Context: an optimization exercise on an open-source flow, tuned for small area, a short achievable clock period and few clock cycles per item. The choices shown serve that exercise and are no tape-out recipe. The RTL was checked by simulation tests, not by an equivalence proof against the original design. Not every run is shown, and edits may drop behaviour that the tests do not exercise.

**design.v**
```verilog
module mul16(input [15:0] a, input [15:0] b, input [17:0] b3, output [15:0] hi);
	wire [16:0] b2 = {b, 1'b0};
	wire d0_1 = a[1:0] == 2'd1;
	wire d0_2 = a[1:0] == 2'd2;
	wire d0_3 = a[1:0] == 2'd3;
	wire pp1 = (d0_1 & b[0]) | (d0_2 & b2[0]) | (d0_3 & b3[0]);
	wire pp2 = (d0_1 & b[1]) | (d0_2 & b2[1]) | (d0_3 & b3[1]);
	wire pp3 = (d0_1 & b[2]) | (d0_2 & b2[2]) | (d0_3 & b3[2]);
	wire pp4 = (d0_1 & b[3]) | (d0_2 & b2[3]) | (d0_3 & b3[3]);
	wire pp5 = (d0_1 & b[4]) | (d0_2 & b2[4]) | (d0_3 & b3[4]);
	wire pp6 = (d0_1 & b[5]) | (d0_2 & b2[5]) | (d0_3 & b3[5]);
	wire pp7 = (d0_1 & b[6]) | (d0_2 & b2[6]) | (d0_3 & b3[6]);
	wire pp8 = (d0_1 & b[7]) | (d0_2 & b2[7]) | (d0_3 & b3[7]);
	wire pp9 = (d0_1 & b[8]) | (d0_2 & b2[8]) | (d0_3 & b3[8]);
	wire pp10 = (d0_1 & b[9]) | (d0_2 & b2[9]) | (d0_3 & b3[9]);
	wire pp11 = (d0_1 & b[10]) | (d0_2 & b2[10]) | (d0_3 & b3[10]);
	wire pp12 = (d0_1 & b[11]) | (d0_2 & b2[11]) | (d0_3 & b3[11]);
	wire pp13 = (d0_1 & b[12]) | (d0_2 & b2[12]) | (d0_3 & b3[12]);
	wire pp14 = (d0_1 & b[13]) | (d0_2 & b2[13]) | (d0_3 & b3[13]);
	wire pp15 = (d0_1 & b[14]) | (d0_2 & b2[14]) | (d0_3 & b3[14]);
	wire pp16 = (d0_1 & b[15]) | (d0_2 & b2[15]) | (d0_3 & b3[15]);
	wire pp17 = (d0_2 & b2[16]) | (d0_3 & b3[16]);
	wire pp18 = (d0_3 & b3[17]);
	wire d1_1 = a[3:2] == 2'd1;
	wire d1_2 = a[3:2] == 2'd2;
	wire d1_3 = a[3:2] == 2'd3;
	wire pp19 = (d1_1 & b[0]) | (d1_2 & b2[0]) | (d1_3 & b3[0]);
	wire pp20 = (d1_1 & b[1]) | (d1_2 & b2[1]) | (d1_3 & b3[1]);
	wire pp21 = (d1_1 & b[2]) | (d1_2 & b2[2]) | (d1_3 & b3[2]);
	wire pp22 = (d1_1 & b[3]) | (d1_2 & b2[3]) | (d1_3 & b3[3]);
	wire pp23 = (d1_1 & b[4]) | (d1_2 & b2[4]) | (d1_3 & b3[4]);
	wire pp24 = (d1_1 & b[5]) | (d1_2 & b2[5]) | (d1_3 & b3[5]);
	wire pp25 = (d1_1 & b[6]) | (d1_2 & b2[6]) | (d1_3 & b3[6]);
	wire pp26 = (d1_1 & b[7]) | (d1_2 & b2[7]) | (d1_3 & b3[7]);
	wire pp27 = (d1_1 & b[8]) | (d1_2 & b2[8]) | (d1_3 & b3[8]);
	wire pp28 = (d1_1 & b[9]) | (d1_2 & b2[9]) | (d1_3 & b3[9]);
	wire pp29 = (d1_1 & b[10]) | (d1_2 & b2[10]) | (d1_3 & b3[10]);
	wire pp30 = (d1_1 & b[11]) | (d1_2 & b2[11]) | (d1_3 & b3[11]);
	wire pp31 = (d1_1 & b[12]) | (d1_2 & b2[12]) | (d1_3 & b3[12]);
	wire pp32 = (d1_1 & b[13]) | (d1_2 & b2[13]) | (d1_3 & b3[13]);
	wire pp33 = (d1_1 & b[14]) | (d1_2 & b2[14]) | (d1_3 & b3[14]);
	wire pp34 = (d1_1 & b[15]) | (d1_2 & b2[15]) | (d1_3 & b3[15]);
	wire pp35 = (d1_2 & b2[16]) | (d1_3 & b3[16]);
	wire pp36 = (d1_3 & b3[17]);
	wire d2_1 = a[5:4] == 2'd1;
	wire d2_2 = a[5:4] == 2'd2;
	wire d2_3 = a[5:4] == 2'd3;
	wire pp37 = (d2_1 & b[0]) | (d2_2 & b2[0]) | (d2_3 & b3[0]);
	wire pp38 = (d2_1 & b[1]) | (d2_2 & b2[1]) | (d2_3 & b3[1]);
	wire pp39 = (d2_1 & b[2]) | (d2_2 & b2[2]) | (d2_3 & b3[2]);
	wire pp40 = (d2_1 & b[3]) | (d2_2 & b2[3]) | (d2_3 & b3[3]);
	wire pp41 = (d2_1 & b[4]) | (d2_2 & b2[4]) | (d2_3 & b3[4]);
	wire pp42 = (d2_1 & b[5]) | (d2_2 & b2[5]) | (d2_3 & b3[5]);
	wire pp43 = (d2_1 & b[6]) | (d2_2 & b2[6]) | (d2_3 & b3[6]);
	wire pp44 = (d2_1 & b[7]) | (d2_2 & b2[7]) | (d2_3 & b3[7]);
	wire pp45 = (d2_1 & b[8]) | (d2_2 & b2[8]) | (d2_3 & b3[8]);
	wire pp46 = (d2_1 & b[9]) | (d2_2 & b2[9]) | (d2_3 & b3[9]);
	wire pp47 = (d2_1 & b[10]) | (d2_2 & b2[10]) | (d2_3 & b3[10]);
	wire pp48 = (d2_1 & b[11]) | (d2_2 & b2[11]) | (d2_3 & b3[11]);
	wire pp49 = (d2_1 & b[12]) | (d2_2 & b2[12]) | (d2_3 & b3[12]);
	wire pp50 = (d2_1 & b[13]) | (d2_2 & b2[13]) | (d2_3 & b3[13]);
	wire pp51 = (d2_1 & b[14]) | (d2_2 & b2[14]) | (d2_3 & b3[14]);
	wire pp52 = (d2_1 & b[15]) | (d2_2 & b2[15]) | (d2_3 & b3[15]);
	wire pp53 = (d2_2 & b2[16]) | (d2_3 & b3[16]);
	wire pp54 = (d2_3 & b3[17]);
	wire d3_1 = a[7:6] == 2'd1;
	wire d3_2 = a[7:6] == 2'd2;
	wire d3_3 = a[7:6] == 2'd3;
	wire pp55 = (d3_1 & b[0]) | (d3_2 & b2[0]) | (d3_3 & b3[0]);
	wire pp56 = (d3_1 & b[1]) | (d3_2 & b2[1]) | (d3_3 & b3[1]);
	wire pp57 = (d3_1 & b[2]) | (d3_2 & b2[2]) | (d3_3 & b3[2]);
	wire pp58 = (d3_1 & b[3]) | (d3_2 & b2[3]) | (d3_3 & b3[3]);
	wire pp59 = (d3_1 & b[4]) | (d3_2 & b2[4]) | (d3_3 & b3[4]);
	wire pp60 = (d3_1 & b[5]) | (d3_2 & b2[5]) | (d3_3 & b3[5]);
	wire pp61 = (d3_1 & b[6]) | (d3_2 & b2[6]) | (d3_3 & b3[6]);
	wire pp62 = (d3_1 & b[7]) | (d3_2 & b2[7]) | (d3_3 & b3[7]);
	wire pp63 = (d3_1 & b[8]) | (d3_2 & b2[8]) | (d3_3 & b3[8]);
	wire pp64 = (d3_1 & b[9]) | (d3_2 & b2[9]) | (d3_3 & b3[9]);
	wire pp65 = (d3_1 & b[10]) | (d3_2 & b2[10]) | (d3_3 & b3[10]);
	wire pp66 = (d3_1 & b[11]) | (d3_2 & b2[11]) | (d3_3 & b3[11]);
	wire pp67 = (d3_1 & b[12]) | (d3_2 & b2[12]) | (d3_3 & b3[12]);
	wire pp68 = (d3_1 & b[13]) | (d3_2 & b2[13]) | (d3_3 & b3[13]);
	wire pp69 = (d3_1 & b[14]) | (d3_2 & b2[14]) | (d3_3 & b3[14]);
	wire pp70 = (d3_1 & b[15]) | (d3_2 & b2[15]) | (d3_3 & b3[15]);
	wire pp71 = (d3_2 & b2[16]) | (d3_3 & b3[16]);
	wire pp72 = (d3_3 & b3[17]);
	wire d4_1 = a[9:8] == 2'd1;
	wire d4_2 = a[9:8] == 2'd2;
	wire d4_3 = a[9:8] == 2'd3;
	wire pp73 = (d4_1 & b[0]) | (d4_2 & b2[0]) | (d4_3 & b3[0]);
	wire pp74 = (d4_1 & b[1]) | (d4_2 & b2[1]) | (d4_3 & b3[1]);
	wire pp75 = (d4_1 & b[2]) | (d4_2 & b2[2]) | (d4_3 & b3[2]);
	wire pp76 = (d4_1 & b[3]) | (d4_2 & b2[3]) | (d4_3 & b3[3]);
	wire pp77 = (d4_1 & b[4]) | (d4_2 & b2[4]) | (d4_3 & b3[4]);
	wire pp78 = (d4_1 & b[5]) | (d4_2 & b2[5]) | (d4_3 & b3[5]);
	wire pp79 = (d4_1 & b[6]) | (d4_2 & b2[6]) | (d4_3 & b3[6]);
	wire pp80 = (d4_1 & b[7]) | (d4_2 & b2[7]) | (d4_3 & b3[7]);
	wire pp81 = (d4_1 & b[8]) | (d4_2 & b2[8]) | (d4_3 & b3[8]);
	wire pp82 = (d4_1 & b[9]) | (d4_2 & b2[9]) | (d4_3 & b3[9]);
	wire pp83 = (d4_1 & b[10]) | (d4_2 & b2[10]) | (d4_3 & b3[10]);
	wire pp84 = (d4_1 & b[11]) | (d4_2 & b2[11]) | (d4_3 & b3[11]);
	wire pp85 = (d4_1 & b[12]) | (d4_2 & b2[12]) | (d4_3 & b3[12]);
	wire pp86 = (d4_1 & b[13]) | (d4_2 & b2[13]) | (d4_3 & b3[13]);
	wire pp87 = (d4_1 & b[14]) | (d4_2 & b2[14]) | (d4_3 & b3[14]);
	wire pp88 = (d4_1 & b[15]) | (d4_2 & b2[15]) | (d4_3 & b3[15]);
	wire pp89 = (d4_2 & b2[16]) | (d4_3 & b3[16]);
	wire pp90 = (d4_3 & b3[17]);
	wire d5_1 = a[11:10] == 2'd1;
	wire d5_2 = a[11:10] == 2'd2;
	wire d5_3 = a[11:10] == 2'd3;
	wire pp91 = (d5_1 & b[0]) | (d5_2 & b2[0]) | (d5_3 & b3[0]);
	wire pp92 = (d5_1 & b[1]) | (d5_2 & b2[1]) | (d5_3 & b3[1]);
	wire pp93 = (d5_1 & b[2]) | (d5_2 & b2[2]) | (d5_3 & b3[2]);
	wire pp94 = (d5_1 & b[3]) | (d5_2 & b2[3]) | (d5_3 & b3[3]);
	wire pp95 = (d5_1 & b[4]) | (d5_2 & b2[4]) | (d5_3 & b3[4]);
	wire pp96 = (d5_1 & b[5]) | (d5_2 & b2[5]) | (d5_3 & b3[5]);
	wire pp97 = (d5_1 & b[6]) | (d5_2 & b2[6]) | (d5_3 & b3[6]);
	wire pp98 = (d5_1 & b[7]) | (d5_2 & b2[7]) | (d5_3 & b3[7]);
	wire pp99 = (d5_1 & b[8]) | (d5_2 & b2[8]) | (d5_3 & b3[8]);
	wire pp100 = (d5_1 & b[9]) | (d5_2 & b2[9]) | (d5_3 & b3[9]);
	wire pp101 = (d5_1 & b[10]) | (d5_2 & b2[10]) | (d5_3 & b3[10]);
	wire pp102 = (d5_1 & b[11]) | (d5_2 & b2[11]) | (d5_3 & b3[11]);
	wire pp103 = (d5_1 & b[12]) | (d5_2 & b2[12]) | (d5_3 & b3[12]);
	wire pp104 = (d5_1 & b[13]) | (d5_2 & b2[13]) | (d5_3 & b3[13]);
	wire pp105 = (d5_1 & b[14]) | (d5_2 & b2[14]) | (d5_3 & b3[14]);
	wire pp106 = (d5_1 & b[15]) | (d5_2 & b2[15]) | (d5_3 & b3[15]);
	wire pp107 = (d5_2 & b2[16]) | (d5_3 & b3[16]);
	wire pp108 = (d5_3 & b3[17]);
	wire d6_1 = a[13:12] == 2'd1;
	wire d6_2 = a[13:12] == 2'd2;
	wire d6_3 = a[13:12] == 2'd3;
	wire pp109 = (d6_1 & b[0]) | (d6_2 & b2[0]) | (d6_3 & b3[0]);
	wire pp110 = (d6_1 & b[1]) | (d6_2 & b2[1]) | (d6_3 & b3[1]);
	wire pp111 = (d6_1 & b[2]) | (d6_2 & b2[2]) | (d6_3 & b3[2]);
	wire pp112 = (d6_1 & b[3]) | (d6_2 & b2[3]) | (d6_3 & b3[3]);
	wire pp113 = (d6_1 & b[4]) | (d6_2 & b2[4]) | (d6_3 & b3[4]);
	wire pp114 = (d6_1 & b[5]) | (d6_2 & b2[5]) | (d6_3 & b3[5]);
	wire pp115 = (d6_1 & b[6]) | (d6_2 & b2[6]) | (d6_3 & b3[6]);
	wire pp116 = (d6_1 & b[7]) | (d6_2 & b2[7]) | (d6_3 & b3[7]);
	wire pp117 = (d6_1 & b[8]) | (d6_2 & b2[8]) | (d6_3 & b3[8]);
	wire pp118 = (d6_1 & b[9]) | (d6_2 & b2[9]) | (d6_3 & b3[9]);
	wire pp119 = (d6_1 & b[10]) | (d6_2 & b2[10]) | (d6_3 & b3[10]);
	wire pp120 = (d6_1 & b[11]) | (d6_2 & b2[11]) | (d6_3 & b3[11]);
	wire pp121 = (d6_1 & b[12]) | (d6_2 & b2[12]) | (d6_3 & b3[12]);
	wire pp122 = (d6_1 & b[13]) | (d6_2 & b2[13]) | (d6_3 & b3[13]);
	wire pp123 = (d6_1 & b[14]) | (d6_2 & b2[14]) | (d6_3 & b3[14]);
	wire pp124 = (d6_1 & b[15]) | (d6_2 & b2[15]) | (d6_3 & b3[15]);
	wire pp125 = (d6_2 & b2[16]) | (d6_3 & b3[16]);
	wire pp126 = (d6_3 & b3[17]);
	wire d7_1 = a[15:14] == 2'd1;
	wire d7_2 = a[15:14] == 2'd2;
	wire d7_3 = a[15:14] == 2'd3;
	wire pp127 = (d7_1 & b[0]) | (d7_2 & b2[0]) | (d7_3 & b3[0]);
	wire pp128 = (d7_1 & b[1]) | (d7_2 & b2[1]) | (d7_3 & b3[1]);
	wire pp129 = (d7_1 & b[2]) | (d7_2 & b2[2]) | (d7_3 & b3[2]);
	wire pp130 = (d7_1 & b[3]) | (d7_2 & b2[3]) | (d7_3 & b3[3]);
	wire pp131 = (d7_1 & b[4]) | (d7_2 & b2[4]) | (d7_3 & b3[4]);
	wire pp132 = (d7_1 & b[5]) | (d7_2 & b2[5]) | (d7_3 & b3[5]);
	wire pp133 = (d7_1 & b[6]) | (d7_2 & b2[6]) | (d7_3 & b3[6]);
	wire pp134 = (d7_1 & b[7]) | (d7_2 & b2[7]) | (d7_3 & b3[7]);
	wire pp135 = (d7_1 & b[8]) | (d7_2 & b2[8]) | (d7_3 & b3[8]);
	wire pp136 = (d7_1 & b[9]) | (d7_2 & b2[9]) | (d7_3 & b3[9]);
	wire pp137 = (d7_1 & b[10]) | (d7_2 & b2[10]) | (d7_3 & b3[10]);
	wire pp138 = (d7_1 & b[11]) | (d7_2 & b2[11]) | (d7_3 & b3[11]);
	wire pp139 = (d7_1 & b[12]) | (d7_2 & b2[12]) | (d7_3 & b3[12]);
	wire pp140 = (d7_1 & b[13]) | (d7_2 & b2[13]) | (d7_3 & b3[13]);
	wire pp141 = (d7_1 & b[14]) | (d7_2 & b2[14]) | (d7_3 & b3[14]);
	wire pp142 = (d7_1 & b[15]) | (d7_2 & b2[15]) | (d7_3 & b3[15]);
	wire pp143 = (d7_2 & b2[16]) | (d7_3 & b3[16]);
	wire pp144 = (d7_3 & b3[17]);
	wire s145 = pp13 ^ pp29;
	wire c146 = pp13 & pp29;
	wire s147, c148;
	fa us147(pp14, pp30, pp46, s147, c148);
	wire s149, c150;
	fa us149(pp15, pp31, pp47, s149, c150);
	wire s151 = pp63 ^ pp79;
	wire c152 = pp63 & pp79;
	wire s153, c154;
	fa us153(pp16, pp32, pp48, s153, c154);
	wire s155, c156;
	fa us155(pp64, pp80, pp96, s155, c156);
	wire s157, c158;
	fa us157(pp17, pp33, pp49, s157, c158);
	wire s159, c160;
	fa us159(pp65, pp81, pp97, s159, c160);
	wire s161, c162;
	fa us161(pp18, pp34, pp50, s161, c162);
	wire s163, c164;
	fa us163(pp66, pp82, pp98, s163, c164);
	wire s165, c166;
	fa us165(pp35, pp51, pp67, s165, c166);
	wire s167 = pp83 ^ pp99;
	wire c168 = pp83 & pp99;
	wire s169, c170;
	fa us169(pp36, pp52, pp68, s169, c170);
	wire s171 = pp84 ^ pp100;
	wire c172 = pp84 & pp100;
	wire s173, c174;
	fa us173(pp53, pp69, pp85, s173, c174);
	wire s175 = pp54 ^ pp70;
	wire c176 = pp54 & pp70;
	wire s177 = pp9 ^ pp25;
	wire c178 = pp9 & pp25;
	wire s179, c180;
	fa us179(pp10, pp26, pp42, s179, c180);
	wire s181, c182;
	fa us181(pp11, pp27, pp43, s181, c182);
	wire s183 = pp59 ^ pp75;
	wire c184 = pp59 & pp75;
	wire s185, c186;
	fa us185(pp12, pp28, pp44, s185, c186);
	wire s187, c188;
	fa us187(pp60, pp76, pp92, s187, c188);
	wire s189, c190;
	fa us189(s145, pp45, pp61, s189, c190);
	wire s191, c192;
	fa us191(pp77, pp93, pp109, s191, c192);
	wire s193, c194;
	fa us193(c146, s147, pp62, s193, c194);
	wire s195, c196;
	fa us195(pp78, pp94, pp110, s195, c196);
	wire s197, c198;
	fa us197(c148, s149, s151, s197, c198);
	wire s199, c200;
	fa us199(pp95, pp111, pp127, s199, c200);
	wire s201, c202;
	fa us201(c150, c152, s153, s201, c202);
	wire s203, c204;
	fa us203(s155, pp112, pp128, s203, c204);
	wire s205, c206;
	fa us205(c154, c156, s157, s205, c206);
	wire s207, c208;
	fa us207(s159, pp113, pp129, s207, c208);
	wire s209, c210;
	fa us209(c158, c160, s161, s209, c210);
	wire s211, c212;
	fa us211(s163, pp114, pp130, s211, c212);
	wire s213, c214;
	fa us213(c162, c164, s165, s213, c214);
	wire s215, c216;
	fa us215(s167, pp115, pp131, s215, c216);
	wire s217, c218;
	fa us217(c166, c168, s169, s217, c218);
	wire s219, c220;
	fa us219(s171, pp116, pp132, s219, c220);
	wire s221, c222;
	fa us221(c170, c172, s173, s221, c222);
	wire s223, c224;
	fa us223(pp101, pp117, pp133, s223, c224);
	wire s225, c226;
	fa us225(c174, s175, pp86, s225, c226);
	wire s227, c228;
	fa us227(pp102, pp118, pp134, s227, c228);
	wire s229, c230;
	fa us229(c176, pp71, pp87, s229, c230);
	wire s231, c232;
	fa us231(pp103, pp119, pp135, s231, c232);
	wire s233, c234;
	fa us233(pp72, pp88, pp104, s233, c234);
	wire s235 = pp120 ^ pp136;
	wire c236 = pp120 & pp136;
	wire s237, c238;
	fa us237(pp89, pp105, pp121, s237, c238);
	wire s239 = pp90 ^ pp106;
	wire c240 = pp90 & pp106;
	wire s241 = pp7 ^ pp23;
	wire c242 = pp7 & pp23;
	wire s243, c244;
	fa us243(pp8, pp24, pp40, s243, c244);
	wire s245, c246;
	fa us245(s177, pp41, pp57, s245, c246);
	wire s247, c248;
	fa us247(c178, s179, pp58, s247, c248);
	wire s249, c250;
	fa us249(c180, s181, s183, s249, c250);
	wire s251, c252;
	fa us251(c182, c184, s185, s251, c252);
	wire s253, c254;
	fa us253(c186, c188, s189, s253, c254);
	wire s255, c256;
	fa us255(c190, c192, s193, s255, c256);
	wire s257, c258;
	fa us257(c194, c196, s197, s257, c258);
	wire s259, c260;
	fa us259(c198, c200, s201, s259, c260);
	wire s261, c262;
	fa us261(c202, c204, s205, s261, c262);
	wire s263, c264;
	fa us263(c206, c208, s209, s263, c264);
	wire s265, c266;
	fa us265(c210, c212, s213, s265, c266);
	wire s267, c268;
	fa us267(c214, c216, s217, s267, c268);
	wire s269, c270;
	fa us269(c218, c220, s221, s269, c270);
	wire s271, c272;
	fa us271(c222, c224, s225, s271, c272);
	wire s273, c274;
	fa us273(c226, c228, s229, s273, c274);
	wire s275, c276;
	fa us275(c230, c232, s233, s275, c276);
	wire s277, c278;
	fa us277(c234, c236, s237, s277, c278);
	wire s279, c280;
	fa us279(c238, s239, pp122, s279, c280);
	wire s281, c282;
	fa us281(c240, pp107, pp123, s281, c282);
	wire s283 = pp108 ^ pp124;
	wire c284 = pp108 & pp124;
	wire s285 = pp5 ^ pp21;
	wire c286 = pp5 & pp21;
	wire s287, c288;
	fa us287(pp6, pp22, pp38, s287, c288);
	wire s289, c290;
	fa us289(s241, pp39, pp55, s289, c290);
	wire s291, c292;
	fa us291(c242, s243, pp56, s291, c292);
	wire s293, c294;
	fa us293(c244, s245, pp73, s293, c294);
	wire s295, c296;
	fa us295(c246, s247, pp74, s295, c296);
	wire s297, c298;
	fa us297(c248, s249, pp91, s297, c298);
	wire s299, c300;
	fa us299(c250, s251, s187, s299, c300);
	wire s301, c302;
	fa us301(c252, s253, s191, s301, c302);
	wire s303, c304;
	fa us303(c254, s255, s195, s303, c304);
	wire s305, c306;
	fa us305(c256, s257, s199, s305, c306);
	wire s307, c308;
	fa us307(c258, s259, s203, s307, c308);
	wire s309, c310;
	fa us309(c260, s261, s207, s309, c310);
	wire s311, c312;
	fa us311(c262, s263, s211, s311, c312);
	wire s313, c314;
	fa us313(c264, s265, s215, s313, c314);
	wire s315, c316;
	fa us315(c266, s267, s219, s315, c316);
	wire s317, c318;
	fa us317(c268, s269, s223, s317, c318);
	wire s319, c320;
	fa us319(c270, s271, s227, s319, c320);
	wire s321, c322;
	fa us321(c272, s273, s231, s321, c322);
	wire s323, c324;
	fa us323(c274, s275, s235, s323, c324);
	wire s325, c326;
	fa us325(c276, s277, pp137, s325, c326);
	wire s327, c328;
	fa us327(c278, s279, pp138, s327, c328);
	wire s329, c330;
	fa us329(c280, s281, pp139, s329, c330);
	wire s331, c332;
	fa us331(c282, s283, pp140, s331, c332);
	wire s333, c334;
	fa us333(c284, pp125, pp141, s333, c334);
	wire s335 = pp126 ^ pp142;
	wire c336 = pp126 & pp142;
	wire [31:0] ra = {pp144, c336, c334, c332, c330, c328, c326, c324, c322, c320, c318, c316, c314, c312, c310, c308, c306, c304, c302, c300, c298, c296, c294, c292, c290, c288, c286, s285, pp4, pp3, pp2, pp1};
	wire [31:0] rb = {1'b0, pp143, s335, s333, s331, s329, s327, s325, s323, s321, s319, s317, s315, s313, s311, s309, s307, s305, s303, s301, s299, s297, s295, s293, s291, s289, s287, pp37, pp20, pp19, 1'b0, 1'b0};
	wire [31:0] p = ra + rb;
	assign hi = p[31:16];
endmodule
module fa(input a, b, c, output s, co);
	assign s = a ^ b ^ c;
	assign co = (a & b) | (a & c) | (b & c);
endmodule
module exponential(input clk, rst, start, input [15:0] _x, output done,
                   output [1:0] intpart, output [15:0] fracpart);
	reg [3:0] st;           
	reg idle;               
	reg sh1, sh2, term;     
	reg [15:0] b, t;
	reg [17:0] b3;          
	reg [17:0] r;
	wire go = idle & start;
	wire [3:0] nst = go ? 4'd1 : (idle | st == 4'd9) ? 4'd0 : st + 4'd1;
	always @(posedge clk or posedge rst) begin
		if (rst) begin
			st   <= 4'd0;
			idle <= 1'b1;
		end else begin
			st   <= nst;
			idle <= (nst == 4'd0);
		end
	end
	always @(posedge clk) begin
		sh1  <= (nst == 4'd1);                                
		sh2  <= (nst == 4'd4);                                
		term <= (nst == 4'd1) | (nst == 4'd2) | (nst == 4'd4) |
		        (nst == 4'd5) | (nst == 4'd7) | (nst == 4'd9);  
	end
	reg [15:0] bn;
	always @(*) begin
		case (nst)
			4'd3:    bn = 16'h5555;
			4'd6:    bn = 16'h3333;
			4'd8:    bn = 16'h2AAA;
			default: bn = _x;
		endcase
	end
	reg [17:0] bn3;
	always @(*) begin
		case (nst)
			4'd3:    bn3 = 18'h0FFFF;    
			4'd6:    bn3 = 18'h09999;    
			4'd8:    bn3 = 18'h07FFE;    
			default: bn3 = {2'b00, _x} + {1'b0, _x, 1'b0};
		endcase
	end
	always @(posedge clk)
		b3 <= bn3;
	wire [15:0] ph;                      
	mul16 mul(.a(t), .b(b), .b3(b3), .hi(ph));
	wire [15:0] tn = sh1 ? {1'b0,  ph[15:1]} :
	                 sh2 ? {2'b00, ph[15:2]} : ph;
	wire [15:0] t1 = (_x[15:1] == 15'd0) ? 16'd0 : _x - 16'd2;
	wire [6:0] u6 = t[6:0];
	reg [3:0] t7;
	always @(*) begin
		if (u6 >= 7'd85) t7 = 4'd12;
		else if (u6 >= 7'd78) t7 = 4'd11;
		else if (u6 >= 7'd71) t7 = 4'd10;
		else if (u6 >= 7'd64) t7 = 4'd9;
		else if (u6 >= 7'd57) t7 = 4'd8;
		else if (u6 >= 7'd50) t7 = 4'd7;
		else if (u6 >= 7'd43) t7 = 4'd6;
		else if (u6 >= 7'd36) t7 = 4'd5;
		else if (u6 >= 7'd29) t7 = 4'd4;
		else if (u6 >= 7'd22) t7 = 4'd3;
		else if (u6 >= 7'd15) t7 = 4'd2;
		else if (u6 >= 7'd8) t7 = 4'd1;
		else t7 = 4'd0;
	end
	reg t8;                 
	always @(*) begin
		case (t7)
			4'd9:    t8 = b >= 16'd58255;
			4'd10:   t8 = b >= 16'd52429;
			4'd11:   t8 = b >= 16'd47663;
			4'd12:   t8 = b >= 16'd43691;
			4'd13:   t8 = b >= 16'd40330;
			4'd14:   t8 = b >= 16'd37450;
			4'd15:   t8 = b >= 16'd34953;
			default: t8 = 1'b0;
		endcase
	end
	always @(posedge clk) begin
		if (go) begin
			b <= bn;
			t <= t1;
			r <= 18'h0FFFF;
		end else if (!idle) begin
			b <= bn;
			t <= tn;
			if (term)
				r <= r + {2'b00, t};
		end
	end
	wire [4:0]  lo = {1'b0, r[3:0]} + {1'b0, t7} + {4'd0, t8};
	wire [13:0] hi = lo[4] ? r[17:4] + 14'd1 : r[17:4];
	assign done = idle;
	assign {intpart, fracpart} = {hi, lo[3:0]};
endmodule
```
**config.mk**
```make
export PLATFORM = sky130hd
export DESIGN_NAME = exponential
export DESIGN_NICKNAME = exponential
export VERILOG_FILES = /design/flow/design.v
export SDC_FILE = /design/flow/constraint.sdc
export NUM_CORES = 4
export LEC_CHECK = 0
export CAP_MARGIN = 20
export CORE_MARGIN = 2
export CORE_UTILIZATION = 40
export PLACE_DENSITY = 0.6
export SETUP_SLACK_MARGIN = 3
export SLEW_MARGIN = 20
export SYNTH_HIERARCHICAL = 1
export SYNTH_MINIMUM_KEEP_SIZE = 0
```
**constraint.sdc**
```tcl
create_clock -name core_clock -period 9.0 [get_ports {clk}]
set_input_delay 1.8000 -clock core_clock [delete_from_list [all_inputs] [get_ports {clk}]]
set_output_delay 1.8000 -clock core_clock [all_outputs]
set_load 0.01 [all_outputs]
```
**run.sh**
```bash
#!/bin/bash
# synth_recipe.tcl (not shown) runs the flow's synth.tcl, then flattens the netlist and writes it again
# the make line also repeats each setting of config.mk as NAME=value (left out here)
make -C /OpenROAD-flow-scripts/flow DESIGN_CONFIG=/design/flow/config.mk WORK_HOME=/design/flow/orfs CLKGATE_MAP_FILE= SYNTH_SCRIPT=/design/flow/synth_recipe.tcl finish
```
Fig. 1: run 1, met1 routing
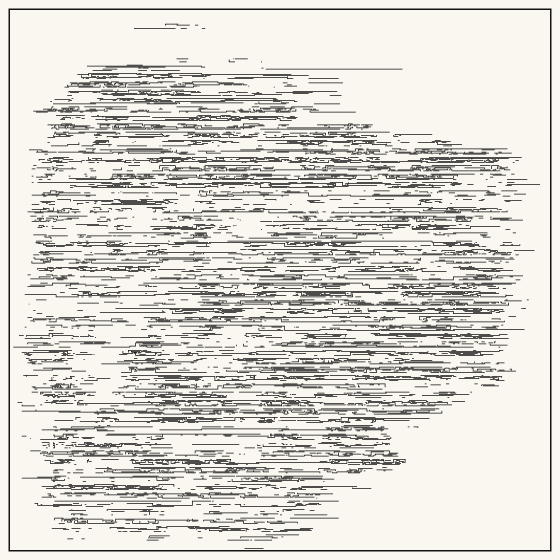
The wires run mostly horizontal. The layer carries 16,500 um of wire. The layer holds 43% of the routed length. The longest straight run is 71.1 um.
M1 GR Usage: 33.13%
WL final: 38,590 um

Fig. 2: run 1, M2 wires
Scale bar: 50 um.
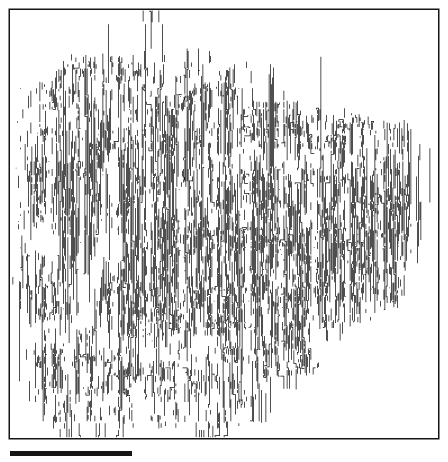
The longest straight run is 52.7 um. The layer holds 46% of the routed length. The wires run mostly vertical.
GR Util met2: 40.06%
vias: 10,550

Fig. 3: run 1, met3 routing
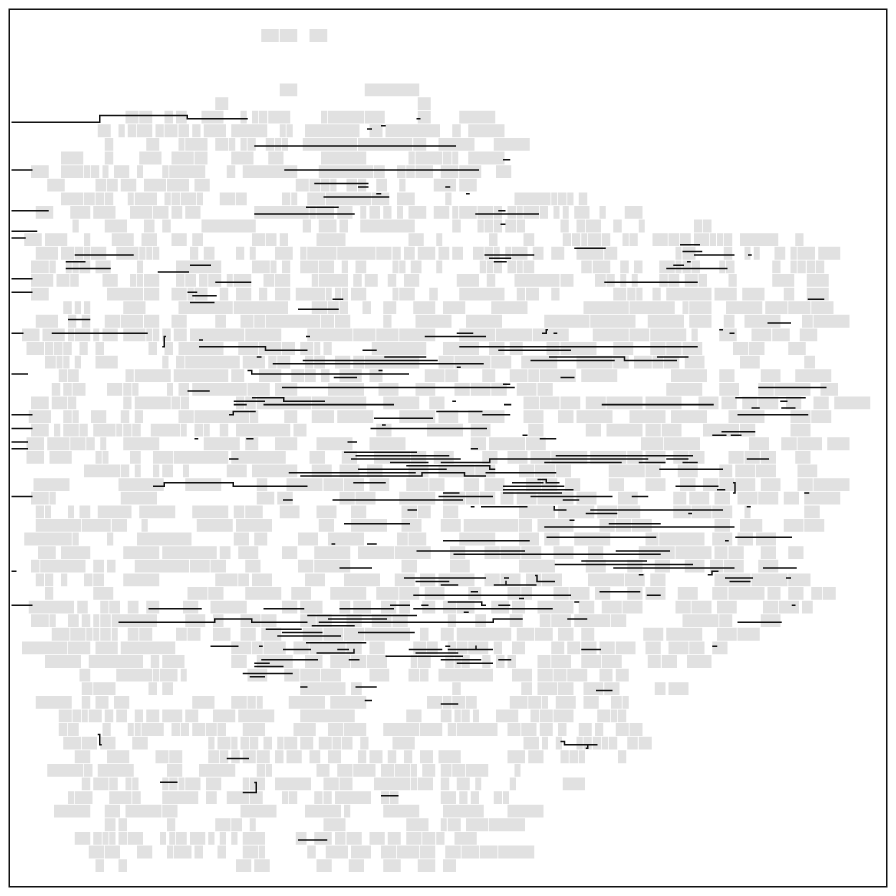
145 nets have wire on it. The layer carries 2,200 um of wire. The layer holds 5.7% of the routed length.
met3 GRT Util: 2.785%

==> flow_summary_export.csv, run 1 <==
group,metric,value,unit
placement,dpl.hpwl,27240,um
global_routing,gr-max-usage-layer,"met2",
final_layout,bufAreaShareNonClock,7.479,%
clock_network,holdBufCountCts,0,
placement,gp_congestion,0.8693,
clock_network,h-tree-depth,3,
final_layout,multi_input_area_share,71.36,%
final_layout,buffers_excl_clock,109,
critical_path,slowest_stage,"fa_1",
clock_network,root_buffer,"clkbuf_16",
final_layout,final_cell_mix,"a22o_1, mux2_2, ha_1, fa_1, a21oi_1",
critical_path,endpoint,"t[8]$_DFFE_PP_",
floorplan,fp.coreArea,28780,um^2
route,drt.antenna.violating_nets,0,
route,drc,0,
clock_network,post_cts_buffers,22,
final_layout,regArea,1868,um^2
route,routedWlPerCell,22.78,um
critical_path,worstPathRequired,9.19,ns
status,status,"complete, no violations",
final_layout,largest_registers,"b3 x18, r x18",
final_layout,mostFrequentLayoutCell,"a22o_1",
sta,final_max_slew_viol_count,0,
final_layout,inv_count,38,
synthesis,async_flop_share,6.579,%
synthesis,synthCells,1267,
sta,fmax,0.1689,GHz
final_layout,largest_class,"multi-input combinational cells",
critical_path,r2r-start,"t[1]$_DFFE_PP_",
synthesis,synthSimpleGateAreaFrac,12.28,%
critical_path,worstPathCellList,"buf_4, nor2b_4, buf_4, a22o_1, fa_1, fa_1, fa_1, fa_1, ha_4, nand4_1, nor4_1, o211ai_1, a21o_1, nand2_1, a21oi_1, xnor2_1, mux2i_1, nor2_1, a21oi_1, o22ai_1",
critical_path,slowest_delay,0.57,ns
min_path,hold_path_depth,2,
synthesis,synth_edf_count,32,
synthesis,ys.flop_type,"dfxtp_1",
synthesis,synth_top_area_share,14.87,%
floorplan,die-area,30660,um^2
critical_path,crit_cells,20,
clock_network,cts_tree,"yes",
critical_path,r2r_end,"t[8]$_DFFE_PP_",
synthesis,netlist_top_cells_area,"fa_1, mux2_2, ha_1",
route,drtIter0Drc,973,
synthesis,synth_xor_area_share,4.862,%
clock_network,cts_buffers,9,
min_path,hold_end,"r[17]$_SDFFE_PP0P_",
clock_network,path_clk_slew,0.08,ns
sta,period_needed,5.919,ns
final_layout,drive_gt1_share,20.46,%
critical_path,startpoint_type,"flip-flop",
critical_path,worst_setup_path_end_kind,"flip-flop",
route,top_layer,"met4",
sta,setup_tns,0,ns
synthesis,yosysWarningCount,7,
min_path,min_from,"r[17]$_SDFFE_PP0P_",
route,routed_via_density,6.226,
global_routing,grt_start_max_net_pins,33,
placement,pre_cts_slack,2.438,ns
placement,numPortBuffers,37,
final_layout,nClkBuffers,10,
synthesis,avgSynthCellArea,9.242,um^2
clock_network,worstSkewPairLatency,0.36,ns
route,met2WireLength,17860,um
final_layout,n_fill_cell,2787,
synthesis,seq_area_frac_synth,15.95,%
sta,rsz0062_at_grt,"yes",
critical_path,path_buf_inv,2,
placement,dp.cells,1634,
sta,finalCritPeriodShare,65.77,%
floorplan,ios,38,
critical_path,critical_path_class,"flip-flop to flip-flop",
critical_path,cp_top_family,"adder cells",
sta,hold_viol,0,
floorplan,die_x,175.1,um
job,maxCapViolations,0,
clock_network,cts_resized,26,
min_path,hp-class,"flip-flop to flip-flop",
synthesis,synth-compound-area-share,23.72,%
floorplan,fp.dieH,175.1,um
final_layout,multi_input_comb_area,9575,um^2
sta,hold_ws,0.4881,ns
sta,worst_pin_slew,1.025,ns
placement,placed_area,12420,um^2
route,drt_first_pass_iters,5,
critical_path,arrival,6.10,ns
critical_path,reg2reg_slack,3.08,ns
synthesis,synth_top_family_by_area,"adder cells",
global_routing,grt_pass1_vias,10180,
critical_path,cp_common_cell,"fa_1",
synthesis,yosys.area.top_type,"fa_1",
sta,skew,0.01886,ns
final_layout,seq-cell-share,13.92,%
critical_path,r2r.worst_path.cells,20,
route,wl_met3,2201,um
sta,fin_ws,3.081,ns
synthesis,synth_top_cells_by_count,"a22o_1, mux2_2, ha_1",
final_layout,fin_util,46.62,%
clock_network,clk_path_buf_depth,2,
synthesis,ys_seq_elements,76,
sta,report.final.setup_viol,0,
final_layout,clkCellAreaFrac,2.592,%
final_layout,final-instance-count-excl-fill,1694,
final_layout,synthToLayoutAreaGrowth,14.59,%
critical_path,cp-startpoint,"t[1]$_DFFE_PP_",
route,met1Wirelength,16530,um
synthesis,synth_area,11710,um^2
global_routing,grt_usage,24.74,%
clock_network,numClockSinks,76,
sta,maxSlewHeadroom,31.56,%
synthesis,synth-adder-area-share,24.81,%
global_routing,antenna_found_initial,0,
floorplan,num_rows,62,
final_layout,seq_cells,76,
final_layout,finalNetCount,1504,
final_layout,multi_input_cells,1071,
global_routing,grt_overflow_total,0,
final_layout,antenna_cells,0,
final_layout,stdcell_area,13420,um^2
floorplan,start_util,40.69,%
synthesis,yosysMostFrequentCell,"a22o_1",
Testbench counts for the RTL of run 1, summed over its fixed seeds: cycles 12,006, items 1,200.
Fig. 4: run 1, the metal 4 layer
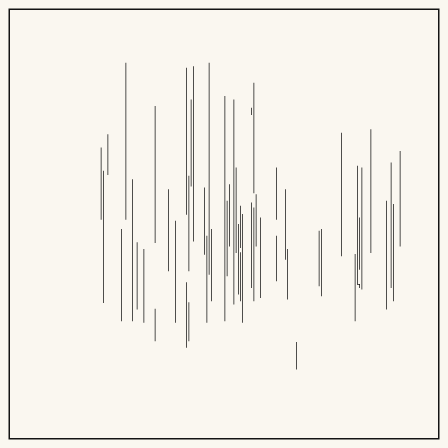

--- run 2 (diff from run 1) ---
--- a/config.mk
+++ b/config.mk
@@ -6,4 +6,5 @@
 export NUM_CORES = 4
 export LEC_CHECK = 0
+export ABC_AREA = 1
 export CAP_MARGIN = 20
 export CORE_MARGIN = 2
Fig. 5: run 2, the metal 4 layer
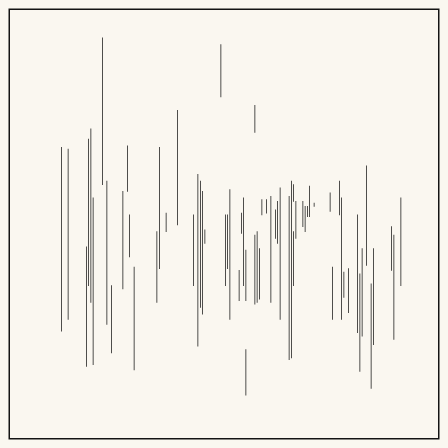
61 nets have wire on it. The wires run mostly vertical.
vias: 11,990
WL final: 41,390 um

Fig. 6: run 2, met1 routing
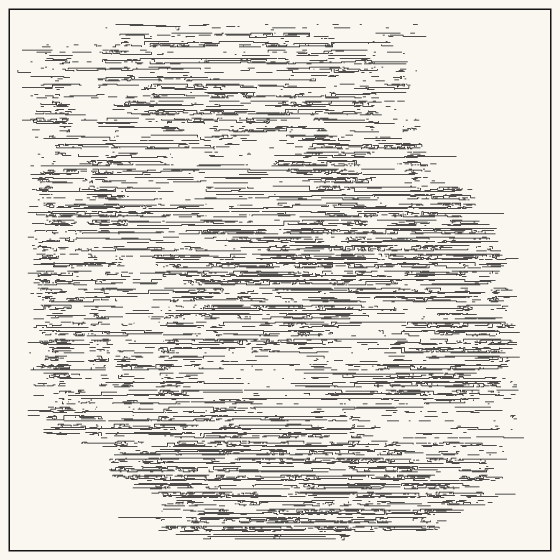
The wires run mostly horizontal. 1,699 nets have wire on it. The layer carries 17,400 um of wire. The longest straight run is 45.8 um. The layer holds 42% of the routed length.
M1 GR Usage: 36.45%

==> run 2 against run 1 <==
  * Via count up 14%
  * Final cell count is 20% higher
  * Critical endpoint is now t[12]$_DFFE_PP_
  * Maximum frequency up 2.4%
  * Non-clock buffer count down 15
  * Die area fell by 2.6%
  * Critical path depth up 3
==> flow_summary_export.csv, run 2 <==
group,metric,value,unit
status,status,"complete, no violations",
critical_path,r2r_end,"t[12]$_DFFE_PP_",
final_layout,seq-cell-share,14.52,%
clock_network,cts_buffers,9,
placement,placed_area,12070,um^2
synthesis,ys_seq_elements,76,
clock_network,clk_path_buf_depth,2,
clock_network,post_cts_buffers,35,
final_layout,largest_class,"multi-input combinational cells",
placement,numPortBuffers,37,
clock_network,cts_resized,9,
global_routing,met2_usage,42.43,%
critical_path,endpoint,"t[12]$_DFFE_PP_",
final_layout,antenna_cells,0,
global_routing,grt_start_max_net_pins,33,
final_layout,multi_input_comb_area,8653,um^2
job,maxCapViolations,0,
final_layout,regArea,1868,um^2
final_layout,clkCellAreaFrac,2.470,%
sta,hold_viol,0,
clock_network,cts_tree,"yes",
clock_network,root_buffer,"clkbuf_16",
placement,dp.cells,1958,
placement,pre_cts_slack,2.666,ns
final_layout,buffers_excl_clock,94,
critical_path,slowest_delay,0.56,ns
route,met2WireLength,18370,um
critical_path,critical_path_class,"flip-flop to flip-flop",
clock_network,numClockSinks,76,
final_layout,fin_util,46.05,%
synthesis,synth-adder-area-share,25.49,%
sta,fmax,0.1730,GHz
global_routing,antenna_found_initial,0,
critical_path,slowest_stage,"fa_1",
floorplan,fp.coreArea,27930,um^2
critical_path,cp-startpoint,"t[1]$_DFFE_PP_",
final_layout,drive_gt1_share,7.767,%
final_layout,largest_registers,"b3 x18, r x18",
final_layout,multi_input_cells,1263,
critical_path,reg2reg_slack,3.22,ns
critical_path,worst_setup_path_end_kind,"flip-flop",
synthesis,yosysWarningCount,7,
route,drt.antenna.violating_nets,0,
global_routing,grt_usage,27.12,%
sta,fin_ws,3.218,ns
sta,hold_ws,0.5279,ns
final_layout,inv_count,199,
critical_path,worstPathRequired,9.05,ns
clock_network,path_clk_slew,0.06,ns
final_layout,n_fill_cell,2888,
min_path,hold_path_depth,2,
sta,finalCritPeriodShare,64.24,%
route,routed_via_density,5.920,
floorplan,ios,38,
synthesis,synth_top_area_share,15.28,%
floorplan,die_x,172.8,um
critical_path,arrival,5.83,ns
global_routing,gr-max-usage-layer,"met2",
final_layout,final_cell_mix,"nand2_1, inv_1, o221ai_1, nor2_1, o21ai_0",
synthesis,synth_top_family_by_area,"adder cells",
sta,setup_tns,0,ns
sta,maxSlewHeadroom,41.59,%
route,drt_first_pass_iters,6,
placement,gp_congestion,0.9447,
critical_path,startpoint_type,"flip-flop",
synthesis,synthCells,1592,
final_layout,nClkBuffers,10,
synthesis,synth_top_cells_by_count,"nand2_1, inv_1, nor2_1",
final_layout,bufAreaShareNonClock,6.244,%
synthesis,avgSynthCellArea,7.159,um^2
synthesis,synth_edf_count,32,
sta,skew,0.007981,ns
final_layout,final-instance-count-excl-fill,2026,
placement,dpl.hpwl,32220,um
final_layout,synthToLayoutAreaGrowth,12.88,%
final_layout,seq_cells,76,
floorplan,start_util,40.80,%
route,routedWlPerCell,20.43,um
route,drtIter0Drc,1482,
clock_network,worstSkewPairLatency,0.34,ns
sta,report.final.setup_viol,0,
critical_path,r2r-start,"t[1]$_DFFE_PP_",
synthesis,synth_area,11400,um^2
critical_path,r2r.worst_path.cells,23,
route,wl_met3,3518,um
route,drc,0,
sta,final_max_slew_viol_count,0,
synthesis,yosys.area.top_type,"fa_1",
min_path,hold_end,"r[17]$_SDFFE_PP0P_",
synthesis,async_flop_share,6.579,%
clock_network,h-tree-depth,3,
synthesis,netlist_top_cells_area,"fa_1, nand2_1, ha_1",
synthesis,seq_area_frac_synth,16.39,%
global_routing,grt_pass1_vias,11280,
synthesis,synth-compound-area-share,22.34,%
sta,worst_pin_slew,0.8740,ns
critical_path,path_buf_inv,5,
min_path,min_from,"r[17]$_SDFFE_PP0P_",
critical_path,worstPathCellList,"buf_4, buf_4, inv_1, nor2_1, inv_2, o221ai_1, fa_1, fa_1, fa_1, fa_1, ha_1, nand2_1, nor2_1, inv_1, nor2_1, and3_1, nand2_1, nand3_1, nand2_1, nand2_1, o21ai_0, o21ai_0, o21ai_0",
route,met1Wirelength,17400,um
min_path,hp-class,"flip-flop to flip-flop",
synthesis,ys.flop_type,"dfxtp_1",
synthesis,synthSimpleGateAreaFrac,23.79,%
floorplan,die-area,29860,um^2
final_layout,multi_input_area_share,67.26,%
route,top_layer,"met4",
global_routing,grt_overflow_total,0,
sta,period_needed,5.782,ns
synthesis,synth_xor_area_share,3.535,%
final_layout,mostFrequentLayoutCell,"nand2_1",
sta,rsz0062_at_grt,"yes",
Fig. 7: run 2, final layout
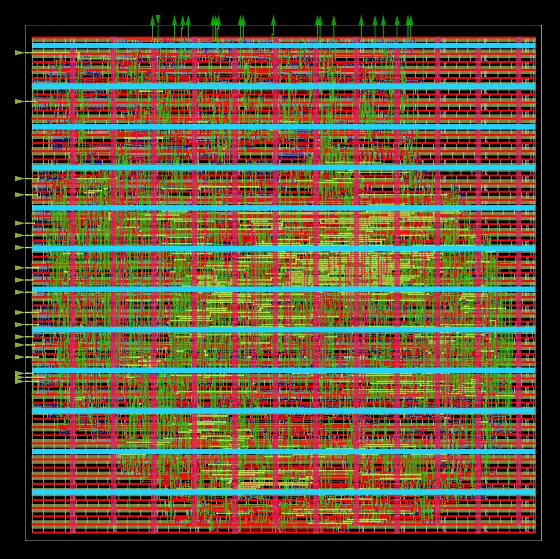
Site Rows: 61
Die Ht: 172.8 um

Fig. 8: run 2, met3 routing
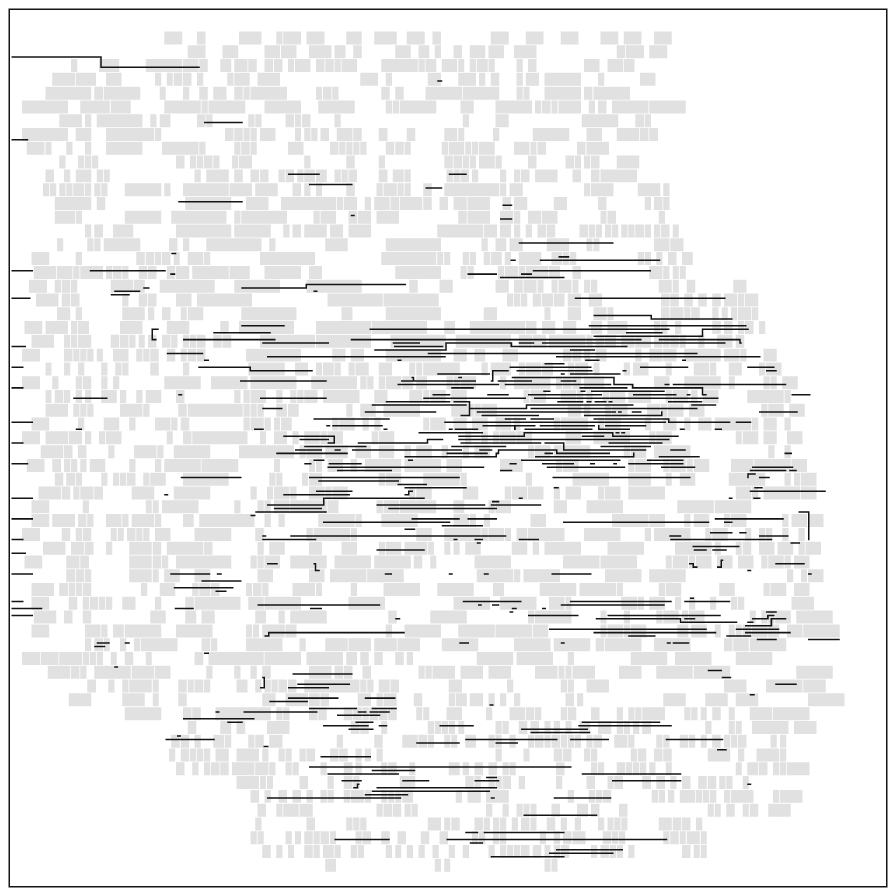
The wires run mostly horizontal. The layer carries 3,520 um of wire. 228 nets have wire on it. The longest straight run is 58.9 um. The layer holds 8.5% of the routed length.
met3 GRT Util: 4.661%

Fig. 9: run 2, M2 wires
Scale bar: 50 um.
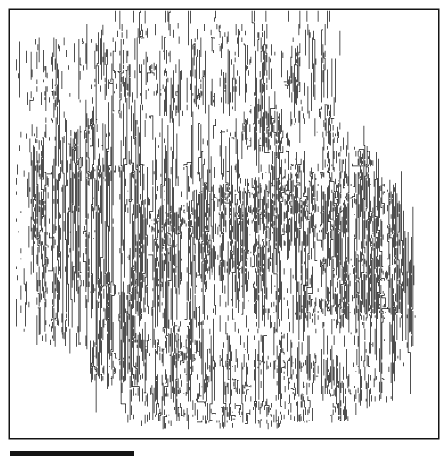

--- run 3 (diff from run 2) ---
--- a/design.v
+++ b/design.v
@@ -1,2 +1,82 @@
+module add18(input [17:0] a, input [17:0] b, output [17:0] s);
+	wire [17:0] p = a ^ b;
+	wire [17:0] g = a & b;
+	wire G1 = g[1] | (p[1] & g[0]);
+	wire P1 = p[1] & p[0];
+	wire G2 = g[3] | (p[3] & g[2]);
+	wire P2 = p[3] & p[2];
+	wire G3 = g[5] | (p[5] & g[4]);
+	wire P3 = p[5] & p[4];
+	wire G4 = g[7] | (p[7] & g[6]);
+	wire P4 = p[7] & p[6];
+	wire G5 = g[9] | (p[9] & g[8]);
+	wire P5 = p[9] & p[8];
+	wire G6 = g[11] | (p[11] & g[10]);
+	wire P6 = p[11] & p[10];
+	wire G7 = g[13] | (p[13] & g[12]);
+	wire P7 = p[13] & p[12];
+	wire G8 = g[15] | (p[15] & g[14]);
+	wire P8 = p[15] & p[14];
+	wire G9 = g[17] | (p[17] & g[16]);
+	wire P9 = p[17] & p[16];
+	wire G10 = G2 | (P2 & G1);
+	wire P10 = P2 & P1;
+	wire G11 = G4 | (P4 & G3);
+	wire P11 = P4 & P3;
+	wire G12 = G6 | (P6 & G5);
+	wire P12 = P6 & P5;
+	wire G13 = G8 | (P8 & G7);
+	wire P13 = P8 & P7;
+	wire G14 = G11 | (P11 & G10);
+	wire P14 = P11 & P10;
+	wire G15 = G13 | (P13 & G12);
+	wire P15 = P13 & P12;
+	wire G16 = G15 | (P15 & G14);
+	wire P16 = P15 & P14;
+	wire G17 = G12 | (P12 & G14);
+	wire P17 = P12 & P14;
+	wire G18 = G3 | (P3 & G10);
+	wire P18 = P3 & P10;
+	wire G19 = G5 | (P5 & G14);
+	wire P19 = P5 & P14;
+	wire G20 = G7 | (P7 & G17);
+	wire P20 = P7 & P17;
+	wire G21 = G9 | (P9 & G16);
+	wire P21 = P9 & P16;
+	wire G22 = g[2] | (p[2] & G1);
+	wire P22 = p[2] & P1;
+	wire G23 = g[4] | (p[4] & G10);
+	wire P23 = p[4] & P10;
+	wire G24 = g[6] | (p[6] & G18);
+	wire P24 = p[6] & P18;
+	wire G25 = g[8] | (p[8] & G14);
+	wire P25 = p[8] & P14;
+	wire G26 = g[10] | (p[10] & G19);
+	wire P26 = p[10] & P19;
+	wire G27 = g[12] | (p[12] & G17);
+	wire P27 = p[12] & P17;
+	wire G28 = g[14] | (p[14] & G20);
+	wire P28 = p[14] & P20;
+	wire G29 = g[16] | (p[16] & G16);
+	wire P29 = p[16] & P16;
+	assign s[0] = p[0];
+	assign s[1] = p[1] ^ g[0];
+	assign s[2] = p[2] ^ G1;
+	assign s[3] = p[3] ^ G22;
+	assign s[4] = p[4] ^ G10;
+	assign s[5] = p[5] ^ G23;
+	assign s[6] = p[6] ^ G18;
+	assign s[7] = p[7] ^ G24;
+	assign s[8] = p[8] ^ G14;
+	assign s[9] = p[9] ^ G25;
+	assign s[10] = p[10] ^ G19;
+	assign s[11] = p[11] ^ G26;
+	assign s[12] = p[12] ^ G17;
+	assign s[13] = p[13] ^ G27;
+	assign s[14] = p[14] ^ G20;
+	assign s[15] = p[15] ^ G28;
+	assign s[16] = p[16] ^ G16;
+	assign s[17] = p[17] ^ G29;
+endmodule
 module mul16(input [15:0] a, input [15:0] b, input [17:0] b3, output [15:0] hi);
 	wire [16:0] b2 = {b, 1'b0};
@@ -404,4 +484,6 @@
 		endcase
 	end
+	wire [17:0] x3;                      
+	add18 ax3(.a({2'b00, _x}), .b({1'b0, _x, 1'b0}), .s(x3));
 	reg [17:0] bn3;
 	always @(*) begin
@@ -410,5 +492,5 @@
 			4'd6:    bn3 = 18'h09999;    
 			4'd8:    bn3 = 18'h07FFE;    
-			default: bn3 = {2'b00, _x} + {1'b0, _x, 1'b0};
+			default: bn3 = x3;
 		endcase
 	end
@@ -419,5 +501,20 @@
 	wire [15:0] tn = sh1 ? {1'b0,  ph[15:1]} :
 	                 sh2 ? {2'b00, ph[15:2]} : ph;
-	wire [15:0] t1 = (_x[15:1] == 15'd0) ? 16'd0 : _x - 16'd2;
+	wire [15:0] t1;
+	assign t1[0] = ~g_dec[16].z & _x[0];
+	genvar k;
+	generate
+		for (k = 1; k <= 16; k = k + 1) begin : g_dec
+			wire z;
+			if (k == 1) begin : g_first
+				assign z = 1'b1;
+			end else begin : g_next
+				assign z = g_dec[k-1].z & ~_x[k-1];
+			end
+		end
+		for (k = 1; k <= 15; k = k + 1) begin : g_t1
+			assign t1[k] = ~g_dec[16].z & (_x[k] ^ g_dec[k].z);
+		end
+	endgenerate
 	wire [6:0] u6 = t[6:0];
 	reg [3:0] t7;
@@ -450,4 +547,6 @@
 		endcase
 	end
+	wire [17:0] racc;                    
+	add18 aacc(.a(r), .b({2'b00, t}), .s(racc));
 	always @(posedge clk) begin
 		if (go) begin
@@ -459,5 +558,5 @@
 			t <= tn;
 			if (term)
-				r <= r + {2'b00, t};
+				r <= racc;
 		end
 	end
Fig. 10: run 3, M2 wires
Scale bar: 50 um.
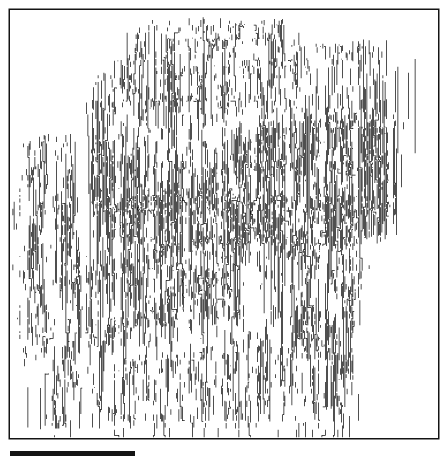
The layer carries 16,600 um of wire. The layer holds 44% of the routed length.
vias: 11,130
WL final: 37,450 um

Fig. 11: run 3, met3 routing
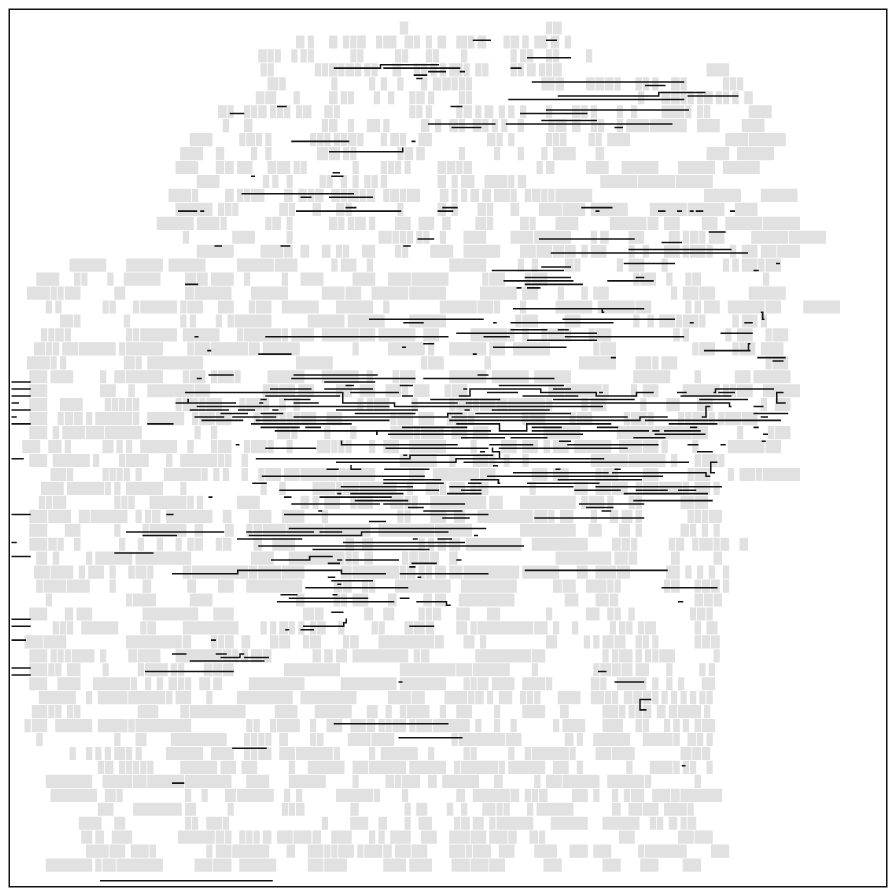
197 nets have wire on it. The layer holds 8.6% of the routed length. The layer carries 3,210 um of wire. The wires run mostly horizontal. The longest straight run is 51.5 um.
met3 GRT Util: 4.048%

Fig. 12: run 3, final layout
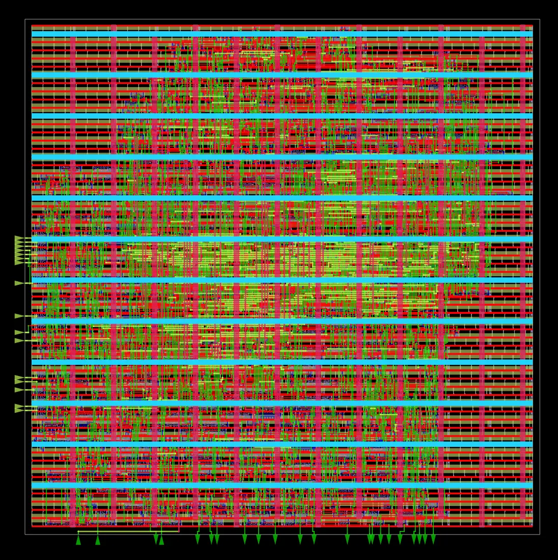
Final Instance Count excl. Fillers: 1,925
Finished Core Util: 45.09%
Finished Cell Area: 12,420 um^2
Die X: 170.8 um
top-level I/O count: 38

Fig. 13: run 3, met1 routing
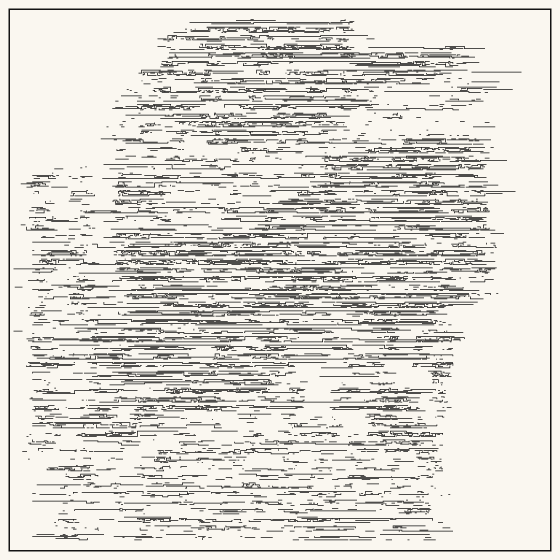
The longest straight run is 48.5 um. The layer carries 15,800 um of wire.
M1 GR Usage: 35.42%

==> run 3 against run 2 <==
  * Utilization is 0.96 points lower
  * Cell area is 3.4% lower
  * First-iteration DRC count is 17% lower
  * Worst setup slack worse by 0.11 ns
  * Synthesized cell count is 5.5% lower
  * Critical path depth is 3 lower
  * Critical endpoint is now t[7]$_DFFE_PP_
==> flow_summary_export.csv, run 3 <==
group,metric,value,unit
sta,period_needed,5.891,ns
critical_path,worstPathRequired,9.04,ns
route,met2WireLength,16590,um
placement,pre_cts_slack,2.893,ns
final_layout,mostFrequentLayoutCell,"nand2_1",
final_layout,inv_count,215,
synthesis,synth-compound-area-share,19.75,%
final_layout,drive_gt1_share,7.304,%
synthesis,yosysMostFrequentCell,"nand2_1",
floorplan,start_util,40.39,%
synthesis,netlist_top_cells_area,"fa_1, nand2_1, ha_1",
sta,rsz0062_at_grt,"yes",
synthesis,synth_top_area_share,18.53,%
floorplan,fp.coreArea,27550,um^2
synthesis,synth.area.mux_share,0,%
clock_network,holdBufCountCts,0,
final_layout,largest_class,"multi-input combinational cells",
critical_path,r2r_end,"t[7]$_DFFE_PP_",
final_layout,multi_input_cells,1167,
clock_network,numClockSinks,76,
critical_path,slowest_stage,"fa_1",
global_routing,grt_first_pass_wirelength,58550,um
critical_path,cp-startpoint,"t[5]$_DFFE_PP_",
critical_path,cp_top_family,"adder cells",
synthesis,synth-adder-area-share,28.54,%
placement,placed_area,11830,um^2
final_layout,multi_input_comb_area,8343,um^2
final_layout,multi_input_area_share,67.15,%
sta,worst_pin_slew,1.119,ns
sta,hold_ws,0.5449,ns
clock_network,cts_resized,8,
min_path,hp-class,"flip-flop to flip-flop",
global_routing,met2_usage,40.68,%
final_layout,largest_registers,"b3 x18, r x18",
synthesis,seq_area_frac_synth,16.79,%
final_layout,seq-cell-share,15.04,%
synthesis,synth_xor_area_share,2.991,%
synthesis,synthCells,1504,
final_layout,clkCellAreaFrac,2.346,%
clock_network,cts_buffers,9,
status,status,"complete, no violations",
route,top_layer,"met4",
route,drt.antenna.violating_nets,0,
floorplan,num_rows,61,
clock_network,root_buffer,"clkbuf_16",
min_path,min_from,"r[17]$_SDFFE_PP0P_",
route,routed_via_density,5.784,
global_routing,grt_start_max_net_pins,33,
final_layout,synthToLayoutAreaGrowth,11.65,%
critical_path,arrival,5.93,ns
clock_network,clk_path_buf_depth,2,
global_routing,grt_overflow_total,0,
critical_path,reg2reg_slack,3.11,ns
sta,fmax,0.1698,GHz
route,drt_first_pass_iters,8,
global_routing,antenna_found_initial,1,
critical_path,r2r-start,"t[5]$_DFFE_PP_",
floorplan,die-area,29170,um^2
final_layout,seq_cells,76,
min_path,hold_end,"r[17]$_SDFFE_PP0P_",
synthesis,yosysWarningCount,7,
job,maxCapViolations,0,
sta,finalCritPeriodShare,65.46,%
final_layout,n_fill_cell,2826,
sta,final_max_slew_viol_count,0,
placement,dpl.hpwl,29340,um
clock_network,post_cts_buffers,17,
synthesis,synth_top_family_by_area,"adder cells",
placement,numPortBuffers,37,
sta,fin_ws,3.109,ns
synthesis,synth_edf_count,32,
critical_path,worst_setup_path_end_kind,"flip-flop",
synthesis,ys.flop_type,"dfxtp_1",
critical_path,critical_path_class,"flip-flop to flip-flop",
clock_network,cts_tree,"yes",
route,wl_met3,3206,um
final_layout,finalNetCount,1753,
sta,skew,0.007439,ns
clock_network,path_clk_slew,0.06,ns
critical_path,slowest_delay,0.60,ns
route,routedWlPerCell,19.45,um
clock_network,worstSkewPairLatency,0.34,ns
floorplan,tap_cells,378,
synthesis,synthSimpleGateAreaFrac,22.80,%
placement,dp.cells,1879,
sta,hold_viol,0,
route,drc,0,
clock_network,h-tree-depth,3,
placement,gp_congestion,0.9659,
global_routing,grt_pass1_vias,10590,
critical_path,startpoint_type,"flip-flop",
final_layout,final_cell_mix,"nand2_1, inv_1, o221ai_1, nor2_1, fa_1",
synthesis,yosys.area.top_type,"fa_1",
synthesis,ys_seq_elements,76,
critical_path,cp_common_cell,"nand2_1",
critical_path,worstPathCellList,"buf_4, nand2_1, o221ai_1, fa_1, fa_1, fa_1, fa_1, ha_1, a21oi_1, inv_1, nor2_1, o21ai_0, a211oi_1, nand2_1, nand2_1, nand2_1, nand2_1, nand2_1, a21oi_1, o22ai_1",
sta,maxSlewHeadroom,24.88,%
critical_path,cp_max_fo,18,
final_layout,bufAreaShareNonClock,5.166,%
final_layout,buffers_excl_clock,73,
sta,setup_tns,0,ns
final_layout,regArea,1868,um^2
route,met1Wirelength,15790,um
critical_path,r2r.worst_path.cells,20,
route,drtIter0Drc,1229,
synthesis,avgSynthCellArea,7.399,um^2
global_routing,grt_usage,26.14,%
min_path,hold_path_depth,2,
final_layout,nClkBuffers,10,
synthesis,synth_top_cells_by_count,"nand2_1, inv_1, o221ai_1",
synthesis,synthDistinctLibCells,48,
critical_path,crit_cells,20,
final_layout,antenna_cells,0,
global_routing,gr-max-usage-layer,"met2",
critical_path,endpoint,"t[7]$_DFFE_PP_",
synthesis,synth_area,11130,um^2
critical_path,path_buf_inv,2,
synthesis,async_flop_share,6.579,%
sta,report.final.setup_viol,0,
Testbench counts for the RTL of run 3, summed over its fixed seeds: cycles 12,006, items 1,200.
Fig. 14: run 3, the metal 4 layer
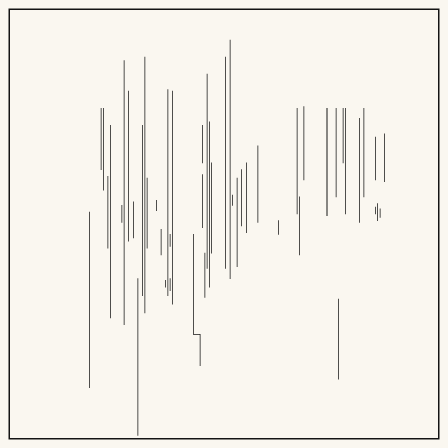

--- run 4 (diff from run 3) ---
--- a/design.v
+++ b/design.v
@@ -454,5 +454,6 @@
 	reg [3:0] st;           
 	reg idle;               
-	reg sh1, sh2, term;     
+	reg sh0, sh1, sh2;      
+	reg term;               
 	reg [15:0] b, t;
 	reg [17:0] b3;          
@@ -464,12 +465,16 @@
 			st   <= 4'd0;
 			idle <= 1'b1;
+			sh0  <= 1'b0;
+			sh1  <= 1'b0;
+			sh2  <= 1'b0;
 		end else begin
 			st   <= nst;
 			idle <= (nst == 4'd0);
+			sh0  <= (nst != 4'd0) & (nst != 4'd1) & (nst != 4'd4);
+			sh1  <= (nst == 4'd1);                                
+			sh2  <= (nst == 4'd4);                                
 		end
 	end
 	always @(posedge clk) begin
-		sh1  <= (nst == 4'd1);                                
-		sh2  <= (nst == 4'd4);                                
 		term <= (nst == 4'd1) | (nst == 4'd2) | (nst == 4'd4) |
 		        (nst == 4'd5) | (nst == 4'd7) | (nst == 4'd9);  
@@ -499,6 +504,6 @@
 	wire [15:0] ph;                      
 	mul16 mul(.a(t), .b(b), .b3(b3), .hi(ph));
-	wire [15:0] tn = sh1 ? {1'b0,  ph[15:1]} :
-	                 sh2 ? {2'b00, ph[15:2]} : ph;
+	wire [15:0] tn = ({16{sh0}} & ph) | ({16{sh1}} & {1'b0, ph[15:1]}) |
+	                 ({16{sh2}} & {2'b00, ph[15:2]}) | ({16{idle}} & t1);
 	wire [15:0] t1;
 	assign t1[0] = ~g_dec[16].z & _x[0];
@@ -550,14 +555,12 @@
 	add18 aacc(.a(r), .b({2'b00, t}), .s(racc));
 	always @(posedge clk) begin
-		if (go) begin
-			b <= bn;
-			t <= t1;
-			r <= 18'h0FFFF;
-		end else if (!idle) begin
+		if (go | !idle) begin
 			b <= bn;
 			t <= tn;
-			if (term)
-				r <= racc;
 		end
+		if (go)
+			r <= 18'h0FFFF;
+		else if (term)
+			r <= racc;
 	end
 	wire [4:0]  lo = {1'b0, r[3:0]} + {1'b0, t7} + {4'd0, t8};
Fig. 15: run 4, the metal 4 layer
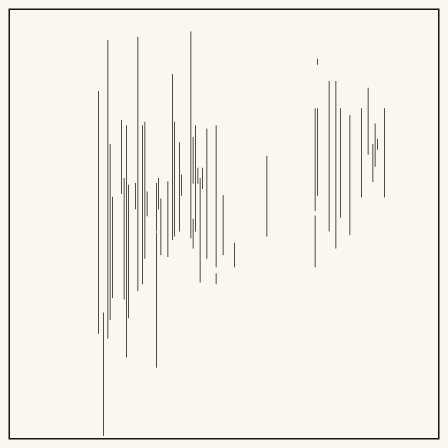
The longest straight run is 119 um. The wires run mostly vertical.
WL final: 38,730 um
vias: 11,240

Fig. 16: run 4, M2 wires
Scale bar: 50 um.
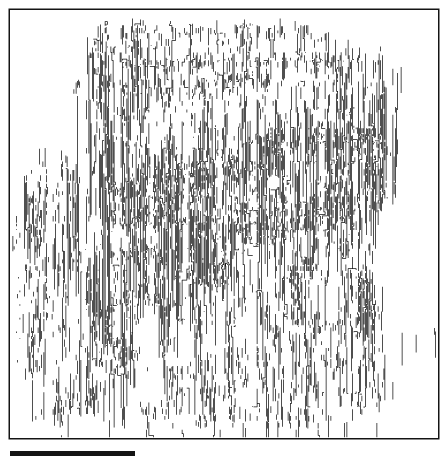
The layer carries 16,700 um of wire. The wires run mostly vertical. The layer holds 43% of the routed length. The longest straight run is 72.1 um.
GR Util met2: 40.79%

==> run 4 against run 3 <==
  * Via count up 0.96%
  * Sequential share of layout area up 0.25 points
  * Cell area is 0.23% higher
  * Critical path depth is 3 higher
  * Worst setup slack gained 0.11 ns
  * Worst hold slack lost 0.033 ns
  * Critical path type is now flip-flop to primary output
  * Critical endpoint is now fracpart[15]
  * Largest cell class unchanged
==> flow_summary_export.csv, run 4 <==
group,metric,value,unit
status,status,"complete, no violations",
synthesis,synthSimpleGateAreaFrac,24.30,%
sta,finalCritPeriodShare,64.26,%
critical_path,cp_max_fo,12,
final_layout,final-instance-count-excl-fill,1932,
final_layout,final_cell_mix,"nand2_1, inv_1, o221ai_1, nor2_1, fa_1",
clock_network,root_buffer,"clkbuf_16",
critical_path,path_buf_inv,5,
final_layout,finalNetCount,1760,
floorplan,ios,38,
placement,gp_congestion,0.9754,
final_layout,buffers_excl_clock,75,
critical_path,slowest_stage,"edfxtp_1",
sta,period_needed,5.783,ns
synthesis,seq_area_frac_synth,17.07,%
sta,hold_viol,0,
min_path,hp-class,"flip-flop to flip-flop",
synthesis,yosysWarningCount,7,
synthesis,avgSynthCellArea,7.386,um^2
clock_network,holdBufCountCts,0,
critical_path,reg2reg_slack,3.28,ns
route,wl_met3,3422,um
global_routing,antenna_found_initial,0,
final_layout,bufAreaShareNonClock,5.315,%
min_path,min_from,"r[3]$_SDFFE_PP1P_",
global_routing,grt_start_max_net_pins,33,
critical_path,arrival,3.98,ns
sta,skew,0.01178,ns
synthesis,synth_top_cells_by_count,"nand2_1, inv_1, o221ai_1",
critical_path,cp-startpoint,"b[9]$_DFFE_PP_",
final_layout,clkCellAreaFrac,2.411,%
synthesis,synth_edf_count,32,
global_routing,grt_first_pass_wirelength,60510,um
final_layout,seq-cell-share,15.28,%
synthesis,synth_top_family_by_area,"adder cells",
placement,numPortBuffers,37,
floorplan,start_util,40.34,%
final_layout,multi_input_cells,1177,
final_layout,n_fill_cell,2884,
critical_path,startpoint_type,"flip-flop",
critical_path,endpoint,"fracpart[15]",
synthesis,synth_xor_area_share,3.065,%
global_routing,grt_pass1_vias,10710,
route,drt_first_pass_iters,5,
global_routing,gr-max-usage-layer,"met2",
clock_network,post_cts_buffers,30,
synthesis,ys.flop_type,"dfxtp_1",
sta,final_max_slew_viol_count,0,
final_layout,nClkBuffers,10,
synthesis,ys_seq_elements,77,
critical_path,worst_setup_path_end_kind,"primary output",
route,met1Wirelength,16690,um
synthesis,netlist_top_cells_area,"fa_1, nand2_1, ha_1",
sta,worst_pin_slew,0.9083,ns
floorplan,fp.coreArea,27630,um^2
final_layout,multi_input_comb_area,8330,um^2
route,drt.antenna.violating_nets,0,
synthesis,yosysMostFrequentCell,"nand2_1",
clock_network,cts_tree,"yes",
critical_path,r2r.worst_path.cells,18,
critical_path,critical_path_class,"flip-flop to primary output",
synthesis,yosys.area.top_type,"fa_1",
final_layout,inv_count,209,
synthesis,synth_area,11150,um^2
final_layout,drive_gt1_share,6.885,%
final_layout,antenna_cells,0,
global_routing,grt_overflow_total,0,
clock_network,cts_resized,12,
final_layout,seq_cells,77,
synthesis,synth-compound-area-share,18.17,%
placement,dpl.hpwl,30500,um
final_layout,multi_input_area_share,66.89,%
placement,placed_area,11870,um^2
placement,dp.cells,1886,
sta,maxSlewHeadroom,39.30,%
min_path,hold_path_depth,2,
route,top_layer,"met4",
placement,pre_cts_slack,3.012,ns
floorplan,tap_cells,378,
critical_path,crit_cells,23,
sta,report.final.setup_viol,0,
synthesis,async_flop_share,10.39,%
synthesis,synth.area.mux_share,0,%
route,met2WireLength,16650,um
clock_network,path_clk_slew,0.06,ns
critical_path,worstPathRequired,7.20,ns
sta,rsz0062_at_grt,"yes",
sta,fmax,0.1729,GHz
global_routing,grt_usage,27.06,%
clock_network,cts_buffers,9,
sta,setup_tns,0,ns
clock_network,h-tree-depth,3,
final_layout,largest_registers,"b3 x18, r x18",
route,routedWlPerCell,20.05,um
synthesis,synth-adder-area-share,28.49,%
route,routed_via_density,5.818,
critical_path,r2r_end,"t[9]$_DFFE_PP_",
route,drtIter0Drc,1226,
critical_path,cp_top_family,"simple AND/OR/NAND/NOR gates",
clock_network,clk_path_buf_depth,2,
synthesis,synth_top_area_share,18.50,%
clock_network,numClockSinks,77,
route,drc,0,
job,maxCapViolations,0,
final_layout,largest_class,"multi-input combinational cells",
global_routing,grtUsageMet3,5.367,%
critical_path,worstPathCellList,"nand2_1, a21oi_1, inv_1, o21ai_0, nand2_1, nand2_1, nand3_1, nand2_1, inv_1, nor2_1, nor2_1, fa_1, inv_1, fa_1, nand3_1, and2_4, nor2_2, nand4_1, inv_1, nand3_2, nor2_1, xor2_1, dlygate4sd2_1",
critical_path,slowest_delay,0.74,ns
min_path,hold_end,"r[3]$_SDFFE_PP1P_",
synthesis,synthCells,1509,
Testbench counts for the RTL of run 4, summed over its fixed seeds: cycles 12,006, items 1,200.
Fig. 17: run 4, final layout
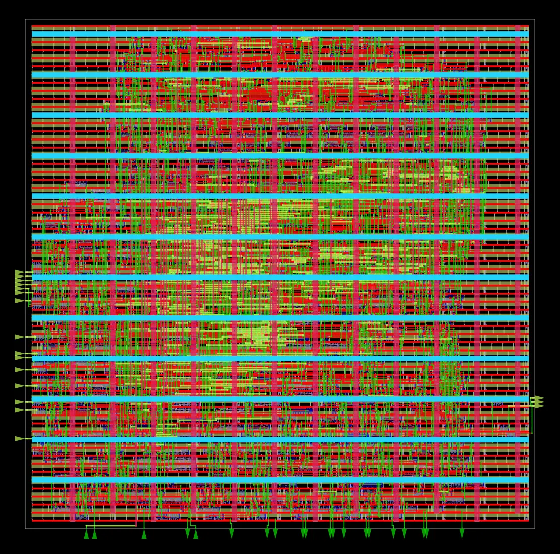
Die X: 170.9 um
Die Ht: 170.9 um
Finished Core Util: 45.07%
Finished Cell Area: 12,450 um^2

Fig. 18: run 4, met1 routing
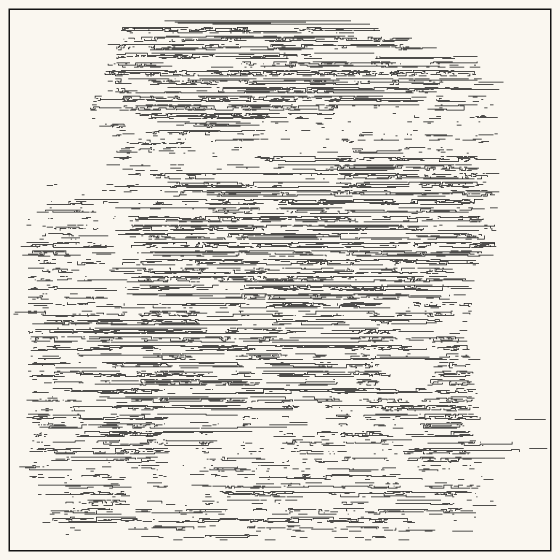
The layer holds 43% of the routed length. 1,632 nets have wire on it.
M1 GR Usage: 37.29%

Fig. 19: run 4, met3 routing
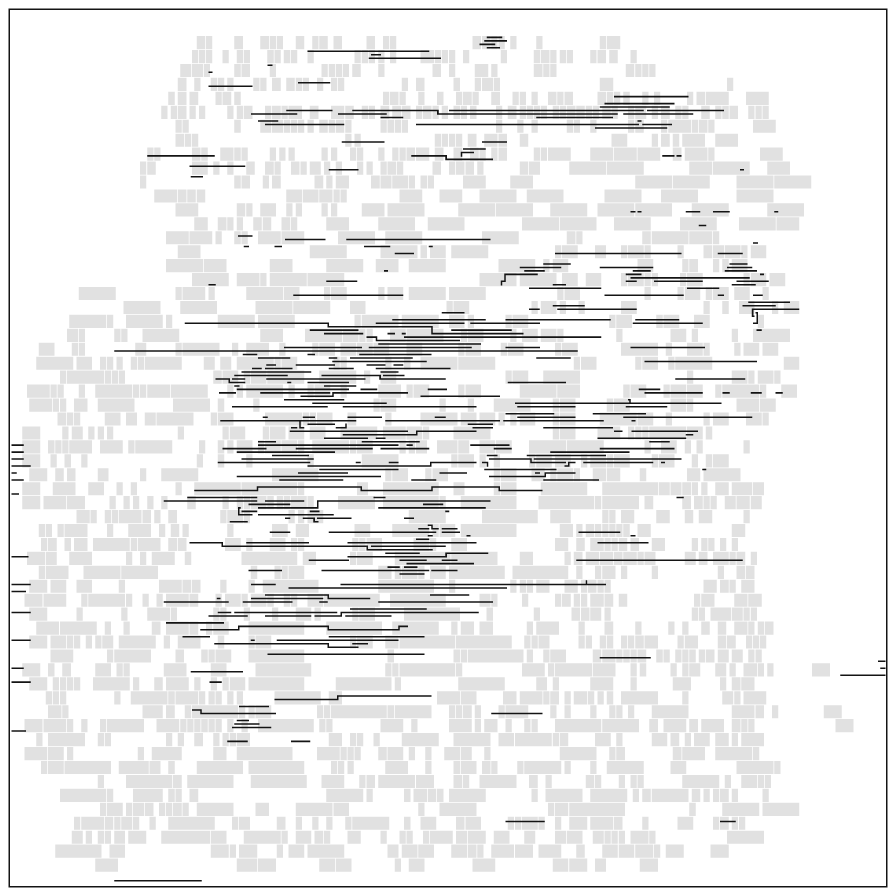

--- run 5 (diff from run 4) ---
--- a/design.v
+++ b/design.v
@@ -1,82 +1,2 @@
-module add18(input [17:0] a, input [17:0] b, output [17:0] s);
-	wire [17:0] p = a ^ b;
-	wire [17:0] g = a & b;
-	wire G1 = g[1] | (p[1] & g[0]);
-	wire P1 = p[1] & p[0];
-	wire G2 = g[3] | (p[3] & g[2]);
-	wire P2 = p[3] & p[2];
-	wire G3 = g[5] | (p[5] & g[4]);
-	wire P3 = p[5] & p[4];
-	wire G4 = g[7] | (p[7] & g[6]);
-	wire P4 = p[7] & p[6];
-	wire G5 = g[9] | (p[9] & g[8]);
-	wire P5 = p[9] & p[8];
-	wire G6 = g[11] | (p[11] & g[10]);
-	wire P6 = p[11] & p[10];
-	wire G7 = g[13] | (p[13] & g[12]);
-	wire P7 = p[13] & p[12];
-	wire G8 = g[15] | (p[15] & g[14]);
-	wire P8 = p[15] & p[14];
-	wire G9 = g[17] | (p[17] & g[16]);
-	wire P9 = p[17] & p[16];
-	wire G10 = G2 | (P2 & G1);
-	wire P10 = P2 & P1;
-	wire G11 = G4 | (P4 & G3);
-	wire P11 = P4 & P3;
-	wire G12 = G6 | (P6 & G5);
-	wire P12 = P6 & P5;
-	wire G13 = G8 | (P8 & G7);
-	wire P13 = P8 & P7;
-	wire G14 = G11 | (P11 & G10);
-	wire P14 = P11 & P10;
-	wire G15 = G13 | (P13 & G12);
-	wire P15 = P13 & P12;
-	wire G16 = G15 | (P15 & G14);
-	wire P16 = P15 & P14;
-	wire G17 = G12 | (P12 & G14);
-	wire P17 = P12 & P14;
-	wire G18 = G3 | (P3 & G10);
-	wire P18 = P3 & P10;
-	wire G19 = G5 | (P5 & G14);
-	wire P19 = P5 & P14;
-	wire G20 = G7 | (P7 & G17);
-	wire P20 = P7 & P17;
-	wire G21 = G9 | (P9 & G16);
-	wire P21 = P9 & P16;
-	wire G22 = g[2] | (p[2] & G1);
-	wire P22 = p[2] & P1;
-	wire G23 = g[4] | (p[4] & G10);
-	wire P23 = p[4] & P10;
-	wire G24 = g[6] | (p[6] & G18);
-	wire P24 = p[6] & P18;
-	wire G25 = g[8] | (p[8] & G14);
-	wire P25 = p[8] & P14;
-	wire G26 = g[10] | (p[10] & G19);
-	wire P26 = p[10] & P19;
-	wire G27 = g[12] | (p[12] & G17);
-	wire P27 = p[12] & P17;
-	wire G28 = g[14] | (p[14] & G20);
-	wire P28 = p[14] & P20;
-	wire G29 = g[16] | (p[16] & G16);
-	wire P29 = p[16] & P16;
-	assign s[0] = p[0];
-	assign s[1] = p[1] ^ g[0];
-	assign s[2] = p[2] ^ G1;
-	assign s[3] = p[3] ^ G22;
-	assign s[4] = p[4] ^ G10;
-	assign s[5] = p[5] ^ G23;
-	assign s[6] = p[6] ^ G18;
-	assign s[7] = p[7] ^ G24;
-	assign s[8] = p[8] ^ G14;
-	assign s[9] = p[9] ^ G25;
-	assign s[10] = p[10] ^ G19;
-	assign s[11] = p[11] ^ G26;
-	assign s[12] = p[12] ^ G17;
-	assign s[13] = p[13] ^ G27;
-	assign s[14] = p[14] ^ G20;
-	assign s[15] = p[15] ^ G28;
-	assign s[16] = p[16] ^ G16;
-	assign s[17] = p[17] ^ G29;
-endmodule
 module mul16(input [15:0] a, input [15:0] b, input [17:0] b3, output [15:0] hi);
 	wire [16:0] b2 = {b, 1'b0};
@@ -489,6 +409,67 @@
 		endcase
 	end
-	wire [17:0] x3;                      
-	add18 ax3(.a({2'b00, _x}), .b({1'b0, _x, 1'b0}), .s(x3));
+	wire [17:0] x3_a = {2'b00, _x};
+	wire [17:0] x3_b = {1'b0, _x, 1'b0};
+	wire [17:0] x3_p = x3_a ^ x3_b;
+	wire [17:0] x3_g = x3_a & x3_b;
+	wire x3_G1 = x3_g[1] | (x3_p[1] & x3_g[0]);
+	wire x3_P1 = x3_p[1] & x3_p[0];
+	wire x3_G2 = x3_g[3] | (x3_p[3] & x3_g[2]);
+	wire x3_P2 = x3_p[3] & x3_p[2];
+	wire x3_G3 = x3_g[5] | (x3_p[5] & x3_g[4]);
+	wire x3_P3 = x3_p[5] & x3_p[4];
+	wire x3_G4 = x3_g[7] | (x3_p[7] & x3_g[6]);
+	wire x3_P4 = x3_p[7] & x3_p[6];
+	wire x3_G5 = x3_g[9] | (x3_p[9] & x3_g[8]);
+	wire x3_P5 = x3_p[9] & x3_p[8];
+	wire x3_G6 = x3_g[11] | (x3_p[11] & x3_g[10]);
+	wire x3_P6 = x3_p[11] & x3_p[10];
+	wire x3_G7 = x3_g[13] | (x3_p[13] & x3_g[12]);
+	wire x3_P7 = x3_p[13] & x3_p[12];
+	wire x3_G8 = x3_g[15] | (x3_p[15] & x3_g[14]);
+	wire x3_P8 = x3_p[15] & x3_p[14];
+	wire x3_G9 = x3_g[17] | (x3_p[17] & x3_g[16]);
+	wire x3_P9 = x3_p[17] & x3_p[16];
+	wire x3_G10 = x3_G2 | (x3_P2 & x3_G1);
+	wire x3_P10 = x3_P2 & x3_P1;
+	wire x3_G11 = x3_G4 | (x3_P4 & x3_G3);
+	wire x3_P11 = x3_P4 & x3_P3;
+	wire x3_G12 = x3_G6 | (x3_P6 & x3_G5);
+	wire x3_P12 = x3_P6 & x3_P5;
+	wire x3_G13 = x3_G8 | (x3_P8 & x3_G7);
+	wire x3_P13 = x3_P8 & x3_P7;
+	wire x3_G14 = x3_G11 | (x3_P11 & x3_G10);
+	wire x3_P14 = x3_P11 & x3_P10;
+	wire x3_G15 = x3_G13 | (x3_P13 & x3_G12);
+	wire x3_P15 = x3_P13 & x3_P12;
+	wire x3_G16 = x3_G15 | (x3_P15 & x3_G14);
+	wire x3_P16 = x3_P15 & x3_P14;
+	wire x3_G17 = x3_G12 | (x3_P12 & x3_G14);
+	wire x3_P17 = x3_P12 & x3_P14;
+	wire x3_G18 = x3_G3 | (x3_P3 & x3_G10);
+	wire x3_P18 = x3_P3 & x3_P10;
+	wire x3_G19 = x3_G5 | (x3_P5 & x3_G14);
+	wire x3_P19 = x3_P5 & x3_P14;
+	wire x3_G20 = x3_G7 | (x3_P7 & x3_G17);
+	wire x3_P20 = x3_P7 & x3_P17;
+	wire x3_G21 = x3_G9 | (x3_P9 & x3_G16);
+	wire x3_P21 = x3_P9 & x3_P16;
+	wire x3_G22 = x3_g[2] | (x3_p[2] & x3_G1);
+	wire x3_P22 = x3_p[2] & x3_P1;
+	wire x3_G23 = x3_g[4] | (x3_p[4] & x3_G10);
+	wire x3_P23 = x3_p[4] & x3_P10;
+	wire x3_G24 = x3_g[6] | (x3_p[6] & x3_G18);
+	wire x3_P24 = x3_p[6] & x3_P18;
+	wire x3_G25 = x3_g[8] | (x3_p[8] & x3_G14);
+	wire x3_P25 = x3_p[8] & x3_P14;
+	wire x3_G26 = x3_g[10] | (x3_p[10] & x3_G19);
+	wire x3_P26 = x3_p[10] & x3_P19;
+	wire x3_G27 = x3_g[12] | (x3_p[12] & x3_G17);
+	wire x3_P27 = x3_p[12] & x3_P17;
+	wire x3_G28 = x3_g[14] | (x3_p[14] & x3_G20);
+	wire x3_P28 = x3_p[14] & x3_P20;
+	wire x3_G29 = x3_g[16] | (x3_p[16] & x3_G16);
+	wire x3_P29 = x3_p[16] & x3_P16;
+	wire [17:0] x3 = x3_p ^ {x3_G29, x3_G16, x3_G28, x3_G20, x3_G27, x3_G17, x3_G26, x3_G19, x3_G25, x3_G14, x3_G24, x3_G18, x3_G23, x3_G10, x3_G22, x3_G1, x3_g[0], 1'b0};
 	reg [17:0] bn3;
 	always @(*) begin
@@ -552,6 +533,67 @@
 		endcase
 	end
-	wire [17:0] racc;                    
-	add18 aacc(.a(r), .b({2'b00, t}), .s(racc));
+	wire [17:0] ra_a = r;
+	wire [17:0] ra_b = {2'b00, t};
+	wire [17:0] ra_p = ra_a ^ ra_b;
+	wire [17:0] ra_g = ra_a & ra_b;
+	wire ra_G1 = ra_g[1] | (ra_p[1] & ra_g[0]);
+	wire ra_P1 = ra_p[1] & ra_p[0];
+	wire ra_G2 = ra_g[3] | (ra_p[3] & ra_g[2]);
+	wire ra_P2 = ra_p[3] & ra_p[2];
+	wire ra_G3 = ra_g[5] | (ra_p[5] & ra_g[4]);
+	wire ra_P3 = ra_p[5] & ra_p[4];
+	wire ra_G4 = ra_g[7] | (ra_p[7] & ra_g[6]);
+	wire ra_P4 = ra_p[7] & ra_p[6];
+	wire ra_G5 = ra_g[9] | (ra_p[9] & ra_g[8]);
+	wire ra_P5 = ra_p[9] & ra_p[8];
+	wire ra_G6 = ra_g[11] | (ra_p[11] & ra_g[10]);
+	wire ra_P6 = ra_p[11] & ra_p[10];
+	wire ra_G7 = ra_g[13] | (ra_p[13] & ra_g[12]);
+	wire ra_P7 = ra_p[13] & ra_p[12];
+	wire ra_G8 = ra_g[15] | (ra_p[15] & ra_g[14]);
+	wire ra_P8 = ra_p[15] & ra_p[14];
+	wire ra_G9 = ra_g[17] | (ra_p[17] & ra_g[16]);
+	wire ra_P9 = ra_p[17] & ra_p[16];
+	wire ra_G10 = ra_G2 | (ra_P2 & ra_G1);
+	wire ra_P10 = ra_P2 & ra_P1;
+	wire ra_G11 = ra_G4 | (ra_P4 & ra_G3);
+	wire ra_P11 = ra_P4 & ra_P3;
+	wire ra_G12 = ra_G6 | (ra_P6 & ra_G5);
+	wire ra_P12 = ra_P6 & ra_P5;
+	wire ra_G13 = ra_G8 | (ra_P8 & ra_G7);
+	wire ra_P13 = ra_P8 & ra_P7;
+	wire ra_G14 = ra_G11 | (ra_P11 & ra_G10);
+	wire ra_P14 = ra_P11 & ra_P10;
+	wire ra_G15 = ra_G13 | (ra_P13 & ra_G12);
+	wire ra_P15 = ra_P13 & ra_P12;
+	wire ra_G16 = ra_G15 | (ra_P15 & ra_G14);
+	wire ra_P16 = ra_P15 & ra_P14;
+	wire ra_G17 = ra_G12 | (ra_P12 & ra_G14);
+	wire ra_P17 = ra_P12 & ra_P14;
+	wire ra_G18 = ra_G3 | (ra_P3 & ra_G10);
+	wire ra_P18 = ra_P3 & ra_P10;
+	wire ra_G19 = ra_G5 | (ra_P5 & ra_G14);
+	wire ra_P19 = ra_P5 & ra_P14;
+	wire ra_G20 = ra_G7 | (ra_P7 & ra_G17);
+	wire ra_P20 = ra_P7 & ra_P17;
+	wire ra_G21 = ra_G9 | (ra_P9 & ra_G16);
+	wire ra_P21 = ra_P9 & ra_P16;
+	wire ra_G22 = ra_g[2] | (ra_p[2] & ra_G1);
+	wire ra_P22 = ra_p[2] & ra_P1;
+	wire ra_G23 = ra_g[4] | (ra_p[4] & ra_G10);
+	wire ra_P23 = ra_p[4] & ra_P10;
+	wire ra_G24 = ra_g[6] | (ra_p[6] & ra_G18);
+	wire ra_P24 = ra_p[6] & ra_P18;
+	wire ra_G25 = ra_g[8] | (ra_p[8] & ra_G14);
+	wire ra_P25 = ra_p[8] & ra_P14;
+	wire ra_G26 = ra_g[10] | (ra_p[10] & ra_G19);
+	wire ra_P26 = ra_p[10] & ra_P19;
+	wire ra_G27 = ra_g[12] | (ra_p[12] & ra_G17);
+	wire ra_P27 = ra_p[12] & ra_P17;
+	wire ra_G28 = ra_g[14] | (ra_p[14] & ra_G20);
+	wire ra_P28 = ra_p[14] & ra_P20;
+	wire ra_G29 = ra_g[16] | (ra_p[16] & ra_G16);
+	wire ra_P29 = ra_p[16] & ra_P16;
+	wire [17:0] racc = ra_p ^ {ra_G29, ra_G16, ra_G28, ra_G20, ra_G27, ra_G17, ra_G26, ra_G19, ra_G25, ra_G14, ra_G24, ra_G18, ra_G23, ra_G10, ra_G22, ra_G1, ra_g[0], 1'b0};
 	always @(posedge clk) begin
 		if (go | !idle) begin
Fig. 20: run 5, met3 routing
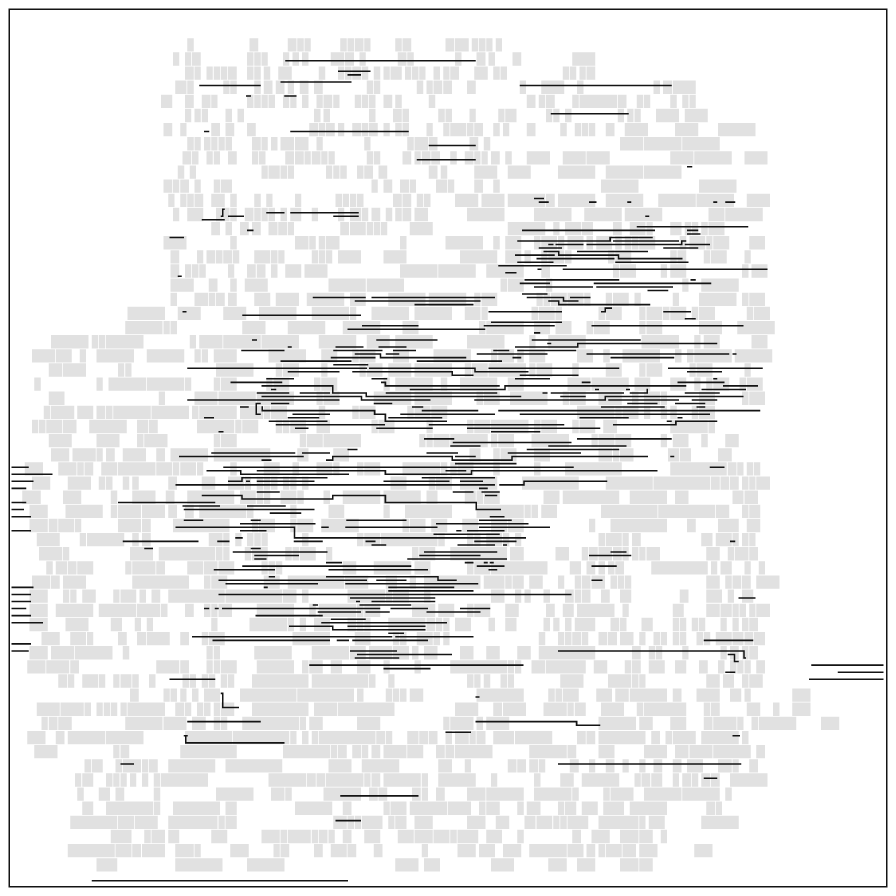
The layer holds 10% of the routed length. The wires run mostly horizontal. The longest straight run is 67.6 um. The layer carries 3,900 um of wire. 194 nets have wire on it.
met3 GRT Util: 7.201%
vias: 10,950
WL final: 37,820 um

Fig. 21: run 5, M2 wires
Scale bar: 50 um.
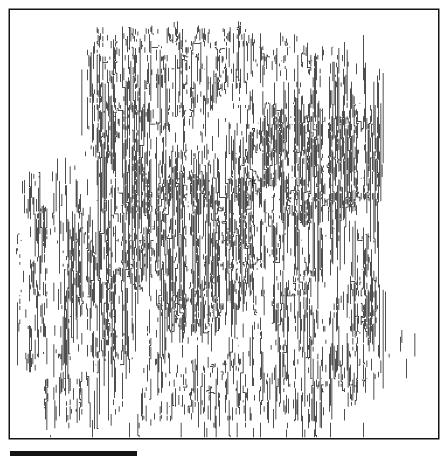
The layer holds 44% of the routed length. The longest straight run is 59.8 um. The wires run mostly vertical. 1,369 nets have wire on it.
GR Util met2: 40.85%

Fig. 22: run 5, the metal 4 layer
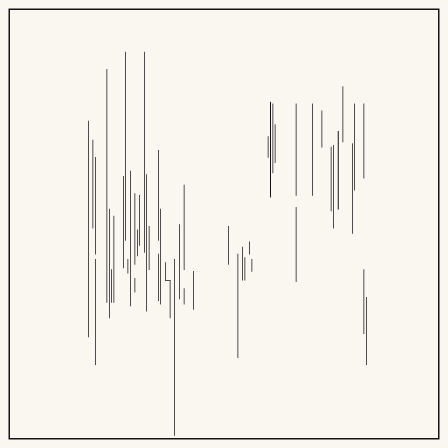
The layer holds 4.2% of the routed length. The layer carries 1,580 um of wire.

Fig. 23: run 5, met1 routing
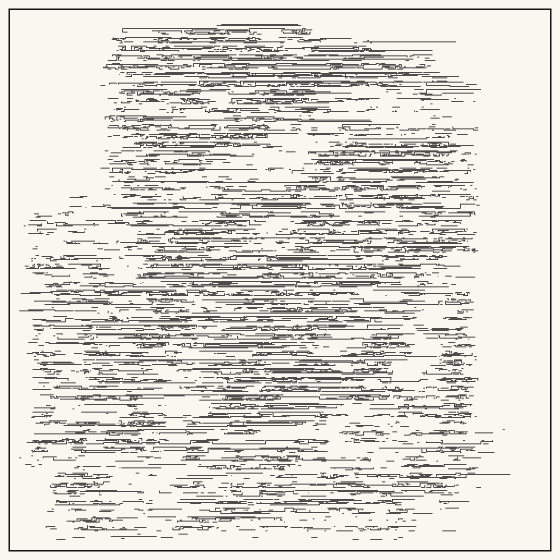
The longest straight run is 47.4 um. The layer carries 15,800 um of wire. The wires run mostly horizontal.
M1 GR Usage: 36.05%

==> run 5 against run 4 <==
  * Via count down 2.6%
  * Non-clock buffer count up 4
  * Critical path type is now flip-flop to flip-flop
  * Clock skew shrank 0.0022 ns
  * Critical path depth down 4
  * Sequential share of layout area grew 0.34 points
  * Die area shrank 2.8%
  * Area after synthesis decreased by 2.8%
  * Final cell count fell by 6.1%
  * Worst hold slack worse by 0.016 ns
  * Global-route usage is 0.36 points lower
==> flow_summary_export.csv, run 5 <==
group,metric,value,unit
final_layout,mostFrequentLayoutCell,"nand2_1",
placement,gp_congestion,0.9665,
final_layout,fin_util,45.44,%
synthesis,yosys.area.top_type,"fa_1",
clock_network,numClockSinks,77,
critical_path,endpoint,"t[9]$_DFFE_PP_",
final_layout,multi_input_comb_area,8217,um^2
route,met2WireLength,16530,um
final_layout,largest_class,"multi-input combinational cells",
final_layout,drive_gt1_share,8.684,%
clock_network,cts_resized,6,
critical_path,cp_top_family,"adder cells",
critical_path,slowest_delay,0.58,ns
min_path,min_from,"r[17]$_SDFFE_PP0P_",
sta,skew,0.009614,ns
final_layout,multi_input_area_share,67.46,%
sta,hold_viol,0,
critical_path,cp-startpoint,"t[5]$_DFFE_PP_",
final_layout,nClkBuffers,9,
floorplan,die-area,28410,um^2
synthesis,avgSynthCellArea,7.578,um^2
route,top_layer,"met4",
synthesis,synth_edf_count,32,
placement,placed_area,11480,um^2
final_layout,finalNetCount,1679,
sta,fmax,0.1743,GHz
final_layout,bufAreaShareNonClock,5.609,%
synthesis,synth_area,10830,um^2
placement,dp.cells,1764,
route,met1Wirelength,15810,um
status,status,"complete, no violations",
sta,hold_ws,0.4957,ns
synthesis,synth_top_cells_by_count,"nand2_1, inv_1, o221ai_1",
final_layout,synthToLayoutAreaGrowth,12.47,%
clock_network,path_clk_slew,0.07,ns
synthesis,synthCells,1429,
final_layout,stdcell_area,12180,um^2
final_layout,final_cell_mix,"nand2_1, inv_1, o221ai_1, fa_1, ha_1",
job,maxCapViolations,0,
sta,report.final.setup_viol,0,
floorplan,fp.coreArea,26800,um^2
critical_path,reg2reg_slack,3.26,ns
synthesis,yosysMostFrequentCell,"nand2_1",
final_layout,final-instance-count-excl-fill,1815,
clock_network,worstSkewPairLatency,0.35,ns
final_layout,n_fill_cell,2681,
floorplan,fp.dieH,168.5,um
critical_path,critical_path_class,"flip-flop to flip-flop",
route,drc,0,
sta,setup_tns,0,ns
critical_path,path_buf_inv,2,
final_layout,seq-cell-share,15.63,%
critical_path,worstPathCellList,"buf_4, buf_4, nand2_2, o221ai_1, fa_1, fa_1, fa_1, fa_1, ha_1, a21oi_1, o21ai_0, a21oi_1, nor2_1, nor3_1, nand2_1, nand2_1, nand2_1, nand2_1, o2111ai_1",
critical_path,arrival,5.77,ns
clock_network,h-tree-depth,3,
final_layout,regArea,1903,um^2
synthesis,async_flop_share,10.39,%
global_routing,antenna_found_initial,1,
placement,pre_cts_slack,2.993,ns
synthesis,ys.flop_type,"dfxtp_1",
floorplan,die_x,168.5,um
floorplan,tap_cells,341,
global_routing,grt_overflow_total,0,
synthesis,synthSimpleGateAreaFrac,22.75,%
critical_path,slowest_stage,"fa_1",
critical_path,cp_max_fo,18,
route,routedWlPerCell,20.84,um
global_routing,grt_first_pass_wirelength,59220,um
synthesis,synthDistinctLibCells,49,
critical_path,crit_cells,19,
critical_path,startpoint_type,"flip-flop",
clock_network,root_buffer,"clkbuf_16",
min_path,hold_end,"r[17]$_SDFFE_PP0P_",
synthesis,synth_top_area_share,18.49,%
clock_network,cts_tree,"yes",
final_layout,clkCellAreaFrac,2.558,%
floorplan,ios,38,
clock_network,cts_buffers,9,
critical_path,r2r_end,"t[9]$_DFFE_PP_",
synthesis,seq_area_frac_synth,17.57,%
sta,final_max_slew_viol_count,0,
Testbench counts for the RTL of run 5, summed over its fixed seeds: cycles 12,006, items 1,200.
Fig. 24: run 5, final layout
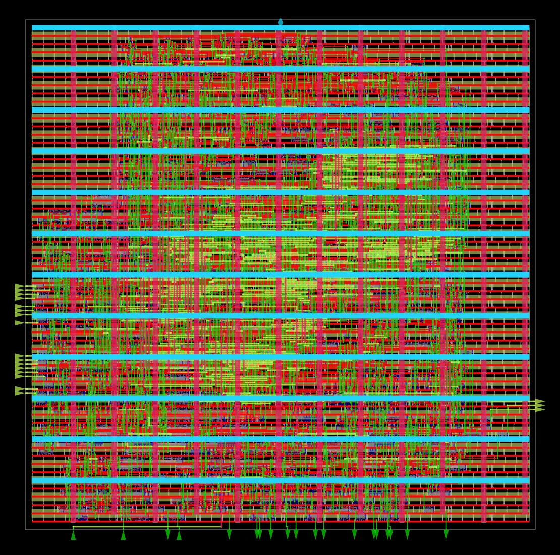

--- run 6 (diff from run 5) ---
--- a/design.v
+++ b/design.v
@@ -363,6 +363,121 @@
 	wire [31:0] ra = {pp144, c336, c334, c332, c330, c328, c326, c324, c322, c320, c318, c316, c314, c312, c310, c308, c306, c304, c302, c300, c298, c296, c294, c292, c290, c288, c286, s285, pp4, pp3, pp2, pp1};
 	wire [31:0] rb = {1'b0, pp143, s335, s333, s331, s329, s327, s325, s323, s321, s319, s317, s315, s313, s311, s309, s307, s305, s303, s301, s299, s297, s295, s293, s291, s289, s287, pp37, pp20, pp19, 1'b0, 1'b0};
-	wire [31:0] p = ra + rb;
-	assign hi = p[31:16];
+	wire [31:0] pp_ = ra ^ rb;
+	wire [31:0] gg_ = ra & rb;
+	wire G1 = gg_[1] | (pp_[1] & gg_[0]);
+	wire P1 = pp_[1] & pp_[0];
+	wire G2 = gg_[3] | (pp_[3] & gg_[2]);
+	wire P2 = pp_[3] & pp_[2];
+	wire G3 = gg_[5] | (pp_[5] & gg_[4]);
+	wire P3 = pp_[5] & pp_[4];
+	wire G4 = gg_[7] | (pp_[7] & gg_[6]);
+	wire P4 = pp_[7] & pp_[6];
+	wire G5 = gg_[9] | (pp_[9] & gg_[8]);
+	wire P5 = pp_[9] & pp_[8];
+	wire G6 = gg_[11] | (pp_[11] & gg_[10]);
+	wire P6 = pp_[11] & pp_[10];
+	wire G7 = gg_[13] | (pp_[13] & gg_[12]);
+	wire P7 = pp_[13] & pp_[12];
+	wire G8 = gg_[15] | (pp_[15] & gg_[14]);
+	wire P8 = pp_[15] & pp_[14];
+	wire G9 = gg_[17] | (pp_[17] & gg_[16]);
+	wire P9 = pp_[17] & pp_[16];
+	wire G10 = gg_[19] | (pp_[19] & gg_[18]);
+	wire P10 = pp_[19] & pp_[18];
+	wire G11 = gg_[21] | (pp_[21] & gg_[20]);
+	wire P11 = pp_[21] & pp_[20];
+	wire G12 = gg_[23] | (pp_[23] & gg_[22]);
+	wire P12 = pp_[23] & pp_[22];
+	wire G13 = gg_[25] | (pp_[25] & gg_[24]);
+	wire P13 = pp_[25] & pp_[24];
+	wire G14 = gg_[27] | (pp_[27] & gg_[26]);
+	wire P14 = pp_[27] & pp_[26];
+	wire G15 = gg_[29] | (pp_[29] & gg_[28]);
+	wire P15 = pp_[29] & pp_[28];
+	wire G16 = gg_[31] | (pp_[31] & gg_[30]);
+	wire P16 = pp_[31] & pp_[30];
+	wire G17 = G2 | (P2 & G1);
+	wire P17 = P2 & P1;
+	wire G18 = G4 | (P4 & G3);
+	wire P18 = P4 & P3;
+	wire G19 = G6 | (P6 & G5);
+	wire P19 = P6 & P5;
+	wire G20 = G8 | (P8 & G7);
+	wire P20 = P8 & P7;
+	wire G21 = G10 | (P10 & G9);
+	wire P21 = P10 & P9;
+	wire G22 = G12 | (P12 & G11);
+	wire P22 = P12 & P11;
+	wire G23 = G14 | (P14 & G13);
+	wire P23 = P14 & P13;
+	wire G24 = G16 | (P16 & G15);
+	wire P24 = P16 & P15;
+	wire G25 = G18 | (P18 & G17);
+	wire P25 = P18 & P17;
+	wire G26 = G20 | (P20 & G19);
+	wire P26 = P20 & P19;
+	wire G27 = G22 | (P22 & G21);
+	wire P27 = P22 & P21;
+	wire G28 = G24 | (P24 & G23);
+	wire P28 = P24 & P23;
+	wire G29 = G26 | (P26 & G25);
+	wire P29 = P26 & P25;
+	wire G30 = G28 | (P28 & G27);
+	wire P30 = P28 & P27;
+	wire G31 = G30 | (P30 & G29);
+	wire P31 = P30 & P29;
+	wire G32 = G27 | (P27 & G29);
+	wire P32 = P27 & P29;
+	wire G33 = G19 | (P19 & G25);
+	wire P33 = P19 & P25;
+	wire G34 = G21 | (P21 & G29);
+	wire P34 = P21 & P29;
+	wire G35 = G23 | (P23 & G32);
+	wire P35 = P23 & P32;
+	wire G36 = G3 | (P3 & G17);
+	wire P36 = P3 & P17;
+	wire G37 = G5 | (P5 & G25);
+	wire P37 = P5 & P25;
+	wire G38 = G7 | (P7 & G33);
+	wire P38 = P7 & P33;
+	wire G39 = G9 | (P9 & G29);
+	wire P39 = P9 & P29;
+	wire G40 = G11 | (P11 & G34);
+	wire P40 = P11 & P34;
+	wire G41 = G13 | (P13 & G32);
+	wire P41 = P13 & P32;
+	wire G42 = G15 | (P15 & G35);
+	wire P42 = P15 & P35;
+	wire G43 = gg_[2] | (pp_[2] & G1);
+	wire P43 = pp_[2] & P1;
+	wire G44 = gg_[4] | (pp_[4] & G17);
+	wire P44 = pp_[4] & P17;
+	wire G45 = gg_[6] | (pp_[6] & G36);
+	wire P45 = pp_[6] & P36;
+	wire G46 = gg_[8] | (pp_[8] & G25);
+	wire P46 = pp_[8] & P25;
+	wire G47 = gg_[10] | (pp_[10] & G37);
+	wire P47 = pp_[10] & P37;
+	wire G48 = gg_[12] | (pp_[12] & G33);
+	wire P48 = pp_[12] & P33;
+	wire G49 = gg_[14] | (pp_[14] & G38);
+	wire P49 = pp_[14] & P38;
+	wire G50 = gg_[16] | (pp_[16] & G29);
+	wire P50 = pp_[16] & P29;
+	wire G51 = gg_[18] | (pp_[18] & G39);
+	wire P51 = pp_[18] & P39;
+	wire G52 = gg_[20] | (pp_[20] & G34);
+	wire P52 = pp_[20] & P34;
+	wire G53 = gg_[22] | (pp_[22] & G40);
+	wire P53 = pp_[22] & P40;
+	wire G54 = gg_[24] | (pp_[24] & G32);
+	wire P54 = pp_[24] & P32;
+	wire G55 = gg_[26] | (pp_[26] & G41);
+	wire P55 = pp_[26] & P41;
+	wire G56 = gg_[28] | (pp_[28] & G35);
+	wire P56 = pp_[28] & P35;
+	wire G57 = gg_[30] | (pp_[30] & G42);
+	wire P57 = pp_[30] & P42;
+	assign hi = pp_[31:16] ^ {G57, G42, G56, G35, G55, G41, G54, G32, G53, G40, G52, G34, G51, G39, G50, G29};
 endmodule
 module fa(input a, b, c, output s, co);
Fig. 25: run 6, final layout
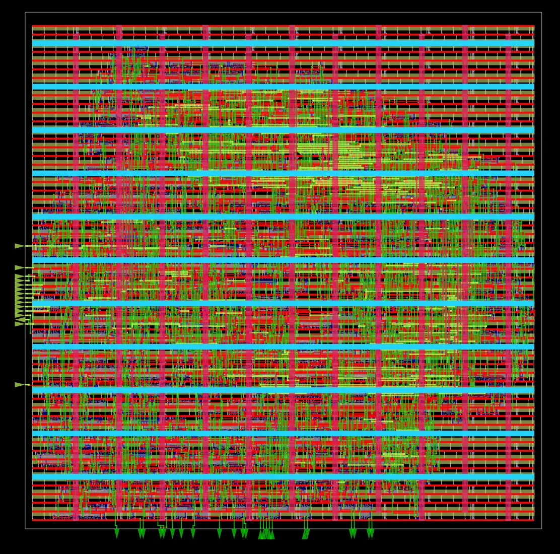
Final Instance Count excl. Fillers: 1,612
full die area: 26,260 um^2
Finished Cell Area: 11,750 um^2
Site Rows: 57

Fig. 26: run 6, met3 routing
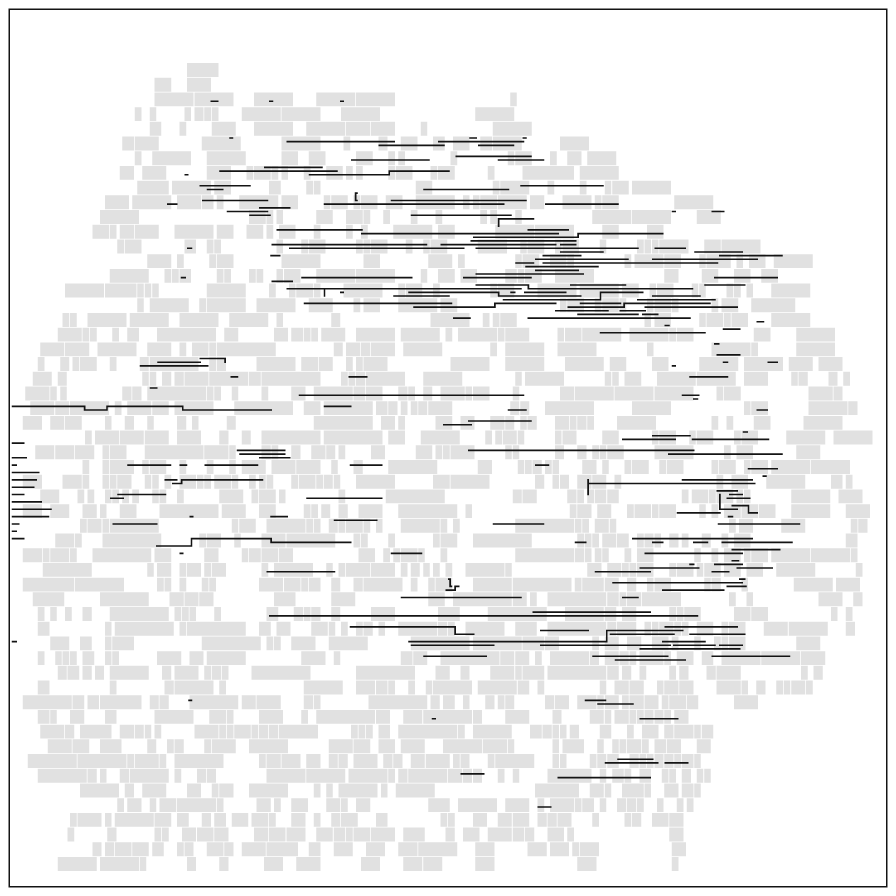
The wires run mostly horizontal. 140 nets have wire on it.
vias: 9,442
met3 GRT Util: 4.290%
WL final: 32,510 um

Fig. 27: run 6, met1 routing
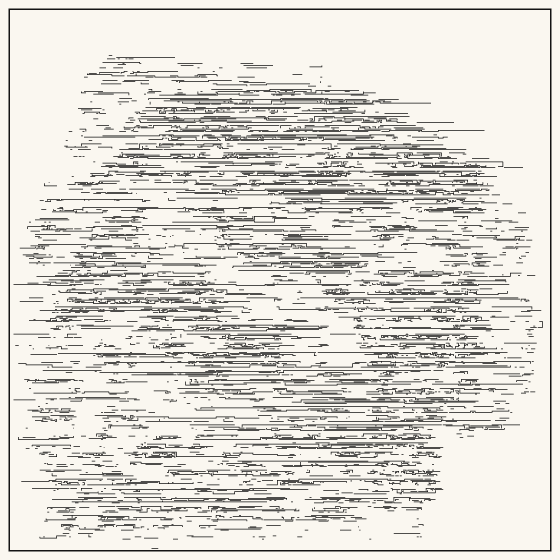
The longest straight run is 65.3 um. The layer holds 43% of the routed length.
M1 GR Usage: 33.77%

Fig. 28: run 6, M2 wires
Scale bar: 50 um.
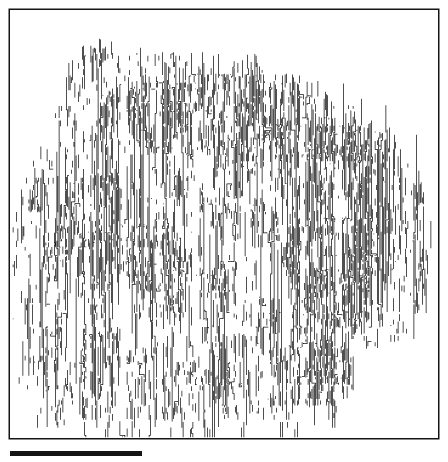
The layer holds 47% of the routed length. 1,212 nets have wire on it. The longest straight run is 80.9 um. The layer carries 15,200 um of wire.
GR Util met2: 39.98%

==> run 6 against run 5 <==
  * Critical path depth grew 7
  * Register-to-register slack lost 0.09 ns
  * Area after synthesis is 7.7% lower
  * First-iteration DRC count is 39% lower
  * Worst hold slack worse by 0.0012 ns
  * Final cell count decreased by 11%
  * Non-clock buffer count increased by 38
  * Still clean on timing, DRC and antenna
  * Worst setup slack worse by 0.25 ns
==> flow_summary_export.csv, run 6 <==
group,metric,value,unit
synthesis,synthSimpleGateAreaFrac,18.68,%
final_layout,inv_count,136,
final_layout,multi_input_cells,942,
final_layout,mostFrequentLayoutCell,"nand2_1",
critical_path,worstPathRequired,7.20,ns
route,drc,0,
sta,rsz0062_at_grt,"yes",
global_routing,grt_usage,24.82,%
synthesis,ys.flop_type,"dfxtp_1",
min_path,hp-class,"flip-flop to flip-flop",
synthesis,synthDistinctLibCells,49,
synthesis,synth_top_cells_by_count,"nand2_1, inv_1, o221ai_1",
synthesis,seq_area_frac_synth,19.04,%
placement,dpl.hpwl,23860,um
floorplan,fp.coreArea,24390,um^2
sta,period_needed,5.987,ns
final_layout,n_fill_cell,2415,
route,routed_via_density,5.857,
critical_path,cp-startpoint,"t[4]$_DFFE_PP_",
synthesis,avgSynthCellArea,8.293,um^2
final_layout,drive_gt1_share,14.98,%
critical_path,slowest_delay,0.55,ns
floorplan,die_x,162.1,um
critical_path,worst_setup_path_end_kind,"primary output",
min_path,min_from,"r[17]$_SDFFE_PP0P_",
synthesis,yosysWarningCount,7,
synthesis,async_flop_share,10.39,%
critical_path,cp_top_family,"simple AND/OR/NAND/NOR gates",
floorplan,fp.dieH,162.1,um
min_path,hold_path_depth,2,
route,drt.antenna.violating_nets,0,
critical_path,endpoint,"intpart[1]",
final_layout,antenna_cells,0,
sta,worst_pin_slew,0.8152,ns
sta,maxSlewHeadroom,45.65,%
critical_path,arrival,4.19,ns
critical_path,reg2reg_slack,3.17,ns
sta,final_max_slew_viol_count,0,
floorplan,tap_cells,324,
global_routing,grt_start_max_net_pins,33,
floorplan,ios,38,
global_routing,grt_first_pass_wirelength,51050,um
clock_network,post_cts_buffers,52,
sta,setup_tns,0,ns
sta,hold_ws,0.4945,ns
placement,gp_congestion,0.9256,
route,routedWlPerCell,20.17,um
synthesis,synth-adder-area-share,32.90,%
clock_network,numClockSinks,77,
final_layout,finalNetCount,1500,
route,top_layer,"met4",
synthesis,synth.area.mux_share,0.1127,%
critical_path,slowest_stage,"edfxtp_1",
sta,report.final.setup_viol,0,
min_path,hold_end,"r[17]$_SDFFE_PP0P_",
clock_network,worstSkewPairLatency,0.35,ns
global_routing,antenna_found_initial,0,
clock_network,h-tree-depth,3,
route,drt_first_pass_iters,6,
final_layout,clkCellAreaFrac,2.736,%
clock_network,root_buffer,"clkbuf_16",
synthesis,synth_top_family_by_area,"adder cells",
job,maxCapViolations,0,
placement,numPortBuffers,37,
final_layout,fin_util,48.18,%
route,met2WireLength,15220,um
synthesis,ys_seq_elements,77,
synthesis,synth_top_area_share,21.64,%
final_layout,final_cell_mix,"nand2_1, inv_1, o221ai_1, fa_1, ha_1",
route,drtIter0Drc,847,
clock_network,clk_path_buf_depth,2,
sta,fin_ws,3.013,ns
floorplan,start_util,40.97,%
route,met1Wirelength,14070,um
final_layout,multi_input_comb_area,7611,um^2
sta,hold_viol,0,
final_layout,seq-cell-share,16.19,%
clock_network,path_clk_slew,0.06,ns
critical_path,cp_max_fo,6,
clock_network,cts_tree,"yes",
global_routing,grt_pass1_vias,9384,
final_layout,bufAreaShareNonClock,8.464,%
synthesis,synth_edf_count,32,
placement,placed_area,10660,um^2
sta,skew,0.008863,ns
final_layout,synthToLayoutAreaGrowth,17.60,%
critical_path,crit_cells,26,
critical_path,path_buf_inv,3,
final_layout,largest_class,"multi-input combinational cells",
synthesis,netlist_top_cells_area,"fa_1, nand2_1, ha_1",
synthesis,yosysMostFrequentCell,"nand2_1",
critical_path,r2r_end,"t[13]$_DFFE_PP_",
final_layout,largest_registers,"b3 x18, r x18",
clock_network,cts_resized,26,
critical_path,cp_common_cell,"nand2_1",
critical_path,critical_path_class,"flip-flop to primary output",
final_layout,multi_input_area_share,64.76,%
synthesis,synth_area,9993,um^2
sta,fmax,0.1670,GHz
critical_path,r2r-start,"t[0]$_DFFE_PP_",
final_layout,seq_cells,77,
placement,dp.cells,1528,
placement,pre_cts_slack,2.572,ns
synthesis,synth_xor_area_share,2.880,%
global_routing,grt_overflow_total,0,
synthesis,synthCells,1205,
final_layout,nClkBuffers,9,
route,wl_met3,2320,um
critical_path,r2r.worst_path.cells,25,
clock_network,cts_buffers,9,
global_routing,gr-max-usage-layer,"met2",
sta,finalCritPeriodShare,66.52,%
synthesis,synth-compound-area-share,19.29,%
final_layout,regArea,1903,um^2
clock_network,holdBufCountCts,0,
final_layout,buffers_excl_clock,117,
critical_path,startpoint_type,"flip-flop",
synthesis,yosys.area.top_type,"fa_1",
status,status,"complete, no violations",
Testbench counts for the RTL of run 6, summed over its fixed seeds: cycles 12,006, items 1,200.
--- run 7 (diff from run 6) ---
--- a/config.mk
+++ b/config.mk
@@ -7,10 +7,10 @@
 export LEC_CHECK = 0
 export ABC_AREA = 1
-export CAP_MARGIN = 20
+export CAP_MARGIN = 0
 export CORE_MARGIN = 2
 export CORE_UTILIZATION = 40
 export PLACE_DENSITY = 0.6
 export SETUP_SLACK_MARGIN = 3
-export SLEW_MARGIN = 20
+export SLEW_MARGIN = 0
 export SYNTH_HIERARCHICAL = 1
 export SYNTH_MINIMUM_KEEP_SIZE = 0
Fig. 29: run 7, the metal 4 layer
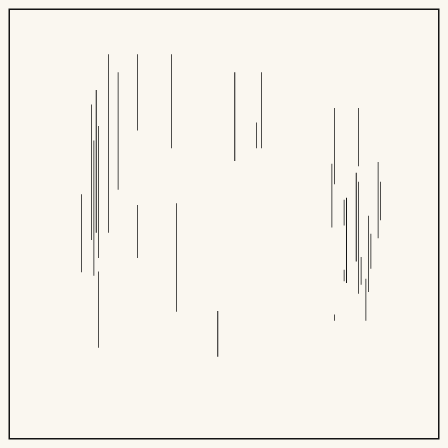
The layer holds 2.8% of the routed length. 27 nets have wire on it. The wires run mostly vertical. The longest straight run is 67.3 um.

==> run 7 against run 6 <==
  * Still clean
  * Highest routed layer unchanged
  * Count of clock-buffer cells in the layout is the same
  * Critical endpoint unchanged
  * Maximum frequency stayed put
==> flow_summary_export.csv, run 7 <==
group,metric,value,unit
synthesis,synth.area.mux_share,0.1127,%
critical_path,arrival,4.19,ns
final_layout,largest_class,"multi-input combinational cells",
sta,final_max_slew_viol_count,0,
sta,setup_tns,0,ns
synthesis,synthSimpleGateAreaFrac,18.68,%
route,vias,9442,
floorplan,ios,38,
synthesis,synth_area,9993,um^2
clock_network,clk_path_buf_depth,2,
synthesis,yosys.area.top_type,"fa_1",
critical_path,cp-startpoint,"t[4]$_DFFE_PP_",
floorplan,fp.dieH,162.1,um
final_layout,buffers_excl_clock,117,
critical_path,cp_common_cell,"nand2_1",
sta,worst_pin_slew,0.8152,ns
min_path,hp-class,"flip-flop to flip-flop",
sta,maxSlewHeadroom,45.65,%
floorplan,tap_cells,324,
sta,report.final.setup_viol,0,
final_layout,final_cell_mix,"nand2_1, inv_1, o221ai_1, fa_1, ha_1",
sta,period_needed,5.987,ns
sta,hold_viol,0,
clock_network,post_cts_buffers,52,
global_routing,grt_first_pass_wirelength,51050,um
synthesis,synthDistinctLibCells,49,
critical_path,startpoint_type,"flip-flop",
placement,dp.cells,1528,
final_layout,seq_cells,77,
clock_network,cts_tree,"yes",
global_routing,grt_util_met1,33.77,%
placement,numPortBuffers,37,
min_path,min_from,"r[17]$_SDFFE_PP0P_",
synthesis,netlist_top_cells_area,"fa_1, nand2_1, ha_1",
final_layout,regArea,1903,um^2
floorplan,start_util,40.97,%
sta,fin_ws,3.013,ns
global_routing,grtUsageMet3,4.290,%
synthesis,seq_area_frac_synth,19.04,%
critical_path,crit_cells,26,
clock_network,cts_resized,26,
synthesis,synth-compound-area-share,19.29,%
route,met1Wirelength,14070,um
route,drt.antenna.violating_nets,0,
placement,dpl.hpwl,23860,um
synthesis,ys.flop_type,"dfxtp_1",
route,top_layer,"met4",
synthesis,synth-adder-area-share,32.90,%
synthesis,synth_xor_area_share,2.880,%
placement,gp_congestion,0.9256,
synthesis,yosysMostFrequentCell,"nand2_1",
synthesis,avgSynthCellArea,8.293,um^2
route,drt_first_pass_iters,6,
global_routing,met2_usage,39.98,%
synthesis,async_flop_share,10.39,%
final_layout,bufAreaShareNonClock,8.464,%
clock_network,root_buffer,"clkbuf_16",
critical_path,cp_top_family,"simple AND/OR/NAND/NOR gates",
critical_path,slowest_delay,0.55,ns
clock_network,cts_buffers,9,
route,drc,0,
status,status,"complete, no violations",
final_layout,drive_gt1_share,14.98,%
global_routing,gr-max-usage-layer,"met2",
synthesis,synth_top_area_share,21.64,%
final_layout,inv_count,136,
global_routing,antenna_found_initial,0,
clock_network,numClockSinks,77,
final_layout,antenna_cells,0,
clock_network,worstSkewPairLatency,0.35,ns
critical_path,r2r.worst_path.cells,25,
route,routed_via_density,5.857,
final_layout,stdcell_area,11750,um^2
synthesis,synthCells,1205,
floorplan,num_rows,57,
job,maxCapViolations,0,
final_layout,nClkBuffers,9,
synthesis,synth_edf_count,32,
synthesis,synth_top_family_by_area,"adder cells",
final_layout,finalNetCount,1500,
critical_path,slowest_stage,"edfxtp_1",
critical_path,r2r-start,"t[0]$_DFFE_PP_",
sta,rsz0062_at_grt,"yes",
synthesis,synth_top_cells_by_count,"nand2_1, inv_1, o221ai_1",
route,routedWlPerCell,20.17,um
global_routing,grt_overflow_total,0,
synthesis,yosysWarningCount,7,
floorplan,die-area,26260,um^2
min_path,hold_end,"r[17]$_SDFFE_PP0P_",
final_layout,n_fill_cell,2415,
final_layout,multi_input_comb_area,7611,um^2
route,met2WireLength,15220,um
clock_network,h-tree-depth,3,
critical_path,worstPathRequired,7.20,ns
final_layout,synthToLayoutAreaGrowth,17.60,%
final_layout,largest_registers,"b3 x18, r x18",
final_layout,final-instance-count-excl-fill,1612,
critical_path,path_buf_inv,3,
sta,fmax,0.1670,GHz
placement,placed_area,10660,um^2
critical_path,cp_max_fo,6,
route,wirelength,32510,um
floorplan,fp.coreArea,24390,um^2
critical_path,critical_path_class,"flip-flop to primary output",
clock_network,holdBufCountCts,0,
critical_path,r2r_end,"t[13]$_DFFE_PP_",
sta,hold_ws,0.4945,ns
global_routing,grt_usage,24.82,%
critical_path,endpoint,"intpart[1]",
final_layout,mostFrequentLayoutCell,"nand2_1",
route,wl_met3,2320,um
global_routing,grt_start_max_net_pins,33,
final_layout,clkCellAreaFrac,2.736,%
clock_network,path_clk_slew,0.06,ns
synthesis,ys_seq_elements,77,
sta,skew,0.008863,ns
floorplan,die_x,162.1,um
final_layout,fin_util,48.18,%
critical_path,reg2reg_slack,3.17,ns
placement,pre_cts_slack,2.572,ns
final_layout,seq-cell-share,16.19,%
final_layout,multi_input_area_share,64.76,%
final_layout,multi_input_cells,942,
global_routing,grt_pass1_vias,9384,
route,drtIter0Drc,847,
critical_path,worst_setup_path_end_kind,"primary output",
min_path,hold_path_depth,2,
sta,finalCritPeriodShare,66.52,%

separate check: timing with driven ports:
How much do the figures lean on ideal ports? The routed layouts below were timed once more, with nothing changed but the port constraints. Step 1 (the two cells are an assumption about what drives the block):
set clk [get_ports {clk}]
set_driving_cell -lib_cell sky130_fd_sc_hd__clkbuf_16 $clk
set_driving_cell -lib_cell sky130_fd_sc_hd__buf_2 [delete_from_list [all_inputs] $clk]
Step 2 adds t to the input delays and takes it off the output delays; t is the mean of the earliest and latest rising clock arrival at the registers after step 1. Input paths then give back, and output paths get back, about the clock's delay inside the block. Slacks: ideal ports / drivers / drivers and shift; pairs: ideal ports / drivers.
run	shift t [ns]	setup slack, ns	worst register clock-pin slew, ns	pins driven straight from the clock port
run 1	0.399	3.081 / 3.081 / 3.081	0.08 / 0.08	1
run 2	0.378	3.218 / 3.218 / 3.218	0.06 / 0.06	1
run 3	0.380	3.109 / 3.092 / 3.109	0.06 / 0.06	1
run 4	0.380	3.217 / 3.175 / 3.108	0.07 / 0.07	1
run 5	0.392	3.262 / 3.220 / 2.903	0.07 / 0.07	1
run 6	0.379	3.013 / 2.976 / 3.043	0.06 / 0.06	1
run 7	0.379	3.013 / 2.976 / 3.043	0.06 / 0.06	1
After both steps setup and hold are still met in every run listed. The setup slack of run 5, which loses most, moves by -0.042 ns with the drivers and by -0.359 ns with both steps.
